What follows belongs to an exercise in optimizing a design on an open flow for small area; a production flow would make more cautious choices.
Only simulation tests tie the RTL to the original design; equivalence was not proved.
Not every run is shown, and edits may drop behaviour that the tests do not exercise.
In runs 9 to 11 the design's own scripts or RTL, not TritonCTS, make the clock network.
The clock port is modelled as an ideal driver, which makes a skipped or thinned clock tree look cheaper than it is; a real chip needs a root buffer or a tree.

run_1/power_grid.png
(4 px per µm) Pins as bars on the die edge. Tap cells in grey.
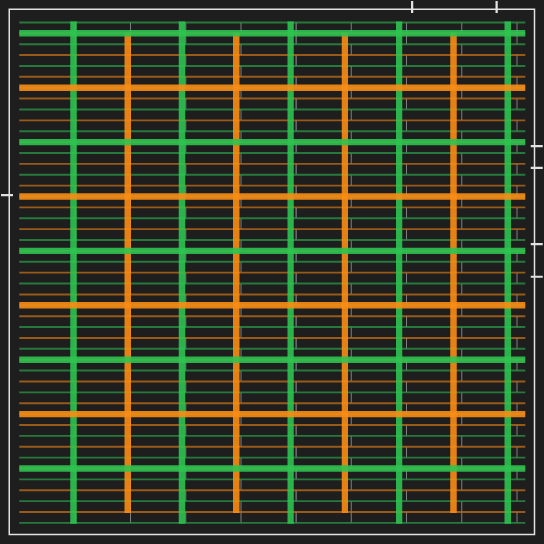
run_1/placement_by_type.png
(4 px per µm) Fill, decap, tap and diode cells in grey.
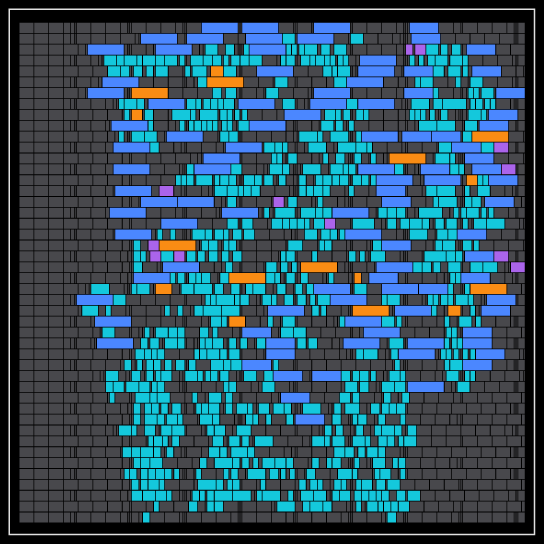
run_1/clk_routes.png
(3 px per µm)
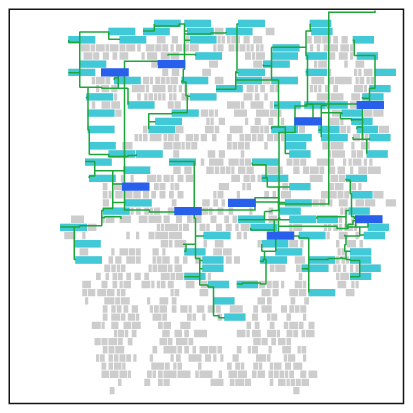
run_1/wires.png
(3 px per µm)
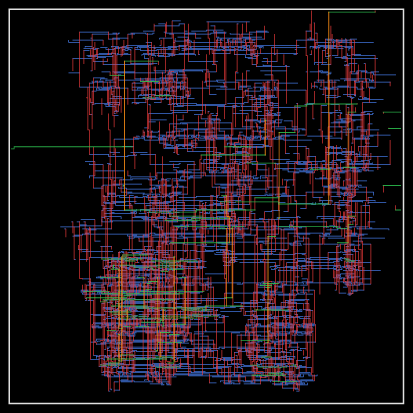
## flow/config.mk

```make
export PLATFORM = sky130hd
export DESIGN_NAME = spi_oled
export DESIGN_NICKNAME = spi_oled
export VERILOG_FILES = /design/flow/design.v
export SDC_FILE = /design/flow/constraint.sdc
export NUM_CORES = 4
export LEC_CHECK = 0
export CAP_MARGIN = 20
export CORE_MARGIN = 2
export CORE_UTILIZATION = 40
export SLEW_MARGIN = 20
export SYNTH_MEMORY_MAX_BITS = 16384
```

## flow/xin.hex

```
00
00
00
00
00
00
00
00
00
00
00
00
00
00
00
00
00
00
00
00
00
00
00
00
00
00
00
00
00
00
00
00
00
00
00
00
00
00
00
00
00
00
00
00
00
00
00
00
00
00
00
00
00
00
00
00
00
00
00
00
00
00
00
00
00
00
00
00
00
00
00
00
00
00
00
00
00
00
00
00
00
00
00
00
00
00
00
00
00
00
00
00
00
00
00
00
00
00
00
00
00
00
00
00
00
00
00
00
00
00
00
00
00
00
00
00
00
00
00
00
00
00
00
00
00
00
00
00
00
00
00
00
00
00
00
00
00
00
00
00
00
00
00
00
00
00
00
00
00
00
00
00
00
00
00
80
C0
E0
F0
F0
F8
F8
FC
FC
FC
FC
FE
FE
FE
FE
FE
FE
FE
FC
FC
FC
FC
F8
F8
F0
F0
E0
E0
C0
80
00
00
00
00
00
80
C0
E0
E0
F0
F0
F8
F8
FC
FC
FC
FC
FC
FE
FE
FE
FE
FE
FE
FC
FC
FC
FC
F8
F8
F0
F0
E0
C0
80
00
00
00
00
00
00
00
00
00
00
00
00
00
00
00
00
00
00
00
00
00
00
00
00
00
00
00
00
00
00
00
00
00
00
00
00
00
00
00
00
00
00
00
00
00
00
00
00
00
00
00
00
00
00
00
00
00
00
00
00
E0
FC
FF
FF
FF
FF
FF
FF
FF
FF
FF
FF
FF
FF
FF
FF
FF
FF
FF
FF
FF
FF
FF
FF
FF
FF
FF
FF
FF
FF
FF
FF
FF
FF
FE
FC
FE
FF
FF
FF
FF
FF
FF
FF
FF
FF
FF
FF
FF
FF
FF
FF
FF
FF
FF
FF
FF
FF
FF
FF
FF
FF
FF
FF
FF
FF
FF
FF
FF
FC
E0
00
00
00
00
00
00
00
00
00
00
00
00
00
00
00
00
00
00
00
00
00
00
00
00
00
00
00
00
00
00
00
00
00
00
00
00
00
00
00
00
00
00
00
00
00
00
00
00
00
00
00
00
00
00
00
00
00
07
3F
FF
FF
FF
FF
FF
FF
FF
FF
FF
FF
FF
FF
FF
FF
FF
FF
FF
FF
FF
FF
FF
FF
FF
FF
FF
FF
FF
FF
FF
FF
FF
FF
FF
FF
FF
FF
FF
FF
FF
FF
FF
FF
FF
FF
FF
FF
FF
FF
FF
FF
FF
FF
FF
FF
FF
FF
FF
FF
FF
FF
FF
FF
FF
FF
FF
FF
FF
3F
07
00
00
00
00
00
00
00
00
00
00
00
00
00
00
00
00
00
00
00
00
00
00
00
00
00
00
00
00
00
00
00
00
00
00
00
00
00
00
00
00
00
00
00
00
00
00
00
00
00
00
00
00
00
00
00
00
00
00
00
00
03
07
0F
3F
7F
FF
FF
FF
FF
FF
FF
FF
FF
FF
FF
FF
FF
FF
FF
FF
FF
FF
FF
FF
FF
FF
FF
FF
FF
FF
FF
FF
FF
FF
FF
FF
FF
FF
FF
FF
FF
FF
FF
FF
FF
FF
FF
FF
FF
FF
FF
FF
FF
FF
FF
FF
FF
FF
FF
FF
7F
3F
1F
07
03
00
00
00
00
00
00
00
00
00
00
00
00
00
00
00
00
00
00
00
00
00
00
00
00
00
00
00
00
00
00
00
00
00
00
00
00
00
00
00
00
00
00
00
00
00
00
00
00
00
00
00
00
00
00
00
00
00
00
00
00
00
00
00
00
00
00
00
00
00
01
03
07
0F
0F
1F
3F
3F
7F
FF
FF
FF
FF
FF
FF
FF
FF
FF
FF
FF
FF
FF
FF
FF
FF
FF
FF
FF
FF
FF
FF
FF
FF
FF
FF
FF
FF
FF
FF
FF
FF
FF
FF
FF
7F
3F
3F
1F
0F
0F
07
03
01
00
00
00
00
00
00
00
00
00
00
00
00
00
00
00
00
00
00
00
00
00
00
00
00
00
00
00
00
00
00
00
00
00
00
00
00
00
00
00
00
00
00
00
00
00
00
00
00
00
00
00
00
00
00
00
00
00
00
00
00
00
00
00
00
00
00
00
00
00
00
00
00
00
00
00
00
00
00
00
00
00
00
00
00
00
00
01
01
03
03
07
07
0F
0F
1F
1F
1F
3F
3F
3F
7F
7F
7F
7F
3F
3F
1F
1F
1F
0F
0F
07
07
03
03
01
01
00
00
00
00
00
00
00
00
00
00
00
00
00
00
00
00
00
00
00
00
00
00
00
00
00
00
00
00
00
00
00
00
00
00
00
00
00
00
00
00
00
00
00
00
00
00
00
00
00
00
00
00
00
00
00
00
00
00
00
00
00
00
00
00
00
00
00
00
00
00
00
00
00
00
00
00
00
00
00
00
00
00
00
00
00
00
00
00
00
00
00
00
00
00
00
00
00
00
00
00
00
00
00
00
00
00
00
00
00
00
00
00
00
00
00
00
00
00
00
00
00
00
00
00
00
00
00
00
00
00
00
00
00
00
00
00
00
00
00
00
00
00
00
00
00
00
00
00
00
00
00
00
00
00
00
00
00
00
00
00
00
00
00
00
00
00
00
00
00
00
00
00
00
00
00
00
00
00
00
00
00
```

## flow/design.v

```verilog
module reverse_vector #( parameter
  WIDTH = 8
)(
  input [(WIDTH-1):0] in,
  output logic [(WIDTH-1):0] out
);
  integer i;
  always_comb begin
    for (i = 0; i < WIDTH ; i++) begin : gen_reverse
      out[i] = in[(WIDTH-1)-i];
    end  
  end  
endmodule
module edge_detect #(
  parameter [7:0] WIDTH = 1,                  
  parameter [0:0] REGISTER_OUTPUTS = 1'b0     
)(
  input clk,
  input anrst,
  input [WIDTH-1:0] in,
  output logic [WIDTH-1:0] rising,
  output logic [WIDTH-1:0] falling,
  output logic [WIDTH-1:0] both
);
logic [WIDTH-1:0] in_d;
always_ff @(posedge clk or negedge anrst) begin
  if ( ~anrst ) begin
    in_d[WIDTH-1:0] <= '0;
  end else begin
    in_d[WIDTH-1:0] <= in[WIDTH-1:0];
  end
end
logic [WIDTH-1:0] rising_comb;
logic [WIDTH-1:0] falling_comb;
logic [WIDTH-1:0] both_comb;
always_comb begin
  rising_comb[WIDTH-1:0] = {WIDTH{anrst}} & (in[WIDTH-1:0] & ~in_d[WIDTH-1:0]);
  falling_comb[WIDTH-1:0] = {WIDTH{anrst}} & (~in[WIDTH-1:0] & in_d[WIDTH-1:0]);
  both_comb[WIDTH-1:0] = {WIDTH{anrst}} & (rising_comb[WIDTH-1:0] | falling_comb[WIDTH-1:0]);
end
generate
  if( REGISTER_OUTPUTS==1'b0 ) begin
    always_comb begin
      rising[WIDTH-1:0] = rising_comb[WIDTH-1:0];
      falling[WIDTH-1:0] = falling_comb[WIDTH-1:0];
      both[WIDTH-1:0] = both_comb[WIDTH-1:0];
    end  
  end else begin
    always_ff @(posedge clk or negedge anrst) begin
      if( ~anrst ) begin
        rising[WIDTH-1:0] <= '0;
        falling[WIDTH-1:0] <= '0;
        both[WIDTH-1:0] <= '0;
      end else begin
        rising[WIDTH-1:0] <= rising_comb[WIDTH-1:0];
        falling[WIDTH-1:0] <= falling_comb[WIDTH-1:0];
        both[WIDTH-1:0] <= both_comb[WIDTH-1:0];
      end  
    end  
  end  
endgenerate
endmodule
module spi_master #(
  parameter CPOL = 0,                   
  parameter FREE_RUNNING_SPI_CLK = 0,   
  parameter [5:0] MOSI_DATA_WIDTH = 8,  
  parameter WRITE_MSB_FIRST = 1,        
  parameter [5:0] MISO_DATA_WIDTH = 8,  
  parameter READ_MSB_FIRST = 1          
)(
  input clk,                      
  input nrst,                     
  input spi_clk,                  
  input spi_wr_cmd,               
  input spi_rd_cmd,               
  output logic spi_busy,          
  input [MOSI_DATA_WIDTH-1:0] mosi_data,             
  output logic [MISO_DATA_WIDTH-1:0] miso_data,      
  output logic clk_pin,           
  output logic ncs_pin,       
  output logic mosi_pin,      
  output logic oe_pin,        
  input miso_pin,                 
  input			recv_dc,
  output	logic	spi_dc
);
localparam WRITE_SEQ_START = 2;
localparam WRITE_SEQ_END = WRITE_SEQ_START+2*MOSI_DATA_WIDTH;
localparam READ_SEQ_START = WRITE_SEQ_END;
localparam READ_SEQ_END = READ_SEQ_START+2*MISO_DATA_WIDTH;
logic spi_clk_rise;
logic spi_clk_fall;
edge_detect ed_spi_clk (
  .clk( clk ),
  .anrst( nrst ),
  .in( spi_clk ),
  .rising( spi_clk_rise ),
  .falling( spi_clk_fall ),
  .both(  )
);
logic spi_wr_cmd_rise;
logic spi_rd_cmd_rise;
edge_detect ed_cmds [1:0] (
  .clk( {2{clk}} ),
  .anrst( {2{nrst}} ),
  .in( {spi_wr_cmd,spi_rd_cmd} ),
  .rising( {spi_wr_cmd_rise,spi_rd_cmd_rise} ),
  .falling(  ),
  .both(  )
);
always@(posedge clk)
	if(~nrst)
		spi_dc <= 1'b0;
	else if(spi_wr_cmd)
		spi_dc <= recv_dc;
logic [MOSI_DATA_WIDTH-1:0] mosi_data_rev;
reverse_vector #(
  .WIDTH( MOSI_DATA_WIDTH )
) reverse_mosi_data (
  .in( mosi_data[MOSI_DATA_WIDTH-1:0] ),
  .out( mosi_data_rev[MOSI_DATA_WIDTH-1:0] )
);
logic clk_pin_before_inversion;                   
logic [7:0] sequence_cntr;
logic rd_nwr;                                 
logic [MOSI_DATA_WIDTH-1:0] mosi_data_buf;    
logic [MISO_DATA_WIDTH-1:0] miso_data_buf;    
always_ff @(posedge clk) begin
  if( ~nrst ) begin
    clk_pin_before_inversion <= CPOL;
    ncs_pin <= 1'b1;
    mosi_pin <= 1'b0;
    oe_pin <= 1'b0;
    sequence_cntr[7:0] <= 0;
    rd_nwr <= 0;
    mosi_data_buf[MOSI_DATA_WIDTH-1:0] <= 0;
    miso_data_buf[MISO_DATA_WIDTH-1:0] <= 0;
  end else begin
    if( FREE_RUNNING_SPI_CLK ) begin
      if ( spi_clk_rise ) begin
        clk_pin_before_inversion <= 1'b1;
      end
      if( spi_clk_fall ) begin
        clk_pin_before_inversion <= 1'b0;
      end
    end else begin   
      if ( ~ncs_pin ) begin
        if ( spi_clk_rise ) begin
          clk_pin_before_inversion <= 1'b1;
        end
        if( spi_clk_fall ) begin
          clk_pin_before_inversion <= 1'b0;
        end
      end else begin  
        clk_pin_before_inversion <= CPOL;
      end
    end  
    if( sequence_cntr[7:0]==0 && (spi_wr_cmd_rise || spi_rd_cmd_rise) ) begin
      if( spi_rd_cmd_rise ) begin
        rd_nwr <= 1'b1;
      end else begin
        rd_nwr <= 1'b0;
      end
      if( WRITE_MSB_FIRST ) begin
        mosi_data_buf[MOSI_DATA_WIDTH-1:0] <= mosi_data_rev[MOSI_DATA_WIDTH-1:0];
      end else begin
        mosi_data_buf[MOSI_DATA_WIDTH-1:0] <= mosi_data[MOSI_DATA_WIDTH-1:0];
      end
      sequence_cntr[7:0] <= sequence_cntr[7:0] + 1'b1;
    end
    if( sequence_cntr[7:0]==1 && spi_clk_rise ) begin
      ncs_pin <= 1'b0;
      oe_pin <= 1'b1;
      sequence_cntr[7:0] <= sequence_cntr[7:0] + 1'b1;
    end
    if( sequence_cntr[7:0]>=WRITE_SEQ_START && sequence_cntr[7:0]<WRITE_SEQ_END ) begin
      if ( spi_clk_rise ) begin
        sequence_cntr[7:0] <= sequence_cntr[7:0] + 1'b1;
      end
      if( spi_clk_fall ) begin
        mosi_pin <= mosi_data_buf[0];
        mosi_data_buf[MOSI_DATA_WIDTH-1:0] <= {1'b0,mosi_data_buf[MOSI_DATA_WIDTH-1:1]};
        sequence_cntr[7:0] <= sequence_cntr[7:0] + 1'b1;
      end
    end
    if( ~rd_nwr ) begin
      if( sequence_cntr[7:0]==WRITE_SEQ_END && spi_clk_fall ) begin
        ncs_pin <= 1'b1;
        mosi_pin <= 1'b0;
        oe_pin <= 1'b0;
        sequence_cntr[7:0] <= 0;
      end
    end else begin
      if( sequence_cntr[7:0]==WRITE_SEQ_END && spi_clk_fall ) begin
        mosi_pin <= 1'b0;
        oe_pin <= 1'b0;
        sequence_cntr[7:0] <= sequence_cntr[7:0] + 1'b1;
      end
      if( sequence_cntr[7:0]>=READ_SEQ_START && sequence_cntr[7:0]<READ_SEQ_END ) begin
          if ( spi_clk_rise ) begin
            miso_data_buf[MISO_DATA_WIDTH-1:0] <= {miso_pin,miso_data_buf[MOSI_DATA_WIDTH-1:1]};
            sequence_cntr[7:0] <= sequence_cntr[7:0] + 1'b1;
          end
          if( spi_clk_fall ) begin
            sequence_cntr[7:0] <= sequence_cntr[7:0] + 1'b1;
          end
      end
      if( sequence_cntr[7:0]==READ_SEQ_END && spi_clk_fall ) begin
          ncs_pin <= 1'b1;
          mosi_pin <= 1'b0;
          oe_pin <= 1'b0;
          sequence_cntr[7:0] <= 0;
      end
    end  
  end  
end  
logic [MISO_DATA_WIDTH-1:0] miso_data_buf_rev;
reverse_vector #(
  .WIDTH( MISO_DATA_WIDTH )
) reverse_miso_data (
  .in( miso_data_buf[MISO_DATA_WIDTH-1:0] ),
  .out( miso_data_buf_rev[MISO_DATA_WIDTH-1:0] )
);
always_comb begin
  if( CPOL ) begin
    clk_pin = ~clk_pin_before_inversion;
  end else begin
    clk_pin = clk_pin_before_inversion;
  end
  if( READ_MSB_FIRST ) begin
    miso_data[MISO_DATA_WIDTH-1:0] = miso_data_buf_rev[MISO_DATA_WIDTH-1:0];
  end else begin
    miso_data[MISO_DATA_WIDTH-1:0] = miso_data_buf[MISO_DATA_WIDTH-1:0];
  end
  spi_busy = (sequence_cntr[7:0] != 0);
end
endmodule
module myram(
	input		clk,
	input [9:0]	read_addr,
	output reg [7:0]	read_data
);
reg	[7:0]	memory	[1023:0];
initial $readmemh("xin.hex", memory);
always@(posedge clk)  	
	read_data<= memory[read_addr];
endmodule
module ssd1306_ctrl#(
	parameter CLK_FRE = 50
	) (
	input 			  clk,rst_n,
	output [9:0] read_addr,
	input  [7:0] read_data,
	output reg		  oled_rst,		 
	input 			  send_busy ,	
	output reg 		  send_en,
	output reg  	  send_dc,
	output reg [ 7:0] send_data
);
parameter	state_RESET = 3'd0,
				state_INIT  = 3'd1,
				state_WRITE = 3'd2,
				state_BUSY  = 3'd3;
parameter	DELAY_100MS = 5_000;
parameter OLED_CMD    = 0;			 
parameter OLED_DAT    = 1;			 
parameter	NUM_CMD_INIT = 27;	 
parameter	NUM_PAGR = 8;			 
parameter	NUM_PAGE_SEG = 128;	 
parameter	NUM_CMD_ADDR = 3;		 
localparam [27*8-1:0] init_cmd = {
	 8'hAE, 
	 8'h00, 
	 8'h10, 
	 8'h40, 
	 8'h81, 
	 8'hFF, 
	 8'hA1, 
	 8'hC8, 
	 8'hA6, 
	 8'hA8, 
	 8'h3f, 
	 8'hD3, 
	 8'h00, 
	 8'hd5, 
	 8'h80, 
	 8'hD9, 
	 8'hF1, 
	 8'hDA, 
	 8'h12, 
	 8'hDB, 
	 8'h40, 
	 8'h20, 
	 8'h02, 
	 8'h8D, 
	 8'h14, 
	 8'hA4, 
	 8'hAF }; 
localparam [3*8-1:0] set_cmd 	 = {8'hb0,8'h00,8'h10};  
reg	[2:0]		state_main,state_sub;
reg	[2:0]		state_save;
reg	[23:0]	cnt_delay;
reg	[10:0]	send_cnt;
reg	[2:0]		page_cnt;
assign read_addr = {page_cnt[2:0],send_cnt[6:0]};
always@(posedge clk or negedge rst_n) begin
	if(!rst_n)begin
		state_main <= 0;
		state_sub  <= 0;
		state_save <= 0;
		cnt_delay  <= 0;
		oled_rst   <= 0;
		send_en    <= 0;
		send_dc    <= 0;
		send_data  <= 0;
		send_cnt   <= 0;
		page_cnt   <= 0;
	end
	else case(state_main)
		state_RESET:
			case(state_sub)
				3'd0:
					if(cnt_delay == DELAY_100MS)begin
						oled_rst <= 'b0;
						cnt_delay <= 'd0;
						state_sub ++;
					end
					else begin 
						oled_rst <= 'b1;
						cnt_delay ++;
					end
				3'd1:
					if(cnt_delay == DELAY_100MS)begin
						oled_rst <= 'b1;
						cnt_delay <= 'd0;
						state_sub ++;
					end
					else  
						cnt_delay ++;
				3'd2:
					if(cnt_delay == DELAY_100MS)begin
						cnt_delay <= 'd0;
						state_sub <= 0;
						send_cnt <= 0;
						state_main ++;
					end
					else begin 
						cnt_delay ++;
					end
			endcase
		state_INIT:
			if(send_cnt == NUM_CMD_INIT) begin
				send_cnt <= 'd0;
				send_en  <= 'b0;
				state_main ++;
			end
			else if(!send_busy) begin	 
				send_en <= 'b1;
				send_dc <= OLED_CMD;
				send_data <= init_cmd[(NUM_CMD_INIT- 1 -send_cnt)*8 +: 8];
				send_cnt ++;
				state_save <= state_main;
				state_main <= state_BUSY;
			end
			else
				send_en <= 'b0;
		state_WRITE:
			case(state_sub)
				3'd0:		 
					if (send_cnt == NUM_CMD_ADDR) begin 
						send_en <= 0;
						send_cnt <=0;
						if(page_cnt == NUM_PAGR)begin 
							send_cnt <= 0;
							page_cnt <= 0;
							state_main ++;
							state_sub <= 0;
						end
						else
							state_sub ++;
					end
					else if(!send_busy) begin
						send_en <= 'b1;
						send_dc <= OLED_CMD;
						send_data <= (send_cnt=='d0) ? set_cmd[(NUM_CMD_ADDR- 1 -send_cnt)*8 +: 8] + page_cnt
						: set_cmd[(NUM_CMD_ADDR- 1 -send_cnt)*8 +: 8];
						send_cnt ++;
						state_save <= state_main;
						state_main <= state_BUSY;
					end
					else
						send_en <= 'b0;
				3'd1:		 
					if(send_cnt==NUM_PAGE_SEG) begin
						send_cnt <= 'd0;
						send_en  <= 'b0;
						page_cnt ++;
						state_sub <= 0;
					end
					else if(!send_busy) begin
						send_en <= 'b1;
						send_dc <= OLED_DAT;
						send_data <= read_data;
						send_cnt ++;
						state_save <= state_main;
						state_main <= state_BUSY;
					end
					else
						send_en <= 'b0;
			endcase
		state_BUSY:			 
			if(send_busy) state_main <= state_save;
		default : begin
			state_main <= 'd0;
			state_sub  <= 'd0;
		end
	endcase
end
endmodule
module spi_oled(
	input  clk,     
	input  rst_n,
	output oled_cs,		 
	output oled_sck,		 
	output oled_rst,		 
	output oled_dc,		 
	output oled_mosi		 
);
parameter 	CLK_FRE = 50;  
parameter 	SPI_FRE = 100;  
wire [9:0] read_addr;
wire [7:0] read_data;
myram myram_m0(
	.clk 	 	(clk			),
	.read_addr 	(read_addr		),
	.read_data 	(read_data		)
	);
wire send_busy,send_en,send_dc;
wire [7:0] send_data,recv_data;
ssd1306_ctrl#(
	.CLK_FRE (CLK_FRE	 )
	) 
ssd1306_ctrl_u0(
	.clk 	  		(clk 		),
	.rst_n 			(rst_n 		),
	.read_addr 		(read_addr	),
	.read_data 		(read_data	),
	.oled_rst 		(oled_rst 	),
	.send_busy	  	(send_busy 	),
	.send_en   		(send_en 	),
	.send_dc   		(send_dc 	),
	.send_data 		(send_data 	)
	);
parameter CLK_DIV = CLK_FRE * 50 / SPI_FRE;
reg [9:0] clk_delay;
reg spi_clk;
always@(posedge clk) clk_delay <= (!rst_n || clk_delay == CLK_DIV)? 0 : clk_delay + 'd1;
always@(posedge clk) spi_clk <= rst_n && clk_delay >= CLK_DIV / 2;
  spi_master #(
    .CPOL(0),                     
    .FREE_RUNNING_SPI_CLK(0),     
    .MOSI_DATA_WIDTH(8),          
    .WRITE_MSB_FIRST(1),          
    .MISO_DATA_WIDTH(8),          
    .READ_MSB_FIRST(1)            
  ) my_spi_master (
    .clk(clk),                    
    .nrst(rst_n),                  
    .spi_clk(spi_clk),            
    .spi_wr_cmd(send_en),      
    .spi_rd_cmd(1'b0),   
    .spi_busy(send_busy),          
    .mosi_data(send_data),        
    .miso_data(),        
    .clk_pin(oled_sck),            
    .ncs_pin(oled_cs),            
    .mosi_pin(oled_mosi),          
    .oe_pin(),              
    .miso_pin(1'b0),       
	 .recv_dc(send_dc),
	 .spi_dc(oled_dc)
  );
endmodule
```

## flow/run.sh

```bash
#!/bin/bash
# synth_recipe.tcl (not shown) runs the flow's synth.tcl, then flattens the netlist and writes it again
# the make line also repeats each setting of config.mk as NAME=value (left out here)
make -C /OpenROAD-flow-scripts/flow DESIGN_CONFIG=/design/flow/config.mk WORK_HOME=/design/flow/orfs CLKGATE_MAP_FILE= SYNTH_SCRIPT=/design/flow/synth_recipe.tcl finish
```

## flow/constraint.sdc

```tcl
create_clock -name core_clock -period 10.0 [get_ports {clk}]
set_input_delay 2.0000 -clock core_clock [delete_from_list [all_inputs] [get_ports {clk}]]
set_output_delay 2.0000 -clock core_clock [all_outputs]
set_load 0.01 [all_outputs]
```

==> summary.md, run 1 <==
* kind of capture point of the worst setup path: flop
* worst reg2reg path endpoint: ssd1306_ctrl_u0.send_data[4]
* CTS clock-pin slew for the worst setup and hold paths: 0.07 ns
* I/O Pins: 7
* number of antenna violations at the first check in global routing: 0
* largest net degree at the start of global routing: 71
* Layout clock area frac: 4.133%
* CTS tree: yes
* final cell count without fillers: 991
* critical path startpoint category: input port
* multi-input gate share of total cell area: 55.92%
* start of the worst register-to-register path: ssd1306_ctrl_u0.send_cnt[0]
* # diodes: 0
* simple-gate share of the synthesized area: 25.41%
* Final Hold Violating Endpoints: 0
* Final Cycle Share: 47.75%
* M3 GR Usage: 4.031%
* Non-CTS buffers: 12
* antenna violation net count after detailed routing: 0
* fraction of synthesized area in multiplexers: 1.281%
* part of the Yosys area used for sequential elements: 35.40%
* proportion of layout cells with a drive suffix above 1: 4.645%
* number of warnings printed during yosys synthesis: 6
* setup slack after layout: 5.225 ns
* amount of wire on met3 after detailed routing: 884 µm
* most used cells in the layout excluding fill and tap cells: sky130_fd_sc_hd__nand2_1, sky130_fd_sc_hd__nor2_1, sky130_fd_sc_hd__o21ai_0, sky130_fd_sc_hd__dfrtp_1, sky130_fd_sc_hd__a21oi_1
* Hold Path Depth: 0
* uppermost routed layer: met4
* inverter count of the layout excluding clock inverters: 28
* initial core utilization: 40.73%
* post-synthesis async set-or-reset flop share: 60.61%
* clk_buf instances: 9
* Critical Path Start: rst_n
* result of the run: no timing/DRC/antenna violations
* number of iterations in the first detailed-routing pass: 7
* Fillers: 1559
* routed metal-1 wirelength: 7.487 mm
* register bank with the most flops: ssd1306_ctrl_u0.cnt_delay
* Yosys top cell area share: 23.29%
* met1 Resource Use GR: 26.47%
* count leader, synth: sky130_fd_sc_hd__nand2_1
* compound-cell area share of the yosys netlist: 21.51%
* pre-CTS setup slack: 4.804 ns
* CP Data Required Time: 10.21 ns
* adder-cell share of the synthesized area: 5.590%
* end of the worst hold path: my_spi_master.ed_spi_clk.in_d
* amount of wire on met2 after detailed routing: 7.477 mm
* wire length of the first global-routing pass: 26.81 mm
* Largest register FFs: 24
* slowest library cell on the worst path: sky130_fd_sc_hd__nand4_1
Back to the opening pictures, power_grid.png:
legend:
  green:
    net: VSS
  orange:
    net: VDD
rows: 46
met1 rails: 47
Die H: 130.9 µm
die width: 130.9 µm

Back to the opening pictures, placement_by_type.png:
legend:
  orange:
    class: clock drivers and dummy loads
    cells: 16
    share_of_their_area: 4.3%
  cyan:
    class: combinational and other logic
    cells: 648
    share_of_their_area: 60%
  purple:
    class: other buffers and delay cells
    cells: 12
    share_of_their_area: 1.5%
  blue:
    class: flops
    cells: 99
    share_of_their_area: 34%
Core Box Area: 15830 µm²
proportion of cell area occupied by registers: 33.06%
post-layout util: 43.61%
row cnt: 46
Final Instance Area: 6903 µm²

Back to the opening pictures, clk_routes.png:
legend:
  green:
    item: clock wires
    length: 1200 µm
  cyan:
    item: flip-flops
    count: 99
  blue:
    item: clock drivers
    count: 9
routed clock nets: 10
clock latency of the later-clocked register in the worst-skew pair: 0.35 ns
skew final: 0.005547 ns

Back to the opening pictures, wires.png:
legend:
  red:
    layer: metal 2
    wire_length: 7480 µm
  orange:
    layer: metal 4
    wire_length: 446 µm
  green:
    layer: metal 3
    wire_length: 885 µm
  blue:
    layer: metal 1
    wire_length: 7490 µm
via total after detailed routing: 5918
average wire per standard cell: 16.44 µm
post-detailed-routing wire length: 16.30 mm
GRT Util Overall: 19.41%

run_1/ir_drop.png
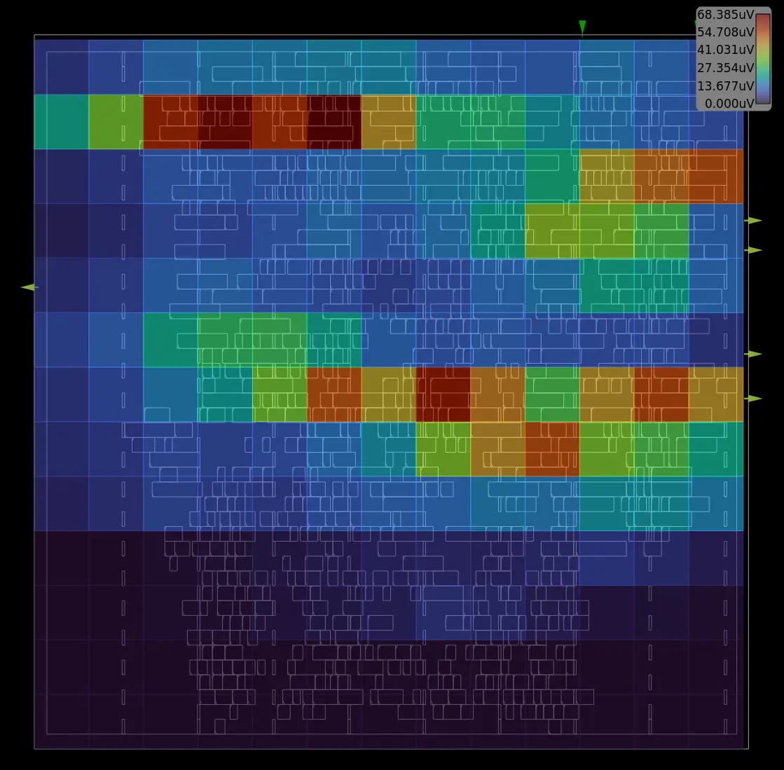

==> run 2, diff against run 1 <==
==> flow/design.v (replaced) <==
module spi_oled(
	input  clk,
	input  rst_n,
	output oled_cs,
	output oled_sck,
	output oled_rst,
	output oled_dc,
	output oled_mosi
);
reg [4:0] dv;
reg [3:0] sl;
reg [7:0] q;
reg [2:0] pg;
reg       rst_q;
wire gap    = sl[3];
wire dv_end = dv[4] & dv[3] & dv[0];           
wire q_inc  = gap & (dv == 5'd1);
wire su     = q[7] & ~(q[6] & q[5] & (|q[4:1]));  
wire win    = (q > 8'hB7 && q < 8'hCC) ||
              (q == 8'hB7 && ((sl == 4'd6 && dv >= 5'd6) || sl < 4'd6 || (gap && dv < 5'd2))) ||
              (q == 8'hCC && ((gap && dv >= 5'd2) || (!gap && sl > 4'd3) || (sl == 4'd3 && dv <= 5'd14)));
always @(posedge clk) begin
	if (!rst_n) begin
		dv    <= 5'd24;
		sl    <= 4'd1;
		q     <= 8'hA1;
		pg    <= 3'd0;
		rst_q <= 1'b0;
	end else begin
		dv <= dv_end ? 5'd0 : dv + 5'd1;
		if (dv_end) sl <= (sl == 4'd0) ? 4'd8 : sl - 4'd1;
		if (q_inc) begin
			if (q == 8'h7F) begin
				q  <= 8'hFD;
				pg <= pg + 3'd1;
			end else
				q <= q + 8'd1;
		end
		rst_q <= ~win;
	end
end
reg [7:0] cmd;
always @(*) begin
	case (q[4:0])
		5'd2: cmd = 8'hAE;
		5'd3: cmd = 8'h00;
		5'd4: cmd = 8'h10;
		5'd5: cmd = 8'h40;
		5'd6: cmd = 8'h81;
		5'd7: cmd = 8'hFF;
		5'd8: cmd = 8'hA1;
		5'd9: cmd = 8'hC8;
		5'd10: cmd = 8'hA6;
		5'd11: cmd = 8'hA8;
		5'd12: cmd = 8'h3F;
		5'd13: cmd = 8'hD3;
		5'd14: cmd = 8'h00;
		5'd15: cmd = 8'hD5;
		5'd16: cmd = 8'h80;
		5'd17: cmd = 8'hD9;
		5'd18: cmd = 8'hF1;
		5'd19: cmd = 8'hDA;
		5'd20: cmd = 8'h12;
		5'd21: cmd = 8'hDB;
		5'd22: cmd = 8'h40;
		5'd23: cmd = 8'h20;
		5'd24: cmd = 8'h02;
		5'd25: cmd = 8'h8D;
		5'd26: cmd = 8'h14;
		5'd27: cmd = 8'hA4;
		5'd28: cmd = 8'hAF;
		5'd29: cmd = {5'b10110, pg};
		5'd30: cmd = 8'h00;
		5'd31: cmd = 8'h10;
		default: cmd = 8'h00;
	endcase
end
localparam [767:0] TOPS = 768'b111111111111111111111111111111111111111111111111111111111111111111111111111111111111111111111111111111111111111111111111111111111111111111111111111111111111111111111111111111111111111111111111111111010101010010010000001111001110001101001100001100001011001011001010001010001010001010001001001001001001001001001001001001001010001010001010001010001010001011001011001100001100001101001101001110001111010000010001010010010001010000001111001110001101001101001100001100001011001011001010001010001010001010001001001001001001001001001001001001001001001010001010001010001010001011001011001100001100001101001110001111010000010010010101111111111111111111111111111111111111111111111111111111111111111111111111111111111111111111111111111111111111111111111111111111111111111111111111;
localparam [767:0] BOTS = 768'b000000000000000000000000000000000000000000000000000000000000000000000000000000000000000000000000000000000000000000000000000000000000000000000000000000000000000000000000000000000000000000000000000000011010011101011111100001100010100100100101100110100111101000101001101010101011101011101100101101101101101110101111101111110000110000110001110001110010110010110011110011110100110100110100110101110101110110110110110110110110110101110101110101110100110100110100110011110011110010110010110001110001110000110000101111101111101110101101101101101100101011101011101010101001101000100111100110100101100011100010100001011111011101011010000000000000000000000000000000000000000000000000000000000000000000000000000000000000000000000000000000000000000000000000000000000000000000000000;
wire [5:0] top = TOPS[q[6:0]*6 +: 6];
wire [5:0] bot = BOTS[q[6:0]*6 +: 6];
wire [5:0] row = {pg, sl[2:0]};
wire pix = (row >= top) && (row <= bot);
wire bit_out = q[7] ? cmd[sl[2:0]] : pix;
assign oled_cs   = su | (gap & ~(dv[4] | (dv[3] & dv[2])));
assign oled_sck  = ~su & ~gap & (dv[4] | (dv[3] & dv[2]));
assign oled_mosi = ~su & ~gap & bit_out;
assign oled_dc   = ~q[7];
assign oled_rst  = rst_q;
endmodule
==> flow/flow/run.sh (new file) <==
#!/bin/bash
set -e
bash standard.sh > standard.log 2>&1
==> flow/standard.sh (new file) <==
#!/bin/bash
# synth_recipe.tcl (not shown) runs the flow's synth.tcl, then flattens the netlist and writes it again
# the make line also repeats each setting of config.mk as NAME=value (left out here)
make -C /OpenROAD-flow-scripts/flow DESIGN_CONFIG=/design/flow/config.mk WORK_HOME=/design/flow/orfs CLKGATE_MAP_FILE= SYNTH_SCRIPT=/design/flow/synth_recipe.tcl "${@:-finish}"
removed: flow/xin.hex
removed: flow/run.sh
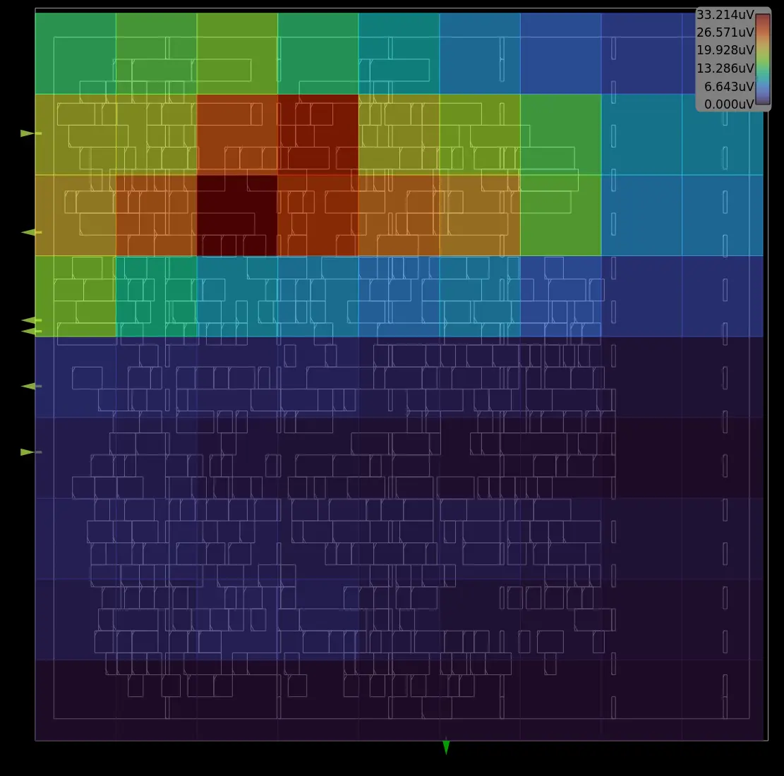
run_2/ir_drop.png

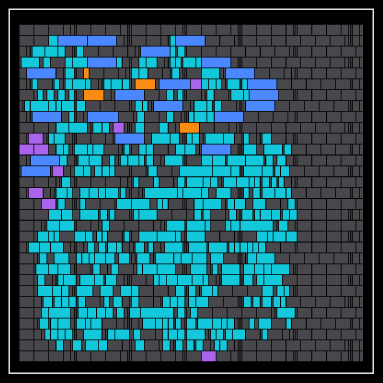
run_2/placement_by_type.png
(4 px per µm) Fill, decap, tap and diode cells in grey.
legend:
  cyan:
    class: combinational and other logic
    cells: 361
    share_of_their_area: 81%
  orange:
    class: clock drivers and dummy loads
    cells: 4
    share_of_their_area: 1.5%
  purple:
    class: other buffers and delay cells
    cells: 9
    share_of_their_area: 2.8%
  blue:
    class: flops
    cells: 21
    share_of_their_area: 14%
Core Box Area: 7253 µm²
post-layout util: 42.32%

==> run 2 against run 1 <==
Compared with the run above:
- largest cell class unchanged
- first-iteration DRC count shrank 58%
- non-clock buffer count decreased by 3
- die area shrank 52%
- count of clock-buffer cells in the layout fell by 5
- register-to-register slack improved by 1.3 ns
- critical endpoint is now oled_mosi
- routed wire length fell by 44%
- core utilization shrank 1.3 points
- synthesized cell count fell by 47%
==> summary.md, run 2 <==
* skew final: 0.002351 ns, -0.003196 ns
* I/O Pins: 7, unchanged
* worst reg2reg path endpoint: pg[0]
* most used cells in the layout excluding fill and tap cells: sky130_fd_sc_hd__nor2_1, sky130_fd_sc_hd__a21oi_1, sky130_fd_sc_hd__ha_1, sky130_fd_sc_hd__o21ai_0, sky130_fd_sc_hd__nand2_1
* number of iterations in the first detailed-routing pass: 5, -2
* M3 GR Usage: 3.422%, -0.61 points
* Yosys top cell area share: 14.17%, -9.1 points
* post-synthesis async set-or-reset flop share: 0%, -61 points
* result of the run: no timing/DRC/antenna violations
* clock sink total: 21
* Layout clock area frac: 1.468%, -2.7 points
* antenna violation net count after detailed routing: 0, unchanged
* Final Cycle Share: 65.50%, +18 points
* final cell count without fillers: 494, -50%
* most repeated library cell on the critical path: sky130_fd_sc_hd__ha_1
* Regs by FF count: q (8), dv (5), sl (4)
* CP Data Required Time: 8.00 ns, -2.21 ns
* initial core utilization: 41.40%, +0.67 points
* cell family contributing the most delay on the critical path: adder cells
* compound-cell area share of the yosys netlist: 32.38%, +11 points
* Critical Path Start: q[1]
* met1 Resource Use GR: 31.89%, +5.4 points
* wire length of the first global-routing pass: 15.12 mm, -44%
* amount of wire on met2 after detailed routing: 4.032 mm, -46%
* simple-gate share of the synthesized area: 22.67%, -2.7 points
* slowest library cell on the worst path: sky130_fd_sc_hd__ha_1
* row cnt: 31, -33%
* amount of wire on met3 after detailed routing: 690 µm, -22%
* CTS clock-pin slew for the worst setup and hold paths: 0.07 ns, about the same
* Non-CTS buffers: 9, -3
* flip-flop and latch area: 422.9 µm²
* kind of capture point of the worst setup path: primary output
* summed instance area of the synthesized netlist: 3003 µm²
* fraction of synthesized area in multiplexers: 6.750%, +5.5 points
* Hold Path Depth: 1, +1
* input/output buffers: 6
* number of warnings printed during yosys synthesis: 1, -5
* routed metal-1 wirelength: 4.163 mm, -44%
* inverter count of the layout excluding clock inverters: 14, -50%
* end of the worst hold path: dv[0]
* CTS tree: yes
* pre-CTS setup slack: 3.782 ns, -1.022 ns
* start of the worst register-to-register path: q[1]
* multi-input gate share of total cell area: 76.31%, +20 points
* largest net degree at the start of global routing: 62, -13%
* uppermost routed layer: met4
* Fillers: 758, -51%
* adder-cell share of the synthesized area: 14.17%, +8.6 points
* clk_buf instances: 4, -5
* clock latency of the later-clocked register in the worst-skew pair: 0.26 ns, -0.09 ns
* register bank with the most flops: q
* Final Instance Area: 3069 µm², -56%
* proportion of layout cells with a drive suffix above 1: 5.063%, +0.42 points
* setup slack after layout: 3.450 ns, -1.775 ns
* Final Hold Violating Endpoints: 0, unchanged
* number of enable-type register cells in the synthesized netlist: 0
* critical path startpoint category: flop
* Largest register FFs: 8, -67%
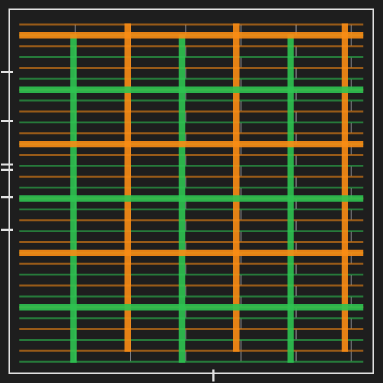
run_2/power_grid.png
(4 px per µm) Pins as bars on the die edge. Tap cells in grey.
legend:
  green:
    net: VSS
  orange:
    net: VDD
signal pins: 7
rows: 31
Die H: 90.65 µm
die width: 90.65 µm

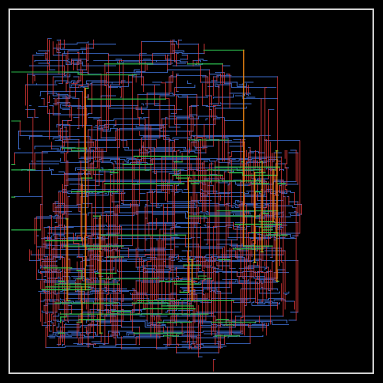
run_2/wires.png
(4 px per µm)
legend:
  green:
    layer: metal 3
    wire_length: 691 µm
  blue:
    layer: metal 1
    wire_length: 4160 µm
  orange:
    layer: metal 4
    wire_length: 303 µm
  red:
    layer: metal 2
    wire_length: 4030 µm
post-detailed-routing wire length: 9.189 mm
GRT Util Overall: 22.30%
via total after detailed routing: 3138
average wire per standard cell: 18.60 µm

==> run 3, diff against run 2 <==
==> flow/run.sh (new file) <==
#!/bin/bash
# synth_recipe.tcl (not shown) runs the flow's synth.tcl, then flattens the netlist and writes it again
# the make line also repeats each setting of config.mk as NAME=value (left out here)
make -C /OpenROAD-flow-scripts/flow DESIGN_CONFIG=/design/flow/config.mk WORK_HOME=/design/flow/orfs CLKGATE_MAP_FILE= SYNTH_SCRIPT=/design/flow/synth_recipe.tcl finish
removed: flow/flow/run.sh
removed: flow/standard.sh
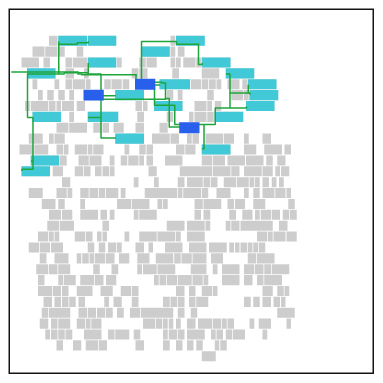
run_3/clk_routes.png
(4 px per µm)
legend:
  blue:
    item: clock drivers
    count: 3
  cyan:
    item: flip-flops
    count: 21
  green:
    item: clock wires
    length: 266 µm
routed clock nets: 4
clock latency of the later-clocked register in the worst-skew pair: 0.26 ns
skew final: 0.002351 ns

==> run 3 against run 2 <==
Compared with the run above:
- still clean on timing, DRC and antenna
- flip-flop and latch count unchanged
- clock skew unchanged
- die area unchanged
- global-route usage unchanged
- largest cell class unchanged
==> summary.md, run 3 <==
* met1 Resource Use GR: 31.89%, unchanged
* Core Box Area: 7253 µm², unchanged
* Fillers: 758, unchanged
* end of the worst hold path: dv[0]
* M3 GR Usage: 3.422%, unchanged
* clk_buf instances: 4, unchanged
* clock sink total: 21, unchanged
* I/O Pins: 7, unchanged
* compound-cell area share of the yosys netlist: 32.38%, unchanged
* GRT Util Overall: 22.30%, unchanged
* inverter count of the layout excluding clock inverters: 14, unchanged
* pre-CTS setup slack: 3.782 ns, unchanged
* Final Instance Area: 3069 µm², unchanged
* wire length of the first global-routing pass: 15.12 mm, unchanged
* start of the worst register-to-register path: q[1]
* most used cells in the layout excluding fill and tap cells: sky130_fd_sc_hd__nor2_1, sky130_fd_sc_hd__a21oi_1, sky130_fd_sc_hd__ha_1, sky130_fd_sc_hd__o21ai_0, sky130_fd_sc_hd__nand2_1
* uppermost routed layer: met4
* routed metal-1 wirelength: 4.163 mm, unchanged
* Die H: 90.65 µm, unchanged
* slowest library cell on the worst path: sky130_fd_sc_hd__ha_1
* post-synthesis async set-or-reset flop share: 0%, unchanged
* largest net degree at the start of global routing: 62, unchanged
* most repeated library cell on the critical path: sky130_fd_sc_hd__ha_1
* critical path startpoint category: flop
* amount of wire on met2 after detailed routing: 4.032 mm, unchanged
* amount of wire on met3 after detailed routing: 690 µm, unchanged
* Final Hold Violating Endpoints: 0, unchanged
* fraction of synthesized area in multiplexers: 6.750%, unchanged
* Yosys top cell area share: 14.17%, unchanged
* cell family contributing the most delay on the critical path: adder cells
* Regs by FF count: q (8), dv (5), sl (4)
* result of the run: no timing/DRC/antenna violations
* setup slack after layout: 3.450 ns, unchanged
* row cnt: 31, unchanged
* adder-cell share of the synthesized area: 14.17%, unchanged
* flip-flop and latch area: 422.9 µm², unchanged
* simple-gate share of the synthesized area: 22.67%, unchanged
* Final Cycle Share: 65.50%, unchanged
* Largest register FFs: 8, unchanged
==> run 4, diff against run 3 <==
==> flow/flow/run.sh (new file) <==
#!/bin/bash
# Layout flow: the standard synthesis, then the combinational logic between the
# (untouched) flip-flops is re-optimised for area with ABC's deepsyn and checked
# equivalent, then the standard ORFS flow continues from the new netlist.
set -euo pipefail
W=$PWD
R=$W/orfs/results/$FLOW_PLATFORM/spi_oled/base
YOSYS=$(command -v yosys || echo "$FLOW_HOME/../tools/install/yosys/bin/yosys")
LIB=$FLOW_HOME/platforms/$FLOW_PLATFORM/lib/sky130_fd_sc_hd__tt_025C_1v80.lib

# 1. standard synthesis (same registers, names and cell types as the standard flow's)
bash standard.sh "$R/1_2_yosys.v" > $W/flow_synth.log 2>&1
cp "$R/1_2_yosys.v" "$W/1_2_yosys.standard.v"

# 2. area re-optimisation of the logic between the flip-flops
DU=""
for c in $(cat $W/flow/dont_use.txt); do DU="$DU -dont_use $c"; done
for f in post check; do
  sed -e "s#@LIB@#$LIB#g" -e "s#@IN@#$W/1_2_yosys.standard.v#g" -e "s#@OUT@#$W/1_2_yosys.post.v#g" \
      -e "s#@DU@#$DU#g" -e "s#@ABC@#$W/flow/deep.abc#g" $W/flow/$f.ys > $W/$f.ys
done
if "$YOSYS" -s $W/post.ys > $W/flow_post_synth.log 2>&1 && \
   "$YOSYS" -s $W/check.ys > $W/flow_post_check.log 2>&1; then
  cp $W/1_2_yosys.post.v "$R/1_2_yosys.v"
  touch "$R/1_2_yosys.v"
else
  echo "post-synthesis optimisation failed; keeping the standard netlist"
fi

# 3. the rest of the standard flow, from the new netlist
bash standard.sh > $W/flow_layout.log 2>&1
==> flow/flow/check.ys (new file) <==
# the new netlist must be well formed and do what the standard synthesis does
read_liberty -lib @LIB@
read_verilog @OUT@
hierarchy -top spi_oled
check -assert
design -reset
read_liberty -ignore_miss_func @LIB@
read_verilog @IN@
rename spi_oled gold
read_verilog @OUT@
rename spi_oled gate
flatten gold gate
delete t:$scopeinfo
opt_clean
rename -hide w:_*
opt_clean
equiv_make gold gate equiv
hierarchy -top equiv
equiv_simple -seq 2
equiv_induct
equiv_status -assert
==> flow/flow/deep.abc (new file) <==
strash
&get -n
&deepsyn -T 60
&put
&get -n
&dch -f
&nf -R 1000
&put
topo
==> flow/flow/dont_use.txt (new file) <==
sky130_fd_sc_hd__lpflow_bleeder_1 sky130_fd_sc_hd__lpflow_clkbufkapwr_1 sky130_fd_sc_hd__lpflow_clkbufkapwr_16 sky130_fd_sc_hd__lpflow_clkbufkapwr_2 sky130_fd_sc_hd__lpflow_clkbufkapwr_4 sky130_fd_sc_hd__lpflow_clkbufkapwr_8 sky130_fd_sc_hd__lpflow_clkinvkapwr_1 sky130_fd_sc_hd__lpflow_clkinvkapwr_16 sky130_fd_sc_hd__lpflow_clkinvkapwr_2 sky130_fd_sc_hd__lpflow_clkinvkapwr_4 sky130_fd_sc_hd__lpflow_clkinvkapwr_8 sky130_fd_sc_hd__lpflow_decapkapwr_12 sky130_fd_sc_hd__lpflow_decapkapwr_3 sky130_fd_sc_hd__lpflow_decapkapwr_4 sky130_fd_sc_hd__lpflow_decapkapwr_6 sky130_fd_sc_hd__lpflow_decapkapwr_8 sky130_fd_sc_hd__lpflow_inputiso0n_1 sky130_fd_sc_hd__lpflow_inputiso0p_1 sky130_fd_sc_hd__lpflow_inputiso1n_1 sky130_fd_sc_hd__lpflow_inputiso1p_1 sky130_fd_sc_hd__lpflow_inputisolatch_1 sky130_fd_sc_hd__lpflow_isobufsrc_1 sky130_fd_sc_hd__lpflow_isobufsrc_16 sky130_fd_sc_hd__lpflow_isobufsrc_2 sky130_fd_sc_hd__lpflow_isobufsrc_4 sky130_fd_sc_hd__lpflow_isobufsrc_8 sky130_fd_sc_hd__lpflow_isobufsrckapwr_16 sky130_fd_sc_hd__lpflow_lsbuf_lh_hl_isowell_tap_1 sky130_fd_sc_hd__lpflow_lsbuf_lh_hl_isowell_tap_2 sky130_fd_sc_hd__lpflow_lsbuf_lh_hl_isowell_tap_4 sky130_fd_sc_hd__lpflow_lsbuf_lh_isowell_4 sky130_fd_sc_hd__lpflow_lsbuf_lh_isowell_tap_1 sky130_fd_sc_hd__lpflow_lsbuf_lh_isowell_tap_2 sky130_fd_sc_hd__lpflow_lsbuf_lh_isowell_tap_4 sky130_fd_sc_hd__probe_p_8 sky130_fd_sc_hd__probec_p_8 
==> flow/flow/post.ys (new file) <==
read_liberty -ignore_miss_func @LIB@
read_verilog @IN@
hierarchy -top spi_oled
setattr -mod -set keep_hierarchy 1 sky130_fd_sc_hd__df*
flatten
delete t:$scopeinfo
opt -purge
abc -script @ABC@ -liberty @LIB@ @DU@
opt_clean -purge
hilomap -singleton -hicell sky130_fd_sc_hd__conb_1 HI -locell sky130_fd_sc_hd__conb_1 LO
insbuf -buf sky130_fd_sc_hd__buf_1 A X
select -module spi_oled
stat -liberty @LIB@
write_verilog -noattr -nohex -nodec -selected @OUT@
==> flow/standard.sh (new file) <==
#!/bin/bash
# synth_recipe.tcl (not shown) runs the flow's synth.tcl, then flattens the netlist and writes it again
# the make line also repeats each setting of config.mk as NAME=value (left out here)
make -C /OpenROAD-flow-scripts/flow DESIGN_CONFIG=/design/flow/config.mk WORK_HOME=/design/flow/orfs CLKGATE_MAP_FILE= SYNTH_SCRIPT=/design/flow/synth_recipe.tcl "${@:-finish}"
removed: flow/run.sh
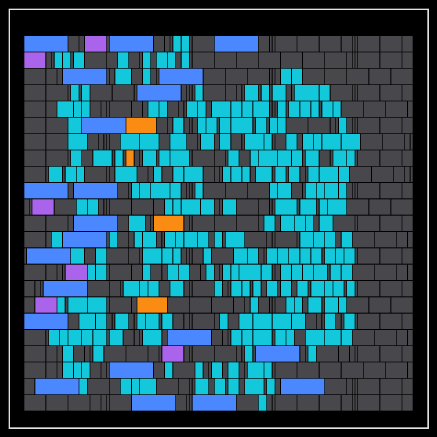
run_4/placement_by_type.png
(6 px per µm) Fill, decap, tap and diode cells in grey.
legend:
  cyan:
    class: combinational and other logic
    cells: 241
    share_of_their_area: 71%
  orange:
    class: clock drivers and dummy loads
    cells: 4
    share_of_their_area: 2.5%
  purple:
    class: other buffers and delay cells
    cells: 6
    share_of_their_area: 3.3%
  blue:
    class: flops
    cells: 21
    share_of_their_area: 23%
Final Instance Area: 1887 µm²
post-layout util: 46.50%
Core Box Area: 4058 µm²

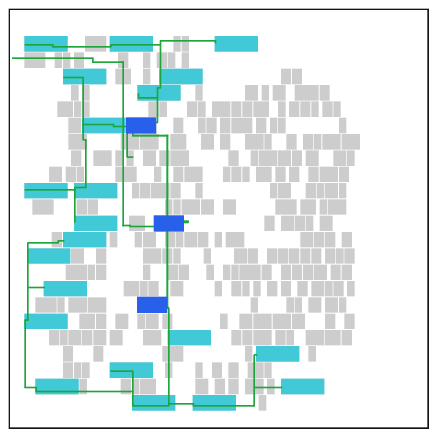
run_4/clk_routes.png
(6 px per µm)
legend:
  green:
    item: clock wires
    length: 321 µm
  cyan:
    item: flip-flops
    count: 21
  blue:
    item: clock drivers
    count: 3
routed clock nets: 4
skew final: 0.001635 ns

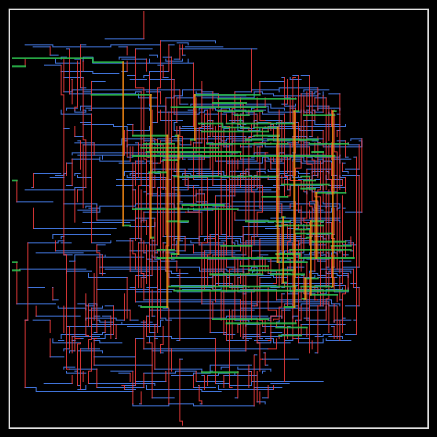
run_4/wires.png
(6 px per µm)
legend:
  red:
    layer: metal 2
    wire_length: 2380 µm
  green:
    layer: metal 3
    wire_length: 540 µm
  blue:
    layer: metal 1
    wire_length: 2470 µm
  orange:
    layer: metal 4
    wire_length: 229 µm
GRT Util Overall: 23.13%
post-detailed-routing wire length: 5.610 mm
average wire per standard cell: 17.42 µm
via total after detailed routing: 2145

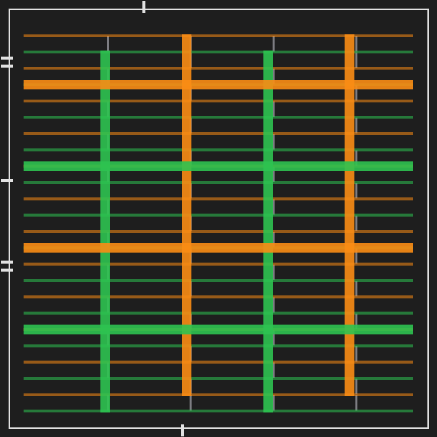
run_4/power_grid.png
(6 px per µm) Pins as bars on the die edge. Tap cells in grey.
legend:
  orange:
    net: VDD
  green:
    net: VSS
met5 straps: 4
met4 straps: 4
die width: 69.56 µm
Die H: 69.56 µm

==> run 4 against run 3 <==
Compared with the run above:
- still clean on timing, DRC and antenna
- non-clock buffer count down 3
- core utilization up 4.2 points
- maximum frequency up 4.4%
- clock skew down 0.00072 ns
- critical endpoint unchanged
- largest cell class unchanged
- highest routed layer unchanged
==> summary.md, run 4 <==
* result of the run: no timing/DRC/antenna violations
* CTS clock-pin slew for the worst setup and hold paths: 0.08 ns
* slowest library cell on the worst path: sky130_fd_sc_hd__dfxtp_1
* Post-CTS Resized: 0
* amount of wire on met3 after detailed routing: 539 µm, -22%
* Critical Path Stages: 12
* multi-input gate share of total cell area: 67.24%
* Peak Freq: 159.4 MHz
* CP cell instances: and2_0, o21ai_0, and3_1, o21ai_0, xor2_1, a311oi_1, o21ai_0, a2111oi_0, nor4b_1, nand2_1, a21oi_1, clkdlybuf4s50_1
* number of warnings printed during yosys synthesis: 1
* dpl cells: 318
* # diodes: 0
* Non-CTS buffers: 6
* floorplan die area: 4839 µm²
* crit path to: oled_mosi
* amount of wire on met2 after detailed routing: 2.377 mm, -41%
* busiest layer in global routing: met2
* GP Congestion: 0.9668
* number of buffers added by the clock tree synthesis step: 3
* DR DRC count: 0
* initial core utilization: 42.37%
* I/O Pins: 7, unchanged
* end of the worst hold path: dv[0]
* worst-case hold slack: 0.5342 ns
* tap cell count: 50
* multi-input logic area: 1269 µm²
* count of final max-slew check failures: 0
* Critical Path Start: q[3]
* routed metal-1 wirelength: 2.465 mm, -41%
* final total negative setup slack: 0 ns
* multi-input combinational cell count: 233
* proportion of layout cells with a drive suffix above 1: 1.103%
* setup repair after global routing missed its margin: no
* most repeated library cell on the critical path: sky130_fd_sc_hd__o21ai_0
* number of global-route vias before repair: 1864
* GRT Residual Overflow: 0
* proportion of cell area occupied by registers: 22.28%
* Largest register FFs: 8, unchanged
* met2 Use GR: 33.76%
* count of mapped cells out of synthesis: 262
* met1 Resource Use GR: 32.11%, +0.23 points
* largest net degree at the start of global routing: 25, -60%
* Final Cycle Share: 62.75%, -2.8 points
* summed instance area of the synthesized netlist: 1719 µm²
* wire length of the first global-routing pass: 9.177 mm, -39%
* input/output buffers: 6
* clock sink total: 21, unchanged
* count of final setup violators: 0
* class of the worst hold path: flop to flop
* inverter count of the layout excluding clock inverters: 8, -6
* Layout non-clock buf frac: 3.183%
* reg-to-reg setup timing slack: 6.99 ns
* Worst EP arrival: 4.27 ns
* pre-CTS setup slack: 4.205 ns, +0.4228 ns
* critical path startpoint category: flop
* setup slack after layout: 3.725 ns, +0.2754 ns
* most common cell after layout, fill and taps aside: sky130_fd_sc_hd__nand2_1
* flip-flop and latch area: 420.4 µm², -0.59%
* antenna violation net count after detailed routing: 0
* via-per-instance ratio: 6.661
* number of cells on the worst reg-to-reg path: 8
* Regs by FF count: q (8), dv (5), sl (4)
* most used cells in the layout excluding fill and tap cells: sky130_fd_sc_hd__nand2_1, sky130_fd_sc_hd__o21ai_0, sky130_fd_sc_hd__nor2_1, sky130_fd_sc_hd__a21oi_1, sky130_fd_sc_hd__dfxtp_1
* Placed Area: 1842 µm²
* uppermost routed layer: met4
* critical path fanouts, max: 23
* average cell area after synthesis: 6.562 µm²
* final cell count without fillers: 322
* area added between synthesis and finish: 9.753%
* Crit path buffers/inverters: 1
* Hold Path Depth: 1
* cell family contributing the most delay on the critical path: simple AND/OR/NAND/NOR gates
* clock latency of the later-clocked register in the worst-skew pair: 0.26 ns, about the same
* number of setup buffers added after CTS: 0
* Fillers: 420, -45%
* CTS tree: yes
* htree depth: 1
* DRT iter0 DRCs: 368
* net total in the final layout: 275
* M3 GR Usage: 4.506%, +1.1 points
* Final Hold Violating Endpoints: 0, unchanged
* number of maximum-capacitance violations: 0
* worst reg2reg path endpoint: pg[1]
* start of the worst register-to-register path: q[3]
* Post-CTS Hold Buffers: 0
* CTS Buffer Depth: 2
* register bank with the most flops: q
* beginning of the worst hold path: dv[0]
* Slew @ Worst Pin: 0.8168 ns
* cell at the root of the clock tree: sky130_fd_sc_hd__clkbuf_8
* Worst slew margin: 45.47%
* row cnt: 23, -26%
* minimum clock period: 6.275 ns
* type of the setup path with the least slack: flop to primary output
* clk_buf instances: 4, unchanged
* Layout clock area frac: 2.387%
* placed wire-length estimate: 3.919 mm
* Largest stage delay, worst path: 0.81 ns
==> run 5, diff against run 4 <==
==> flow/design.v (replaced) <==
module spi_oled(
	input  clk,
	input  rst_n,
	output oled_cs,
	output oled_sck,
	output oled_rst,
	output oled_dc,
	output oled_mosi
);
reg [4:0] dv;
reg [3:0] sl;
reg [7:0] q;
reg [2:0] pg;
reg       rst_q;
wire gap    = sl[3];
wire dv_end = dv[4] & dv[3] & dv[0];           
wire q_inc  = gap & (dv == 5'd1);
wire su     = (q >= 8'hA6) && (q < 8'hE7);
wire data   = (q >= 8'h05) && (q <= 8'h84);
wire win    = (q > 8'hBC && q < 8'hD1) ||
              (q == 8'hBC && ((sl == 4'd6 && dv >= 5'd6) || sl < 4'd6 || (gap && dv < 5'd2))) ||
              (q == 8'hD1 && ((gap && dv >= 5'd2) || (!gap && sl > 4'd3) || (sl == 4'd3 && dv <= 5'd14)));
always @(posedge clk) begin
	if (!rst_n) begin
		dv    <= 5'd24;
		sl    <= 4'd1;
		q     <= 8'hA6;
		pg    <= 3'd0;
		rst_q <= 1'b0;
	end else begin
		dv <= dv_end ? 5'd0 : dv + 5'd1;
		if (dv_end) sl <= (sl == 4'd0) ? 4'd8 : sl - 4'd1;
		if (q_inc) begin
			if (q == 8'h84) begin
				q  <= 8'h02;
				pg <= pg + 3'd1;
			end else
				q <= q + 8'd1;
		end
		rst_q <= ~win;
	end
end
localparam [255:0] CMDS = 256'b0001010010001101000000100010000001000000110110110001001011011010111100011101100110000000110101010000000011010011001111111010100010100110110010001010000111111111100000010100000000010000000000001010111000000000000000000001000000000000101100001010111110100100;
wire [7:0] cmd  = CMDS[q[4:0]*8 +: 8] | ((q[4:0] == 5'd2) ? {5'd0, pg} : 8'd0);
localparam [383:0] LO = 384'b111111111111111111111111111111111111111111111111111111000000000000000000000000000000000000000000000000000000000000000000000000000000000000000000000000000000000000000000000000000000000000000000000000000000000000000000000000000000000000000000000000000000000000000000000000000000000001000010000011000100000101000111001001001011010000111111111111111111111111111111111111111111111111111111;
localparam [383:0] HI = 384'b000000000000000000000000000000000000000000000000000000000001000100000111001001001011001101001111010001010010010100010101010111011000011001011010011011011100011101011101011110011111100000100000100001100001100010100010100010100011100011100011100011100011100011100010100010100010100001100001100000011111011110011101011011011001010101000000000000000000000000000000000000000000000000000000;
wire [5:0] row = {pg, sl[2:0]};
wire [6:0] u   = q[6:0];                        
wire [5:0] lo_r = LO[row*6 +: 6];
wire [5:0] hi_r = HI[row*6 +: 6];
wire       s   = u[6];
wire [5:0] m   = s ? u[5:0] : ~u[5:0];
wire [6:0] ad  = {1'b0, m} + {6'd0, ~s};      
wire fix = (row == 6'd9 && u == 7'd49) || (row == 6'd36 && u == 7'd94) || (row == 6'd54 && u == 7'd66);
wire pix = (({1'b0, lo_r} <= ad) && (ad <= {1'b0, hi_r})) ^ fix;
wire bit_out = data ? pix : cmd[sl[2:0]];
assign oled_cs   = su | (gap & ~(dv[4] | (dv[3] & dv[2])));
assign oled_sck  = ~su & ~gap & (dv[4] | (dv[3] & dv[2]));
assign oled_mosi = ~su & ~gap & bit_out;
assign oled_dc   = data;
assign oled_rst  = rst_q;
endmodule
--- a/flow/flow/run.sh
+++ b/flow/flow/run.sh
@@ -30,2 +30,3 @@
 # 3. the rest of the standard flow, from the new netlist
+export BUFFER_PORTS_ARGS="-buffer_cell sky130_fd_sc_hd__buf_1"
 bash standard.sh > $W/flow_layout.log 2>&1
--- a/flow/config.mk
+++ b/flow/config.mk
@@ -10,3 +10,5 @@
 export CORE_UTILIZATION = 40
+export CTS_BUF_LIST = sky130_fd_sc_hd__clkbuf_4
+export CTS_CLUSTER_DIAMETER = 200
+export CTS_CLUSTER_SIZE = 30
 export SLEW_MARGIN = 20
-export SYNTH_MEMORY_MAX_BITS = 16384
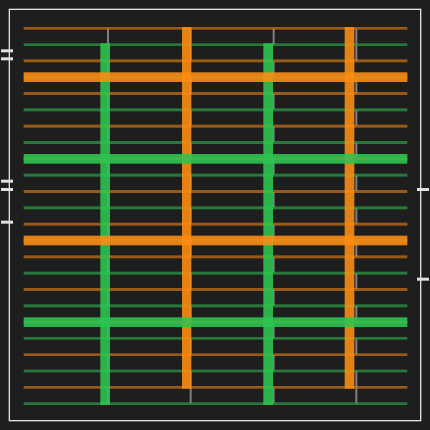
run_5/power_grid.png
(6 px per µm) Pins as bars on the die edge. Tap cells in grey.
legend:
  green:
    net: VSS
  orange:
    net: VDD
met4 straps: 4
met1 rails: 24
die width: 68.33 µm
Die H: 68.33 µm
Core Box Area: 4000 µm²

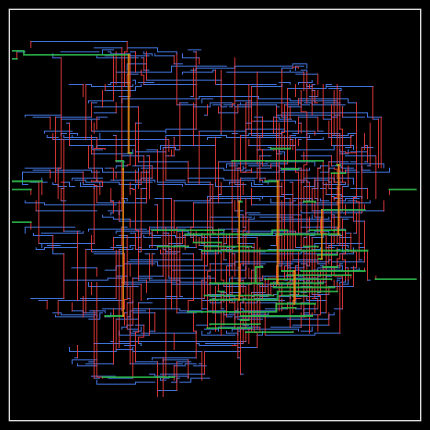
run_5/wires.png
(6 px per µm)
legend:
  red:
    layer: metal 2
    wire_length: 1940 µm
  orange:
    layer: metal 4
    wire_length: 99.3 µm
  green:
    layer: metal 3
    wire_length: 361 µm
  blue:
    layer: metal 1
    wire_length: 2240 µm
average wire per standard cell: 15.83 µm
GRT Util Overall: 22.07%

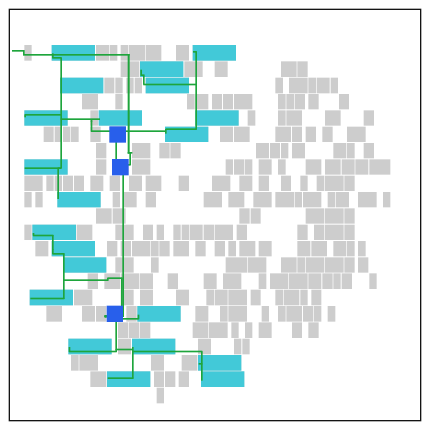
run_5/clk_routes.png
(6 px per µm)
legend:
  green:
    item: clock wires
    length: 253 µm
  cyan:
    item: flip-flops
    count: 21
  blue:
    item: clock drivers
    count: 3
routed clock nets: 4
clock latency of the later-clocked register in the worst-skew pair: 0.30 ns

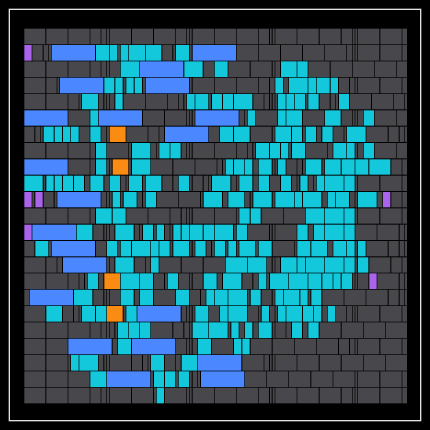
run_5/placement_by_type.png
(6 px per µm) Fill, decap, tap and diode cells in grey.
legend:
  cyan:
    class: combinational and other logic
    cells: 212
    share_of_their_area: 72%
  blue:
    class: flops
    cells: 21
    share_of_their_area: 25%
  orange:
    class: clock drivers and dummy loads
    cells: 4
    share_of_their_area: 1.8%
  purple:
    class: other buffers and delay cells
    cells: 6
    share_of_their_area: 1.3%
Final Instance Area: 1770 µm²
row cnt: 23
post-layout util: 44.26%
proportion of cell area occupied by registers: 23.75%

==> run 5 against run 4 <==
Compared with the run above:
- clock skew decreased by 0.00094 ns
==> summary.md, run 5 <==
* result of the run: no timing/DRC/antenna violations
* routed metal-1 wirelength: 2.238 mm, -9.2%
* multi-input gate share of total cell area: 68.27%, +1.0 points
* wire length of the first global-routing pass: 8.017 mm, -13%
* placed wire-length estimate: 3.196 mm, -18%
* count of final setup violators: 0, unchanged
* beginning of the worst hold path: dv[0]
* register bank with the most flops: q
* met2 Use GR: 32.65%, -1.1 points
* clock sink total: 21, unchanged
* setup slack after layout: 4.894 ns, +1.169 ns
* number of global-route vias before repair: 1639, -12%
* cell at the root of the clock tree: sky130_fd_sc_hd__clkbuf_4
* class of the worst hold path: flop to flop
* average cell area after synthesis: 7.104 µm², +8.3%
* net total in the final layout: 246, -11%
* floorplan die area: 4669 µm², -3.5%
* worst reg2reg path endpoint: q[7]
* dpl cells: 289, -9.1%
* final total negative setup slack: 0 ns, unchanged
* summed instance area of the synthesized netlist: 1655 µm², -3.7%
* post-detailed-routing wire length: 4.638 mm, -17%
* Critical Path Start: sl[0]
* amount of wire on met2 after detailed routing: 1.939 mm, -18%
* Critical Path Stages: 12, unchanged
* count of final max-slew check failures: 0, unchanged
* htree depth: 1, unchanged
* Hold Path Depth: 1, unchanged
* cell family contributing the most delay on the critical path: compound AO/OA/AOI/OAI gates
* initial core utilization: 41.38%, -0.99 points
* via-per-instance ratio: 6.348, -4.7%
* M3 GR Usage: 1.974%, -2.5 points
* tap cell count: 50, unchanged
* Placed Area: 1740 µm², -5.5%
* reg-to-reg setup timing slack: 7.43 ns, +0.44 ns
* number of maximum-capacitance violations: 0, unchanged
* CTS tree: yes
* busiest layer in global routing: met1
* worst-case hold slack: 0.5480 ns, +0.01375 ns
* final cell count without fillers: 293, -9.0%
* Worst EP arrival: 3.11 ns, -1.16 ns
* # diodes: 0, unchanged
* start of the worst register-to-register path: q[1]
* antenna violation net count after detailed routing: 0, unchanged
* end of the worst hold path: dv[0]
* flip-flop and latch area: 420.4 µm², unchanged
* Slew @ Worst Pin: 0.9152 ns, +0.09831 ns
* Final Hold Violating Endpoints: 0, unchanged
* clk_buf instances: 4, unchanged
* Largest register FFs: 8, unchanged
* CTS Buffer Depth: 2, unchanged
* number of setup buffers added after CTS: 0, unchanged
* Layout non-clock buf frac: 1.272%, -1.9 points
* inverter count of the layout excluding clock inverters: 7, -1
* uppermost routed layer: met4
* Fillers: 425, +1.2%
* skew final: 0.0006939 ns, -0.0009406 ns
* critical path startpoint category: flop
* Layout clock area frac: 1.696%, -0.69 points
* type of the setup path with the least slack: flop to primary output
* proportion of layout cells with a drive suffix above 1: 1.646%, +0.54 points
* DRT iter0 DRCs: 380, +3.3%
* crit path to: oled_mosi
* Post-CTS Hold Buffers: 0, unchanged
* multi-input combinational cell count: 205, -12%
* GRT Residual Overflow: 0, unchanged
* pre-CTS setup slack: 5.287 ns, +1.082 ns
* number of cells on the worst reg-to-reg path: 7, -1
* Peak Freq: 195.9 MHz, +23%
* most used cells in the layout excluding fill and tap cells: sky130_fd_sc_hd__nand2_1, sky130_fd_sc_hd__nor2_1, sky130_fd_sc_hd__o21ai_0, sky130_fd_sc_hd__a21oi_1, sky130_fd_sc_hd__dfxtp_1
* met1 Resource Use GR: 33.73%, +1.6 points
* Regs by FF count: q (8), dv (5), sl (4)
* setup repair after global routing missed its margin: no
* Post-CTS Resized: 0, unchanged
* count of mapped cells out of synthesis: 233, -11%
==> run 6, diff against run 5 <==
--- a/flow/config.mk
+++ b/flow/config.mk
@@ -10,5 +10,3 @@
 export CORE_UTILIZATION = 40
-export CTS_BUF_LIST = sky130_fd_sc_hd__clkbuf_4
-export CTS_CLUSTER_DIAMETER = 200
-export CTS_CLUSTER_SIZE = 30
 export SLEW_MARGIN = 20
+export SYNTH_MEMORY_MAX_BITS = 16384
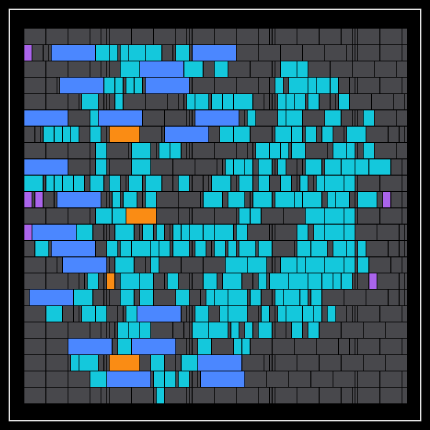
run_6/placement_by_type.png
(6 px per µm) Fill, decap, tap and diode cells in grey.
legend:
  purple:
    class: other buffers and delay cells
    cells: 6
    share_of_their_area: 1.3%
  cyan:
    class: combinational and other logic
    cells: 212
    share_of_their_area: 72%
  blue:
    class: flops
    cells: 21
    share_of_their_area: 24%
  orange:
    class: clock drivers and dummy loads
    cells: 4
    share_of_their_area: 2.6%
post-layout util: 44.64%
proportion of cell area occupied by registers: 23.55%
Final Instance Area: 1785 µm²

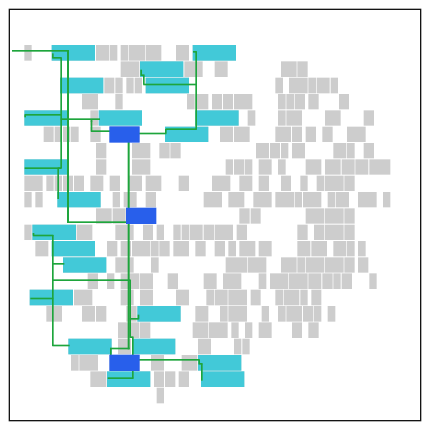
run_6/clk_routes.png
(6 px per µm)
legend:
  green:
    item: clock wires
    length: 271 µm
  cyan:
    item: flip-flops
    count: 21
  blue:
    item: clock drivers
    count: 3
routed clock nets: 4
clock latency of the later-clocked register in the worst-skew pair: 0.26 ns
skew final: 0.002983 ns

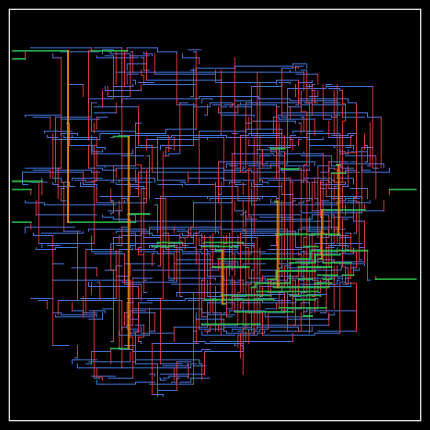
run_6/wires.png
(6 px per µm)
legend:
  green:
    layer: metal 3
    wire_length: 266 µm
  blue:
    layer: metal 1
    wire_length: 2340 µm
  red:
    layer: metal 2
    wire_length: 1930 µm
  orange:
    layer: metal 4
    wire_length: 107 µm
post-detailed-routing wire length: 4.646 mm
GRT Util Overall: 22.51%
via total after detailed routing: 1835
average wire per standard cell: 15.86 µm

==> run 6 against run 5 <==
Compared with the run above:
- synthesized area is the same
- largest cell class unchanged
- final area up 0.85%
- sequential share of layout area shrank 0.20 points
- register-to-register slack barely moved
- highest routed layer unchanged
- global-route usage rose by 0.45 points
- via count fell by 1.3%
- first-iteration DRC count is 10% lower
- clock skew up 0.0023 ns
- critical path type unchanged
==> summary.md, run 6 <==
* CTS Buffer Depth: 2, unchanged
* floorplan die area: 4669 µm², unchanged
* flip-flop and latch area: 420.4 µm², unchanged
* Layout clock area frac: 2.523%, +0.83 points
* Fillers: 421, -0.94%
* count of final setup violators: 0, unchanged
* net total in the final layout: 246, unchanged
* worst reg2reg path endpoint: q[7]
* Post-CTS Hold Buffers: 0, unchanged
* cell at the root of the clock tree: sky130_fd_sc_hd__clkbuf_8
* start of the worst register-to-register path: q[1]
* initial core utilization: 41.38%, unchanged
* Layout non-clock buf frac: 1.261%, -0.011 points
* htree depth: 1, unchanged
* reg-to-reg setup timing slack: 7.43 ns, about the same
* register bank with the most flops: q
* number of setup buffers added after CTS: 0, unchanged
* pre-CTS setup slack: 5.287 ns, unchanged
* routed metal-1 wirelength: 2.342 mm, +4.6%
* Slew @ Worst Pin: 0.9327 ns, +0.01758 ns
* type of the setup path with the least slack: flop to primary output
* number of global-route vias before repair: 1633, -0.37%
* count of mapped cells out of synthesis: 233, unchanged
* worst-case hold slack: 0.5344 ns, -0.01352 ns
* most used cells in the layout excluding fill and tap cells: sky130_fd_sc_hd__nand2_1, sky130_fd_sc_hd__nor2_1, sky130_fd_sc_hd__o21ai_0, sky130_fd_sc_hd__a21oi_1, sky130_fd_sc_hd__dfxtp_1
* # diodes: 0, unchanged
* tap cell count: 50, unchanged
* clk_buf instances: 4, unchanged
* DRT iter0 DRCs: 341, -10%
* Critical Path Stages: 12, unchanged
* average cell area after synthesis: 7.104 µm², unchanged
* die width: 68.33 µm, unchanged
* multi-input gate share of total cell area: 67.69%, -0.57 points
* multi-input combinational cell count: 205, unchanged
* result of the run: no timing/DRC/antenna violations
* final total negative setup slack: 0 ns, unchanged
* uppermost routed layer: met4
* clock sink total: 21, unchanged
* number of cells on the worst reg-to-reg path: 7, unchanged
* CTS tree: yes
* M3 GR Usage: 2.467%, +0.49 points
* wire length of the first global-routing pass: 8.066 mm, +0.61%
* setup slack after layout: 4.959 ns, +0.06524 ns
* placed wire-length estimate: 3.196 mm, unchanged
* via-per-instance ratio: 6.263, -1.3%
* Regs by FF count: q (8), dv (5), sl (4)
* Hold Path Depth: 1, unchanged
* class of the worst hold path: flop to flop
* antenna violation net count after detailed routing: 0, unchanged
* Die H: 68.33 µm, unchanged
* final cell count without fillers: 293, unchanged
* beginning of the worst hold path: dv[0]
* row cnt: 23, unchanged
* inverter count of the layout excluding clock inverters: 7, unchanged
* number of maximum-capacitance violations: 0, unchanged
* GRT Residual Overflow: 0, unchanged
* cell family contributing the most delay on the critical path: compound AO/OA/AOI/OAI gates
* summed instance area of the synthesized netlist: 1655 µm², unchanged
* Placed Area: 1740 µm², unchanged
* amount of wire on met2 after detailed routing: 1.931 mm, -0.41%
==> run 7, diff against run 6 <==
==> flow/flow/run.sh (replaced) <==
#!/bin/bash
set -euo pipefail
W=$PWD
R=$W/orfs/results/$FLOW_PLATFORM/spi_oled/base
YOSYS=$(command -v yosys || echo "$FLOW_HOME/../tools/install/yosys/bin/yosys")
LIB=$FLOW_HOME/platforms/$FLOW_PLATFORM/lib/sky130_fd_sc_hd__tt_025C_1v80.lib

# 1. standard synthesis (same registers, names and cell types as the standard flow's)
bash standard.sh "$R/1_2_yosys.v" > $W/flow_synth.log 2>&1
cp "$R/1_2_yosys.v" "$W/1_2_yosys.standard.v"

# 2. area re-optimisation of the logic between the flip-flops
DU=""
for c in $(cat $W/flow/dont_use.txt); do DU="$DU -dont_use $c"; done
SEEDS="1 2 3 4"
for s in $SEEDS; do
  sed -e "s#@SEED@#$s#g" $W/flow/deep.abc > $W/deep_$s.abc
  for f in post check; do
    sed -e "s#@LIB@#$LIB#g" -e "s#@IN@#$W/1_2_yosys.standard.v#g" -e "s#@OUT@#$W/1_2_yosys.post_$s.v#g" \
        -e "s#@DU@#$DU#g" -e "s#@ABC@#$W/deep_$s.abc#g" $W/flow/$f.ys > $W/${f}_$s.ys
  done
  ( "$YOSYS" -s $W/post_$s.ys > $W/flow_post_synth_$s.log 2>&1 && \
    "$YOSYS" -s $W/check_$s.ys > $W/flow_post_check_$s.log 2>&1 && \
    grep "Chip area" $W/flow_post_synth_$s.log | tail -1 | awk -v s=$s '{print $NF, s}' > $W/area_$s.txt ) || true &
done
wait
BEST=$(cat $W/area_*.txt 2>/dev/null | sort -g | head -1 | awk '{print $2}')
if [[ -n "$BEST" ]]; then
  echo "using seed $BEST"; cat $W/area_*.txt
  cp $W/1_2_yosys.post_$BEST.v "$R/1_2_yosys.v"
  touch "$R/1_2_yosys.v"
else
  echo "post-synthesis optimisation failed; keeping the standard netlist"
fi

# 3. the rest of the standard flow, from the new netlist
export BUFFER_PORTS_ARGS="-buffer_cell sky130_fd_sc_hd__buf_1"
export CTS_ARGS="-sink_clustering_enable -repair_clock_nets -sink_clustering_size 30 -sink_clustering_max_diameter 200 -buf_list sky130_fd_sc_hd__clkbuf_4 -dont_use_dummy_load"
bash standard.sh > $W/flow_layout.log 2>&1
==> flow/flow/deep.abc (replaced) <==
strash
&get -n
&deepsyn -T 90 -S @SEED@
&put
&get -n
&dch -f
&nf -R 1000
&put
topo
--- a/flow/config.mk
+++ b/flow/config.mk
@@ -9,4 +9,3 @@
 export CORE_MARGIN = 2
-export CORE_UTILIZATION = 40
+export CORE_UTILIZATION = 60
 export SLEW_MARGIN = 20
-export SYNTH_MEMORY_MAX_BITS = 16384
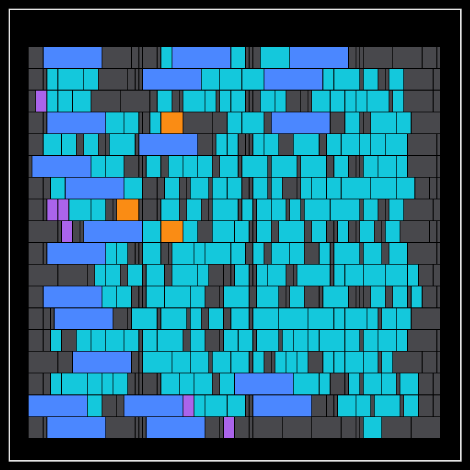
run_7/placement_by_type.png
(8 px per µm) Fill, decap, tap and diode cells in grey.
legend:
  orange:
    class: clock drivers
    cells: 3
    share_of_their_area: 1.3%
  cyan:
    class: combinational and other logic
    cells: 213
    share_of_their_area: 72%
  purple:
    class: other buffers and delay cells
    cells: 6
    share_of_their_area: 1.3%
  blue:
    class: flops
    cells: 21
    share_of_their_area: 25%
post-layout util: 68.25%
proportion of cell area occupied by registers: 24.42%
row cnt: 18

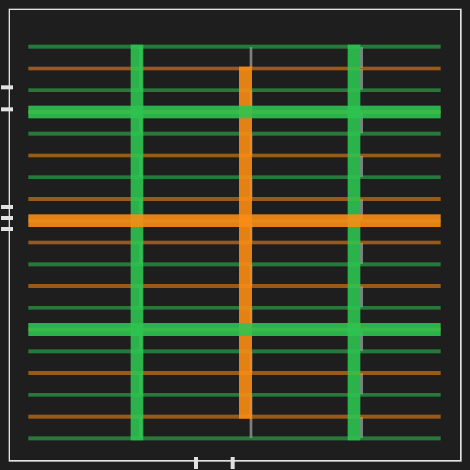
run_7/power_grid.png
(8 px per µm) Pins as bars on the die edge. Tap cells in grey.
legend:
  orange:
    net: VDD
  green:
    net: VSS
tap cells: 30
rows: 18
met4 straps: 3
Die H: 56.27 µm
Core Box Area: 2522 µm²

==> run 7 against run 6 <==
Compared with the run above:
- global-route usage grew 6.7 points
- maximum frequency shrank 4.1%
- critical path depth grew 1
- core utilization grew 24 points
- hold slack is essentially flat
- non-clock buffer count is the same
- flip-flop and latch count is the same
- clock skew is essentially flat
- count of clock-buffer cells in the layout shrank 1
==> summary.md, run 7 <==
* clock sink total: 21, unchanged
* via-per-instance ratio: 7.037, +12%
* final total negative setup slack: 0 ns, unchanged
* class of the worst hold path: flop to flop
* pre-CTS setup slack: 5.140 ns, -0.1469 ns
* Layout clock area frac: 1.308%, -1.2 points
* Worst EP arrival: 3.26 ns
* M3 GR Usage: 1.843%, -0.62 points
* count of final setup violators: 0, unchanged
* setup slack after layout: 4.744 ns, -0.2156 ns
* average wire per standard cell: 16.75 µm, +5.7%
* area added between synthesis and finish: 5.038%
* number of antenna violations at the first check in global routing: 0
* Slew @ Worst Pin: 0.6869 ns, -0.2459 ns
* clock latency of the later-clocked register in the worst-skew pair: 0.30 ns, +0.04 ns
* skew final: 0.003113 ns, +0.0001295 ns
* Non-CTS buffers: 6
* multi-input gate share of total cell area: 69.04%, +1.3 points
* floorplan die area: 3166 µm², -32%
* placed wire-length estimate: 3.194 mm, about the same
* tap cell count: 30, -40%
* multi-input combinational cell count: 205, unchanged
* critical path fanouts, max: 20
* beginning of the worst hold path: dv[0]
* net total in the final layout: 247, +0.41%
* reg-to-reg setup timing slack: 7.48 ns, +0.05 ns
* uppermost routed layer: met4
* cell at the root of the clock tree: sky130_fd_sc_hd__clkbuf_4
* Final Instance Area: 1722 µm², -3.6%
* die width: 56.27 µm, -18%
* cell class with the largest area share: multi-input gates
* most common cell after layout, fill and taps aside: sky130_fd_sc_hd__o21ai_0
* result of the run: no timing/DRC/antenna violations
* dpl cells: 270
* flip-flop and latch area: 420.4 µm², unchanged
* start of the worst register-to-register path: sl[3]
* multi-input logic area: 1189 µm²
* # diodes: 0, unchanged
* clk_buf instances: 3, -1
* CTS tree: yes
* register bank with the most flops: q
* number of setup buffers added after CTS: 0, unchanged
* most used cells in the layout excluding fill and tap cells: sky130_fd_sc_hd__o21ai_0, sky130_fd_sc_hd__a21oi_1, sky130_fd_sc_hd__nand2_1, sky130_fd_sc_hd__dfxtp_1, sky130_fd_sc_hd__nor2_1
* post-detailed-routing wire length: 4.574 mm, -1.5%
* average cell area after synthesis: 7.005 µm², -1.4%
* initial core utilization: 64.98%, +24 points
* inverter count of the layout excluding clock inverters: 8, +1
* Post-CTS Hold Buffers: 0, unchanged
* count of mapped cells out of synthesis: 234, +0.43%
* worst-case hold slack: 0.5341 ns, -0.0003320 ns
* type of the setup path with the least slack: flop to primary output
* count of final max-slew check failures: 0
* cell family contributing the most delay on the critical path: compound AO/OA/AOI/OAI gates
* Regs by FF count: q (8), dv (5), sl (4)
* Critical Path Stages: 13, +1
* CP cell instances: nor2b_1, nand3_1, nand3_1, a21oi_1, clkinv_1, a221oi_1, a21oi_1, o221ai_1, a21oi_1, o22ai_1, a21oi_1, nor4_1, buf_1
* routed metal-1 wirelength: 2.042 mm, -13%
* largest net degree at the start of global routing: 25
* wire length of the first global-routing pass: 7.686 mm, -4.7%
* number of global-route vias before repair: 1642, +0.55%
* amount of wire on met2 after detailed routing: 2.120 mm, +9.8%
* number of cells on the worst reg-to-reg path: 9, +2
* final cell count without fillers: 273, -6.8%
* Fillers: 235, -44%
* setup repair after global routing missed its margin: no
* number of maximum-capacitance violations: 0, unchanged
* number of iterations in the first detailed-routing pass: 5
* summed instance area of the synthesized netlist: 1639 µm², -0.98%
* GRT Residual Overflow: 0, unchanged
* Hold Path Depth: 1, unchanged
* Placed Area: 1699 µm², -2.4%
* CP Data Required Time: 8.00 ns
* antenna violation net count after detailed routing: 0, unchanged
* htree depth: 1, unchanged
* worst reg2reg path endpoint: q[7]
* DRT iter0 DRCs: 199, -42%
* CTS Buffer Depth: 2, unchanged
* Layout non-clock buf frac: 1.308%, +0.047 points
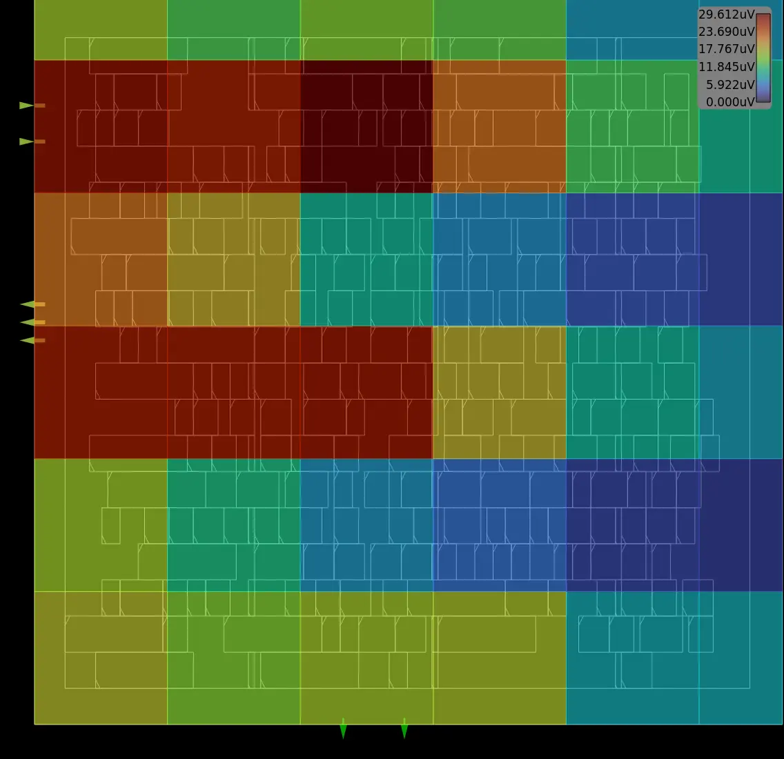
run_7/ir_drop.png

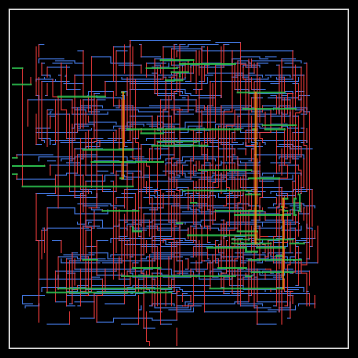
run_7/wires.png
(6 px per µm)
legend:
  blue:
    layer: metal 1
    wire_length: 2040 µm
  red:
    layer: metal 2
    wire_length: 2120 µm
  green:
    layer: metal 3
    wire_length: 358 µm
  orange:
    layer: metal 4
    wire_length: 54.4 µm
via total after detailed routing: 1921
GRT Util Overall: 29.18%

==> run 8, diff against run 7 <==
--- a/flow/flow/run.sh
+++ b/flow/flow/run.sh
@@ -37,3 +37,3 @@
 export BUFFER_PORTS_ARGS="-buffer_cell sky130_fd_sc_hd__buf_1"
-export CTS_ARGS="-sink_clustering_enable -repair_clock_nets -sink_clustering_size 30 -sink_clustering_max_diameter 200 -buf_list sky130_fd_sc_hd__clkbuf_4 -dont_use_dummy_load"
+export CTS_ARGS="-sink_clustering_enable -repair_clock_nets -sink_clustering_size 30 -sink_clustering_max_diameter 200 -root_buf sky130_fd_sc_hd__clkbuf_4 -buf_list sky130_fd_sc_hd__clkbuf_2 -dont_use_dummy_load"
 bash standard.sh > $W/flow_layout.log 2>&1
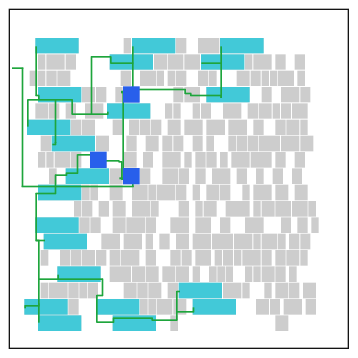
run_8/clk_routes.png
(6 px per µm)
legend:
  cyan:
    item: flip-flops
    count: 21
  green:
    item: clock wires
    length: 245 µm
  blue:
    item: clock drivers
    count: 3
routed clock nets: 4
clock latency of the later-clocked register in the worst-skew pair: 0.30 ns
skew final: 0.003113 ns

==> run 8 against run 7 <==
Compared with the run above:
- still clean
- maximum frequency unchanged
- via count stayed put
- register-to-register slack about the same
- critical path depth unchanged
- non-clock buffer count is the same
- core utilization is the same
- routed wire length did not move
- flip-flop and latch count did not move
- die area unchanged
- first-iteration DRC count unchanged
- critical path type unchanged
- largest cell class unchanged
==> summary.md, run 8 <==
* number of maximum-capacitance violations: 0, unchanged
* area added between synthesis and finish: 5.038%, unchanged
* amount of wire on met2 after detailed routing: 2.120 mm, unchanged
* critical path fanouts, max: 20, unchanged
* Layout clock area frac: 1.308%, unchanged
* start of the worst register-to-register path: sl[3]
* placed wire-length estimate: 3.194 mm, unchanged
* multi-input gate share of total cell area: 69.04%, unchanged
* Post-CTS Hold Buffers: 0, unchanged
* class of the worst hold path: flop to flop
* number of setup buffers added after CTS: 0, unchanged
* CP cell instances: nor2b_1, nand3_1, nand3_1, a21oi_1, clkinv_1, a221oi_1, a21oi_1, o221ai_1, a21oi_1, o22ai_1, a21oi_1, nor4_1, buf_1
* type of the setup path with the least slack: flop to primary output
* initial core utilization: 64.98%, unchanged
* routed metal-1 wirelength: 2.042 mm, unchanged
* setup repair after global routing missed its margin: no
* multi-input combinational cell count: 205, unchanged
* GRT Util Overall: 29.18%, unchanged
* largest net degree at the start of global routing: 25, unchanged
* Fillers: 235, unchanged
* number of antenna violations at the first check in global routing: 0, unchanged
* post-detailed-routing wire length: 4.574 mm, unchanged
* M3 GR Usage: 1.843%, unchanged
* row cnt: 18, unchanged
* pre-CTS setup slack: 5.140 ns, unchanged
* count of mapped cells out of synthesis: 234, unchanged
* reg-to-reg setup timing slack: 7.48 ns, about the same
* beginning of the worst hold path: dv[0]
* wire length of the first global-routing pass: 7.686 mm, unchanged
* clock sink total: 21, unchanged
* htree depth: 1, unchanged
* setup slack after layout: 4.744 ns, unchanged
* Hold Path Depth: 1, unchanged
* result of the run: no timing/DRC/antenna violations
* worst reg2reg path endpoint: q[7]
* cell class with the largest area share: multi-input gates
* clk_buf instances: 3, unchanged
* via total after detailed routing: 1921, unchanged
* Placed Area: 1699 µm², unchanged
* cell family contributing the most delay on the critical path: compound AO/OA/AOI/OAI gates
* count of final setup violators: 0, unchanged
* CTS Buffer Depth: 2, unchanged
* floorplan die area: 3166 µm², unchanged
* die width: 56.27 µm, unchanged
* Worst EP arrival: 3.26 ns, about the same
* final cell count without fillers: 273, unchanged
* tap cell count: 30, unchanged
* net total in the final layout: 247, unchanged
* average wire per standard cell: 16.75 µm, unchanged
* cell at the root of the clock tree: sky130_fd_sc_hd__clkbuf_4
* proportion of cell area occupied by registers: 24.42%, unchanged
* Core Box Area: 2522 µm², unchanged
==> run 9, diff against run 8 <==
--- a/flow/flow/run.sh
+++ b/flow/flow/run.sh
@@ -37,3 +37,3 @@
 export BUFFER_PORTS_ARGS="-buffer_cell sky130_fd_sc_hd__buf_1"
-export CTS_ARGS="-sink_clustering_enable -repair_clock_nets -sink_clustering_size 30 -sink_clustering_max_diameter 200 -root_buf sky130_fd_sc_hd__clkbuf_4 -buf_list sky130_fd_sc_hd__clkbuf_2 -dont_use_dummy_load"
+export POST_CTS_TCL=$W/flow/post_cts.tcl
 bash standard.sh > $W/flow_layout.log 2>&1
==> flow/flow/deep.abc (replaced) <==
strash
&get -n
&deepsyn -T 60 -S @SEED@
&put
if -K 6
mfs2 -W 50 -M 5000
strash
&get -n
&deepsyn -T 60 -S @SEED@
&put
if -K 6
mfs2 -W 50 -M 5000
strash
&get -n
&deepsyn -T 60 -S @SEED@
&put
&get -n
&dch -f
&nf -R 1000
&put
topo
==> flow/flow/post_cts.tcl (new file) <==
# Replace the clock tree TritonCTS built by a single clock buffer next to the
# flip-flops: the clock port then drives one buffer, which drives every register.
set cts_bufs [get_cells -quiet clkbuf_*]
if { [llength $cts_bufs] > 0 } {
  remove_buffers $cts_bufs
}
set block [ord::get_db_block]
# dummy loads CTS may have added for balancing are not needed any more
foreach inst [$block getInsts] {
  if { [string match clkload* [$inst getName]] } {
    odb::dbInst_destroy $inst
  }
}
set clk_net [$block findNet clk]
set sx 0; set sy 0; set n 0
foreach it [$clk_net getITerms] {
  set loc [[$it getInst] getLocation]
  set sx [expr {$sx + [lindex $loc 0]}]
  set sy [expr {$sy + [lindex $loc 1]}]
  incr n
}
set dbu [$block getDbUnitsPerMicron]
set x [expr {$sx / double($n) / $dbu}]
set y [expr {$sy / double($n) / $dbu}]
puts "clock loads: $n, buffer at $x $y"
insert_buffer -buffer_cell sky130_fd_sc_hd__clkbuf_16 -net clk -buffer_name clkbuf_0_clk -location [list $x $y]
detailed_placement
check_placement -verbose
estimate_parasitics -placement
--- a/flow/config.mk
+++ b/flow/config.mk
@@ -9,3 +9,3 @@
 export CORE_MARGIN = 2
-export CORE_UTILIZATION = 60
+export CORE_UTILIZATION = 40
 export SLEW_MARGIN = 20
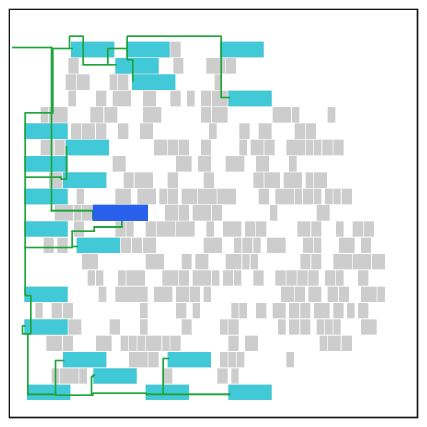
run_9/clk_routes.png
(6 px per µm)
legend:
  cyan:
    item: flip-flops
    count: 21
  green:
    item: clock wires
    length: 261 µm
  blue:
    item: clock drivers
    count: 1
routed clock nets: 2
skew final: 0.002480 ns

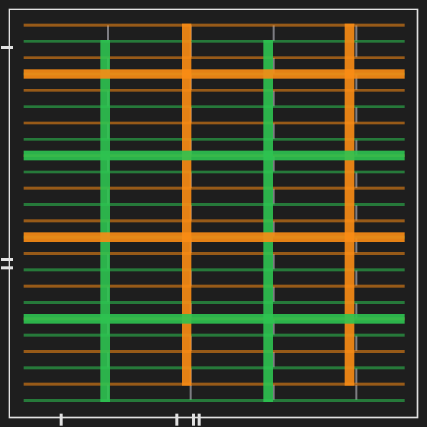
run_9/power_grid.png
(6 px per µm) Pins as bars on the die edge. Tap cells in grey.
legend:
  orange:
    net: VDD
  green:
    net: VSS
met1 rails: 24
signal pins: 7
rows: 23
Die H: 67.79 µm
die width: 67.79 µm
Core Box Area: 3971 µm²

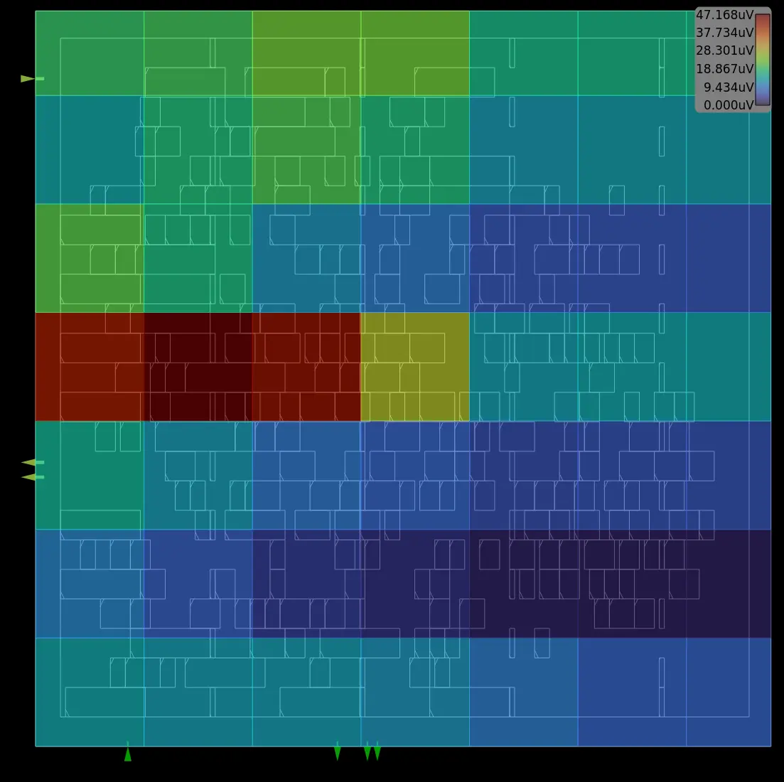
run_9/ir_drop.png

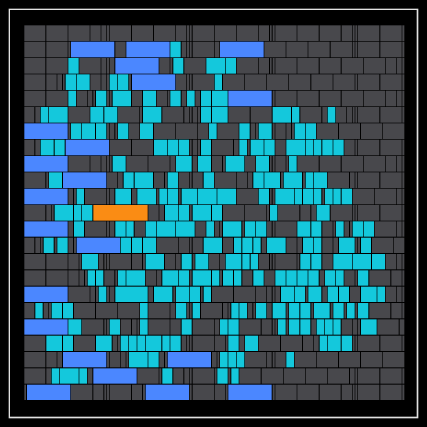
run_9/placement_by_type.png
(6 px per µm) Fill, decap, tap and diode cells in grey.
legend:
  blue:
    class: flops
    cells: 21
    share_of_their_area: 25%
  orange:
    class: clock drivers
    cells: 1
    share_of_their_area: 1.5%
  cyan:
    class: combinational and other logic
    cells: 220
    share_of_their_area: 73%
Final Instance Area: 1722 µm²
post-layout util: 43.35%
row cnt: 23

==> run 9 against run 8 <==
Compared with the run above:
- critical endpoint unchanged
- routed wire length fell by 0.74%
- die area rose by 45%
- via count fell by 6.2%
- final cell count rose by 7.0%
- global-route usage fell by 6.8 points
- largest cell class unchanged
- still clean on timing, DRC and antenna
- clock skew fell by 0.00063 ns
- sequential share of layout area did not move
- synthesized cell count rose by 3.0%
==> summary.md, run 9 <==
* clock latency of the later-clocked register in the worst-skew pair: 0.15 ns, -0.15 ns
* average wire per standard cell: 15.55 µm, -7.2%
* # diodes: 0
* setup slack after layout: 4.985 ns, +0.2414 ns
* net total in the final layout: 246, -0.40%
* multi-input logic area: 1191 µm²
* via total after detailed routing: 1801, -6.2%
* M3 GR Usage: 1.667%, -0.18 points
* number of warnings printed during yosys synthesis: 1
* antenna violation net count after detailed routing: 0
* class of the worst hold path: flop to flop
* Seq cells: 21
* kind of capture point of the worst setup path: primary output
* post-detailed-routing wire length: 4.540 mm, -0.74%
* DR DRC count: 0
* count of final max-slew check failures: 0
* count of final setup violators: 0, unchanged
* multi-input gate share of total cell area: 69.19%, +0.15 points
* Crit path buffers/inverters: 0
* flip-flop and latch area: 420.4 µm²
* crit path to: oled_mosi
* clock sink total: 21, unchanged
* number of maximum-capacitance violations: 0, unchanged
* Critical Path Stages: 10
* final cell count without fillers: 292, +7.0%
* reg-to-reg setup timing slack: 7.42 ns, -0.06 ns
* Hold Path Depth: 1, unchanged
* critical path fanouts, max: 26, +30%
* inverter count of the layout excluding clock inverters: 6
* initial core utilization: 40.99%, -24 points
* met2 Use GR: 34.93%
* GRT Residual Overflow: 0
* summed instance area of the synthesized netlist: 1628 µm²
* critical path startpoint category: flop
* Fillers: 422, +80%
* amount of wire on met3 after detailed routing: 222 µm
* register bank with the most flops: q
* pre-CTS setup slack: 5.115 ns, -0.02475 ns
* cell class with the largest area share: multi-input gates
* CP Data Required Time: 8.00 ns
* CP cell instances: o21ai_0, o21a_1, a211oi_1, xnor2_1, a211o_1, a21oi_1, o221ai_1, nand3_1, o21ai_0, a21oi_1
* beginning of the worst hold path: dv[0]
* Worst slew margin: 41.18%
* busiest layer in global routing: met2
* type of the setup path with the least slack: flop to primary output
* GRT Util Overall: 22.38%, -6.8 points
* amount of wire on met2 after detailed routing: 2.051 mm, -3.3%
* number of global-route vias before repair: 1547
* Largest stage delay, worst path: 0.90 ns
* multi-input combinational cell count: 214, +4.4%
* wire length of the first global-routing pass: 7.472 mm, -2.8%
* proportion of cell area occupied by registers: 24.42%, unchanged
* Final Hold Violating Endpoints: 0
* routed metal-1 wirelength: 2.223 mm, +8.9%
* most used cells in the layout excluding fill and tap cells: sky130_fd_sc_hd__a21oi_1, sky130_fd_sc_hd__o21ai_0, sky130_fd_sc_hd__nor2_1, sky130_fd_sc_hd__nand2_1, sky130_fd_sc_hd__dfxtp_1
* post-synth net total: 243
* met1 Resource Use GR: 33.91%
* most common cell after layout, fill and taps aside: sky130_fd_sc_hd__a21oi_1
* CTS clock-pin slew for the worst setup and hold paths: 0.08 ns
* uppermost routed layer: met4
* proportion of layout cells with a drive suffix above 1: 0.8264%
* cell family contributing the most delay on the critical path: compound AO/OA/AOI/OAI gates
* tap cell count: 50, +67%
* setup repair after global routing missed its margin: no
* largest net degree at the start of global routing: 27, +8.0%
* Critical Path Start: sl[1]
* I/O Pins: 7
* Final Cycle Share: 50.15%
* count of mapped cells out of synthesis: 241, +3.0%
* slowest library cell on the worst path: sky130_fd_sc_hd__dfxtp_1
* Largest register FFs: 8
* Placed Area: 1720 µm², +1.3%
* Peak Freq: 199.4 MHz
* number of antenna violations at the first check in global routing: 0, unchanged
* start of the worst register-to-register path: dv[4]
* minimum clock period: 5.015 ns
* via-per-instance ratio: 6.168
* average cell area after synthesis: 6.754 µm²
* Slew @ Worst Pin: 0.8812 ns
* number of cells on the worst reg-to-reg path: 7
* Worst EP arrival: 3.01 ns, -0.25 ns
* area added between synthesis and finish: 5.765%
* end of the worst hold path: dv[0]
* worst reg2reg path endpoint: pg[2]
* DRT iter0 DRCs: 239
* worst-case hold slack: 0.5305 ns
* input/output buffers: 6
* dpl cells: 298
* result of the run: no timing/DRC/antenna violations
* floorplan die area: 4595 µm², +45%
* GP Congestion: 0.8660
* number of iterations in the first detailed-routing pass: 6
* placed wire-length estimate: 3.190 mm, -0.12%
* Regs by FF count: q (8), dv (5), sl (4)
* final total negative setup slack: 0 ns
run_9/wires.png
(6 px per µm)
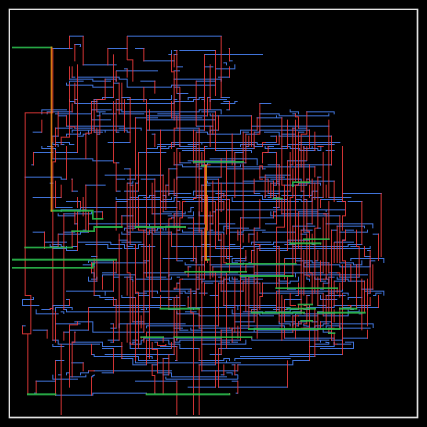

==> run 10, diff against run 9 <==
==> flow/flow/deep.abc (replaced) <==
strash
&get -n
&deepsyn -T 240 -S @SEED@
&put
if -K 6
mfs2 -W 50 -M 5000
strash
&get -n
&deepsyn -T 240 -S @SEED@
&put
if -K 6
mfs2 -W 50 -M 5000
strash
&get -n
&deepsyn -T 240 -S @SEED@
&put
&get -n
&dch -f
&nf -R 1000
&put
topo
--- a/flow/flow/post_cts.tcl
+++ b/flow/flow/post_cts.tcl
@@ -2,12 +2,35 @@
 # flip-flops: the clock port then drives one buffer, which drives every register.
-set cts_bufs [get_cells -quiet clkbuf_*]
-if { [llength $cts_bufs] > 0 } {
-  remove_buffers $cts_bufs
+# Bypass and delete them one by one (remove_buffers would also take out the
+# port buffers).
+proc bypass_buffer { inst } {
+  set in_net "NULL"
+  set out_net "NULL"
+  foreach it [$inst getITerms] {
+    set n [$it getNet]
+    if { $n == "NULL" } { continue }
+    if { [$it isInputSignal] } { set in_net $n }
+    if { [$it isOutputSignal] } { set out_net $n }
+  }
+  if { $out_net != "NULL" } {
+    foreach it [$out_net getITerms] {
+      if { [$it getInst] != $inst } {
+        $it disconnect
+        $it connect $in_net
+      }
+    }
+  }
+  odb::dbInst_destroy $inst
+  if { $out_net != "NULL" } { odb::dbNet_destroy $out_net }
 }
 set block [ord::get_db_block]
-# dummy loads CTS may have added for balancing are not needed any more
+set cts_cells {}
 foreach inst [$block getInsts] {
-  if { [string match clkload* [$inst getName]] } {
-    odb::dbInst_destroy $inst
+  set name [$inst getName]
+  if { [string match clkbuf_* $name] || [string match clkload* $name] } {
+    lappend cts_cells $name
   }
+}
+foreach name $cts_cells {
+  puts "removing clock tree cell $name"
+  bypass_buffer [$block findInst $name]
 }
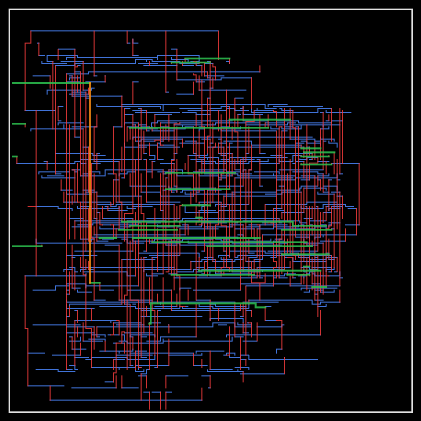
run_10/wires.png
(6 px per µm)
legend:
  blue:
    layer: metal 1
    wire_length: 2260 µm
  orange:
    layer: metal 4
    wire_length: 33.3 µm
  green:
    layer: metal 3
    wire_length: 315 µm
  red:
    layer: metal 2
    wire_length: 2030 µm
post-detailed-routing wire length: 4.643 mm
average wire per standard cell: 16.07 µm
GRT Util Overall: 23.81%

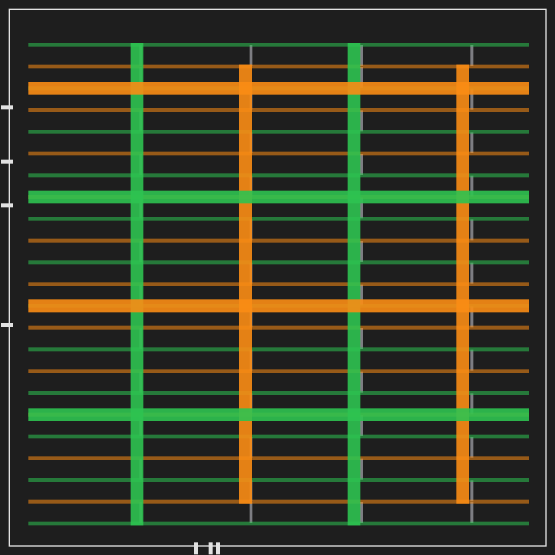
run_10/power_grid.png
(8 px per µm) Pins as bars on the die edge. Tap cells in grey.
legend:
  green:
    net: VSS
  orange:
    net: VDD
tap cells: 48
rows: 22
met4 straps: 4
Core Box Area: 3744 µm²
Die H: 66.91 µm

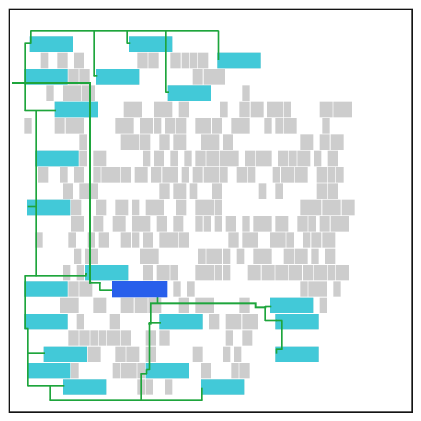
run_10/clk_routes.png
(6 px per µm)
legend:
  green:
    item: clock wires
    length: 278 µm
  cyan:
    item: flip-flops
    count: 21
  blue:
    item: clock drivers
    count: 1
routed clock nets: 2
flops lie: widely spread
clock latency of the later-clocked register in the worst-skew pair: 0.15 ns
skew final: 0.006263 ns

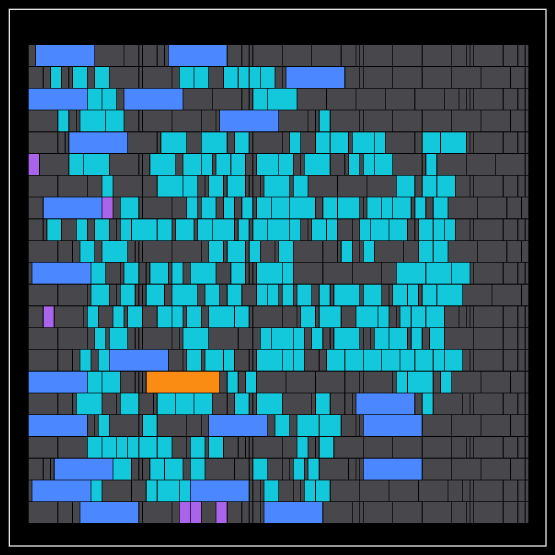
run_10/placement_by_type.png
(8 px per µm) Fill, decap, tap and diode cells in grey.
legend:
  orange:
    class: clock drivers
    cells: 1
    share_of_their_area: 1.5%
  purple:
    class: other buffers and delay cells
    cells: 6
    share_of_their_area: 1.4%
  blue:
    class: flops
    cells: 21
    share_of_their_area: 26%
  cyan:
    class: combinational and other logic
    cells: 213
    share_of_their_area: 71%
Final Instance Area: 1690 µm²
row cnt: 22
proportion of cell area occupied by registers: 24.87%
post-layout util: 45.15%

==> run 10 against run 9 <==
Compared with the run above:
- still clean
- critical path depth grew 4
- worst setup slack got worse by 0.22 ns
- clock skew grew 0.0038 ns
==> summary.md, run 10 <==
* Critical Path Stages: 14, +4
* die width: 66.91 µm, -1.3%
* most common cell after layout, fill and taps aside: sky130_fd_sc_hd__nand2_1
* initial core utilization: 42.28%, +1.3 points
* register bank with the most flops: q
* Critical Path Start: sl[1]
* setup repair after global routing missed its margin: no
* amount of wire on met2 after detailed routing: 2.034 mm, -0.83%
* final cell count without fillers: 289, -1.0%
* CP Data Required Time: 8.00 ns, about the same
* result of the run: no timing/DRC/antenna violations
* Final Cycle Share: 52.35%, +2.2 points
* wire length of the first global-routing pass: 7.617 mm, +1.9%
* clock sink total: 21, unchanged
* I/O Pins: 7, unchanged
* met1 Resource Use GR: 35.69%, +1.8 points
* cell class with the largest area share: multi-input gates
* multi-input logic area: 1136 µm², -4.6%
* tap cell count: 48, -4.0%
* start of the worst register-to-register path: sl[3]
* number of iterations in the first detailed-routing pass: 6, unchanged
* Crit path buffers/inverters: 2, +2
* slowest library cell on the worst path: sky130_fd_sc_hd__dfxtp_1
* critical path startpoint category: flop
* via total after detailed routing: 1808, +0.39%
* multi-input combinational cell count: 206, -3.7%
* Slew @ Worst Pin: 0.8923 ns, +0.01118 ns
* proportion of layout cells with a drive suffix above 1: 0.4149%, -0.41 points
* number of cells on the worst reg-to-reg path: 10, +3
* end of the worst hold path: dv[0]
* reg-to-reg setup timing slack: 7.43 ns, about the same
* Fillers: 427, +1.2%
* Final Hold Violating Endpoints: 0, unchanged
* Hold Path Depth: 1, unchanged
* placed wire-length estimate: 3.348 mm, +5.0%
* met2 Use GR: 37.00%, +2.1 points
* uppermost routed layer: met4
==> run 11, diff against run 10 <==
--- a/flow/flow/run.sh
+++ b/flow/flow/run.sh
@@ -16,3 +16,4 @@
 for s in $SEEDS; do
-  sed -e "s#@SEED@#$s#g" $W/flow/deep.abc > $W/deep_$s.abc
+  MAPPER=nf; if (( s % 2 == 0 )); then MAPPER=amap; fi
+  sed -e "s#@SEED@#$s#g" $W/flow/deep_$MAPPER.abc > $W/deep_$s.abc
   for f in post check; do
==> flow/flow/deep_amap.abc (new file) <==
strash
&get -n
&deepsyn -T 600 -S @SEED@
&put
if -K 6
mfs2 -W 50 -M 5000
strash
&get -n
&deepsyn -T 600 -S @SEED@
&put
if -K 6
mfs2 -W 50 -M 5000
strash
&get -n
&deepsyn -T 600 -S @SEED@
&put
dch -f
amap
topo
==> flow/flow/deep_nf.abc (new file) <==
strash
&get -n
&deepsyn -T 600 -S @SEED@
&put
if -K 6
mfs2 -W 50 -M 5000
strash
&get -n
&deepsyn -T 600 -S @SEED@
&put
if -K 6
mfs2 -W 50 -M 5000
strash
&get -n
&deepsyn -T 600 -S @SEED@
&put
&get -n
&dch -f
&nf -R 1000
&put
topo
removed: flow/flow/deep.abc
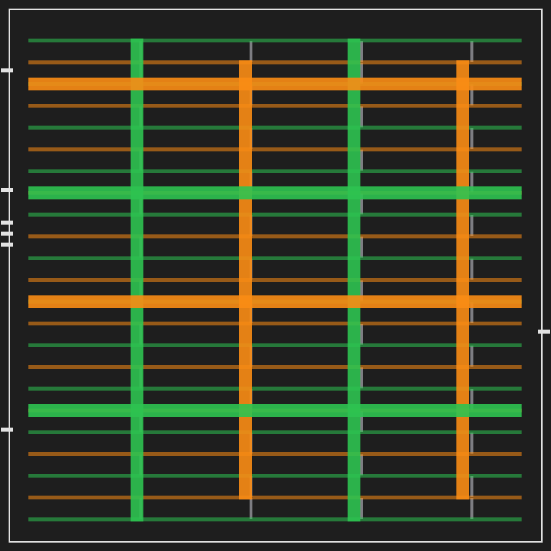
run_11/power_grid.png
(8 px per µm) Pins as bars on the die edge. Tap cells in grey.
legend:
  green:
    net: VSS
  orange:
    net: VDD
met1 rails: 23
met4 straps: 4
rows: 22
die width: 66.38 µm
Die H: 66.38 µm
Core Box Area: 3689 µm²

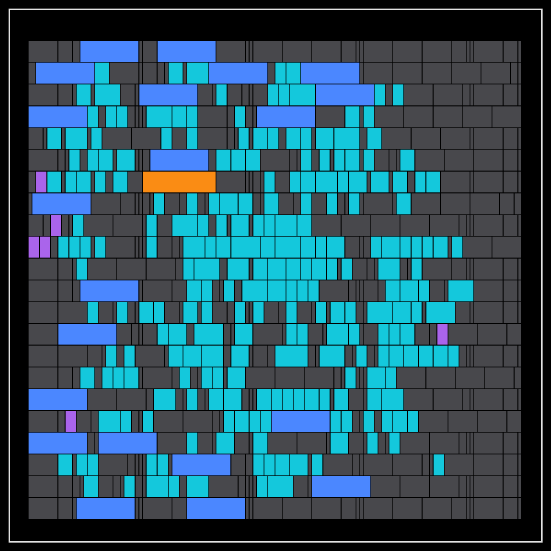
run_11/placement_by_type.png
(8 px per µm) Fill, decap, tap and diode cells in grey.
legend:
  purple:
    class: other buffers and delay cells
    cells: 6
    share_of_their_area: 1.4%
  orange:
    class: clock drivers
    cells: 1
    share_of_their_area: 1.6%
  cyan:
    class: combinational and other logic
    cells: 232
    share_of_their_area: 71%
  blue:
    class: flops
    cells: 21
    share_of_their_area: 26%
proportion of cell area occupied by registers: 25.26%
Final Instance Area: 1664 µm²
post-layout util: 45.12%

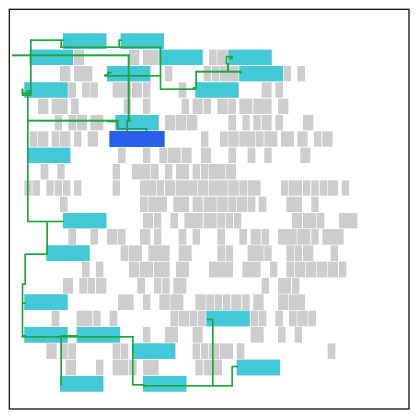
run_11/clk_routes.png
(6 px per µm)
legend:
  green:
    item: clock wires
    length: 263 µm
  blue:
    item: clock drivers
    count: 1
  cyan:
    item: flip-flops
    count: 21
routed clock nets: 2
skew final: 0.002832 ns

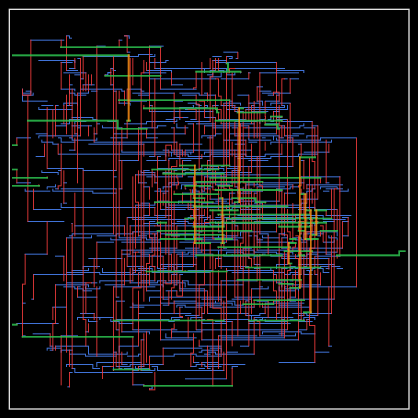
run_11/wires.png
(6 px per µm)
legend:
  blue:
    layer: metal 1
    wire_length: 2140 µm
  green:
    layer: metal 3
    wire_length: 544 µm
  red:
    layer: metal 2
    wire_length: 2110 µm
  orange:
    layer: metal 4
    wire_length: 101 µm
post-detailed-routing wire length: 4.897 mm
average wire per standard cell: 15.90 µm
via total after detailed routing: 1929

==> run 11 against run 10 <==
Compared with the run above:
- first-iteration DRC count increased by 12%
- routed wire length is 5.5% higher
- die area fell by 1.6%
- flip-flop and latch count unchanged
- worst setup slack worse by 0.19 ns
- global-route usage rose by 1.8 points
- critical path type unchanged
- largest cell class unchanged
- highest routed layer unchanged
==> summary.md, run 11 <==
* largest net degree at the start of global routing: 22
* number of cells on the worst reg-to-reg path: 8, -2
* Largest stage delay, worst path: 0.53 ns
* Worst slew margin: 57.02%
* GRT Util Overall: 25.63%, +1.8 points
* most used cells in the layout excluding fill and tap cells: sky130_fd_sc_hd__nor2_1, sky130_fd_sc_hd__clkinv_1, sky130_fd_sc_hd__nand2_1, sky130_fd_sc_hd__a21oi_1, sky130_fd_sc_hd__dfxtp_1
* GP Congestion: 0.9890
* CTS clock-pin slew for the worst setup and hold paths: 0.09 ns
* Largest register FFs: 8
* Seq cells: 21
* multi-input logic area: 1012 µm², -11%
* cell family contributing the most delay on the critical path: simple AND/OR/NAND/NOR gates
* minimum clock period: 5.420 ns
* kind of capture point of the worst setup path: primary output
* routed metal-1 wirelength: 2.140 mm
* area added between synthesis and finish: 6.913%
* # diodes: 0
* Fillers: 417, -2.3%
* input/output buffers: 6
* Final Cycle Share: 54.20%, +1.9 points
* average cell area after synthesis: 6.152 µm²
* number of maximum-capacitance violations: 0
* reg-to-reg setup timing slack: 7.30 ns, -0.13 ns
* most repeated library cell on the critical path: sky130_fd_sc_hd__nor2_1
* via-per-instance ratio: 6.263
* GRT Residual Overflow: 0
* critical path startpoint category: flop
* number of warnings printed during yosys synthesis: 1
* met2 Use GR: 39.75%, +2.8 points
* cell class with the largest area share: multi-input gates
* Placed Area: 1639 µm²
* CP Data Required Time: 8.00 ns, about the same
* uppermost routed layer: met4
* type of the setup path with the least slack: flop to primary output
* I/O Pins: 7, unchanged
* Final Hold Violating Endpoints: 0, unchanged
* count of final setup violators: 0
* Hold Path Depth: 1, unchanged
* Critical Path Stages: 16, +2
* most common cell after layout, fill and taps aside: sky130_fd_sc_hd__nor2_1
* amount of wire on met3 after detailed routing: 543 µm
* M3 GR Usage: 2.215%
* post-synth net total: 255
* beginning of the worst hold path: dv[0]
* floorplan die area: 4406 µm²
* count of mapped cells out of synthesis: 253
* clock sink total: 21, unchanged
* CP cell instances: clkinv_1, nor2_1, clkinv_1, nor2_1, nor2_1, clkinv_1, a21oi_1, nor3_1, nor2_1, a222oi_1, nor2_1, o22a_1, nor4b_1, nor2_1, nor2_1, buf_1
* clock latency of the later-clocked register in the worst-skew pair: 0.15 ns, about the same
* count of final max-slew check failures: 0
* critical path fanouts, max: 9
* crit path to: oled_mosi
* class of the worst hold path: flop to flop
* end of the worst hold path: dv[0]
* Crit path buffers/inverters: 4, +2
* row cnt: 22, unchanged
* tap cell count: 48, unchanged
* pre-CTS setup slack: 4.805 ns
* Peak Freq: 184.5 MHz
* multi-input gate share of total cell area: 60.83%
* Critical Path Start: sl[0]
* setup repair after global routing missed its margin: no
* Worst EP arrival: 3.42 ns
* slowest library cell on the worst path: sky130_fd_sc_hd__dfxtp_1
* met1 Resource Use GR: 38.77%, +3.1 points
* register bank with the most flops: q
* start of the worst register-to-register path: q[0]
* final cell count without fillers: 308, +6.6%
* number of global-route vias before repair: 1717
* Slew @ Worst Pin: 0.6388 ns, -0.2535 ns
* proportion of layout cells with a drive suffix above 1: 0.3846%, -0.030 points
* antenna violation net count after detailed routing: 0
* amount of wire on met2 after detailed routing: 2.111 mm, +3.8%
* summed instance area of the synthesized netlist: 1556 µm²
* placed wire-length estimate: 3.742 mm, +12%
* DRT iter0 DRCs: 301
* number of iterations in the first detailed-routing pass: 8, +2
* multi-input combinational cell count: 199, -3.4%
* busiest layer in global routing: met2
* inverter count of the layout excluding clock inverters: 33
* initial core utilization: 42.20%, -0.081 points
* flip-flop and latch area: 420.4 µm²
* DR DRC count: 0
* worst reg2reg path endpoint: pg[2]
* wire length of the first global-routing pass: 8.328 mm, +9.3%
* worst-case hold slack: 0.4548 ns
* result of the run: no timing/DRC/antenna violations

-- what the ideal ports hide --
Ports are ideal in the flow. The routed layouts listed here were re-timed in OpenROAD. Step 1, drivers: a clkbuf_16 drives clk and a buf_2 each remaining input, both assumed. Step 2 adds t to the input delays and takes it off the output delays; t is the mean of the earliest and latest rising clock arrival at the registers after step 1. Input paths then give back, and output paths get back, about the clock's delay inside the block. a / b / c = no drivers / after step 1 / after step 2; a / b = the first two.
run | shift t [ns] | setup slack, ns | hold WS [ns] | worst setup path at the end | worst register clock-pin slew, ns
run 1 | 0.388 | 5.225 / 5.241 / 4.853 | 0.389 / 0.389 / 0.389 | input to register | 0.07 / 0.07
run 2 | 0.278 | 3.450 / 3.428 / 3.706 | 0.563 / 0.563 / 0.563 | register to output | 0.07 / 0.07
run 3 | 0.278 | 3.450 / 3.428 / 3.706 | 0.563 / 0.563 / 0.563 | register to output | 0.07 / 0.07
run 4 | 0.289 | 3.725 / 3.700 / 3.989 | 0.534 / 0.534 / 0.534 | register to output | 0.08 / 0.08
run 5 | 0.327 | 4.894 / 4.873 / 5.199 | 0.548 / 0.548 / 0.548 | register to output | 0.11 / 0.11
run 6 | 0.285 | 4.959 / 4.934 / 5.219 | 0.534 / 0.534 / 0.534 | register to output | 0.07 / 0.07
run 7 | 0.318 | 4.744 / 4.723 / 5.041 | 0.534 / 0.534 / 0.534 | register to output | 0.11 / 0.11
run 8 | 0.318 | 4.744 / 4.723 / 5.041 | 0.534 / 0.534 / 0.534 | register to output | 0.11 / 0.11
run 9 | 0.174 | 4.985 / 4.956 / 5.131 | 0.531 / 0.531 / 0.531 | register to output | 0.08 / 0.08
run 10 | 0.179 | 4.765 / 4.734 / 4.914 | 0.514 / 0.514 / 0.514 | register to output | 0.09 / 0.09
run 11 | 0.176 | 4.580 / 4.552 / 4.729 | 0.455 / 0.455 / 0.455 | register to output | 0.09 / 0.09
After both steps every run listed still meets setup and hold. For run 1, which loses most, drivers alone change the setup slack by +0.016 ns; drivers and shift together by -0.372 ns.
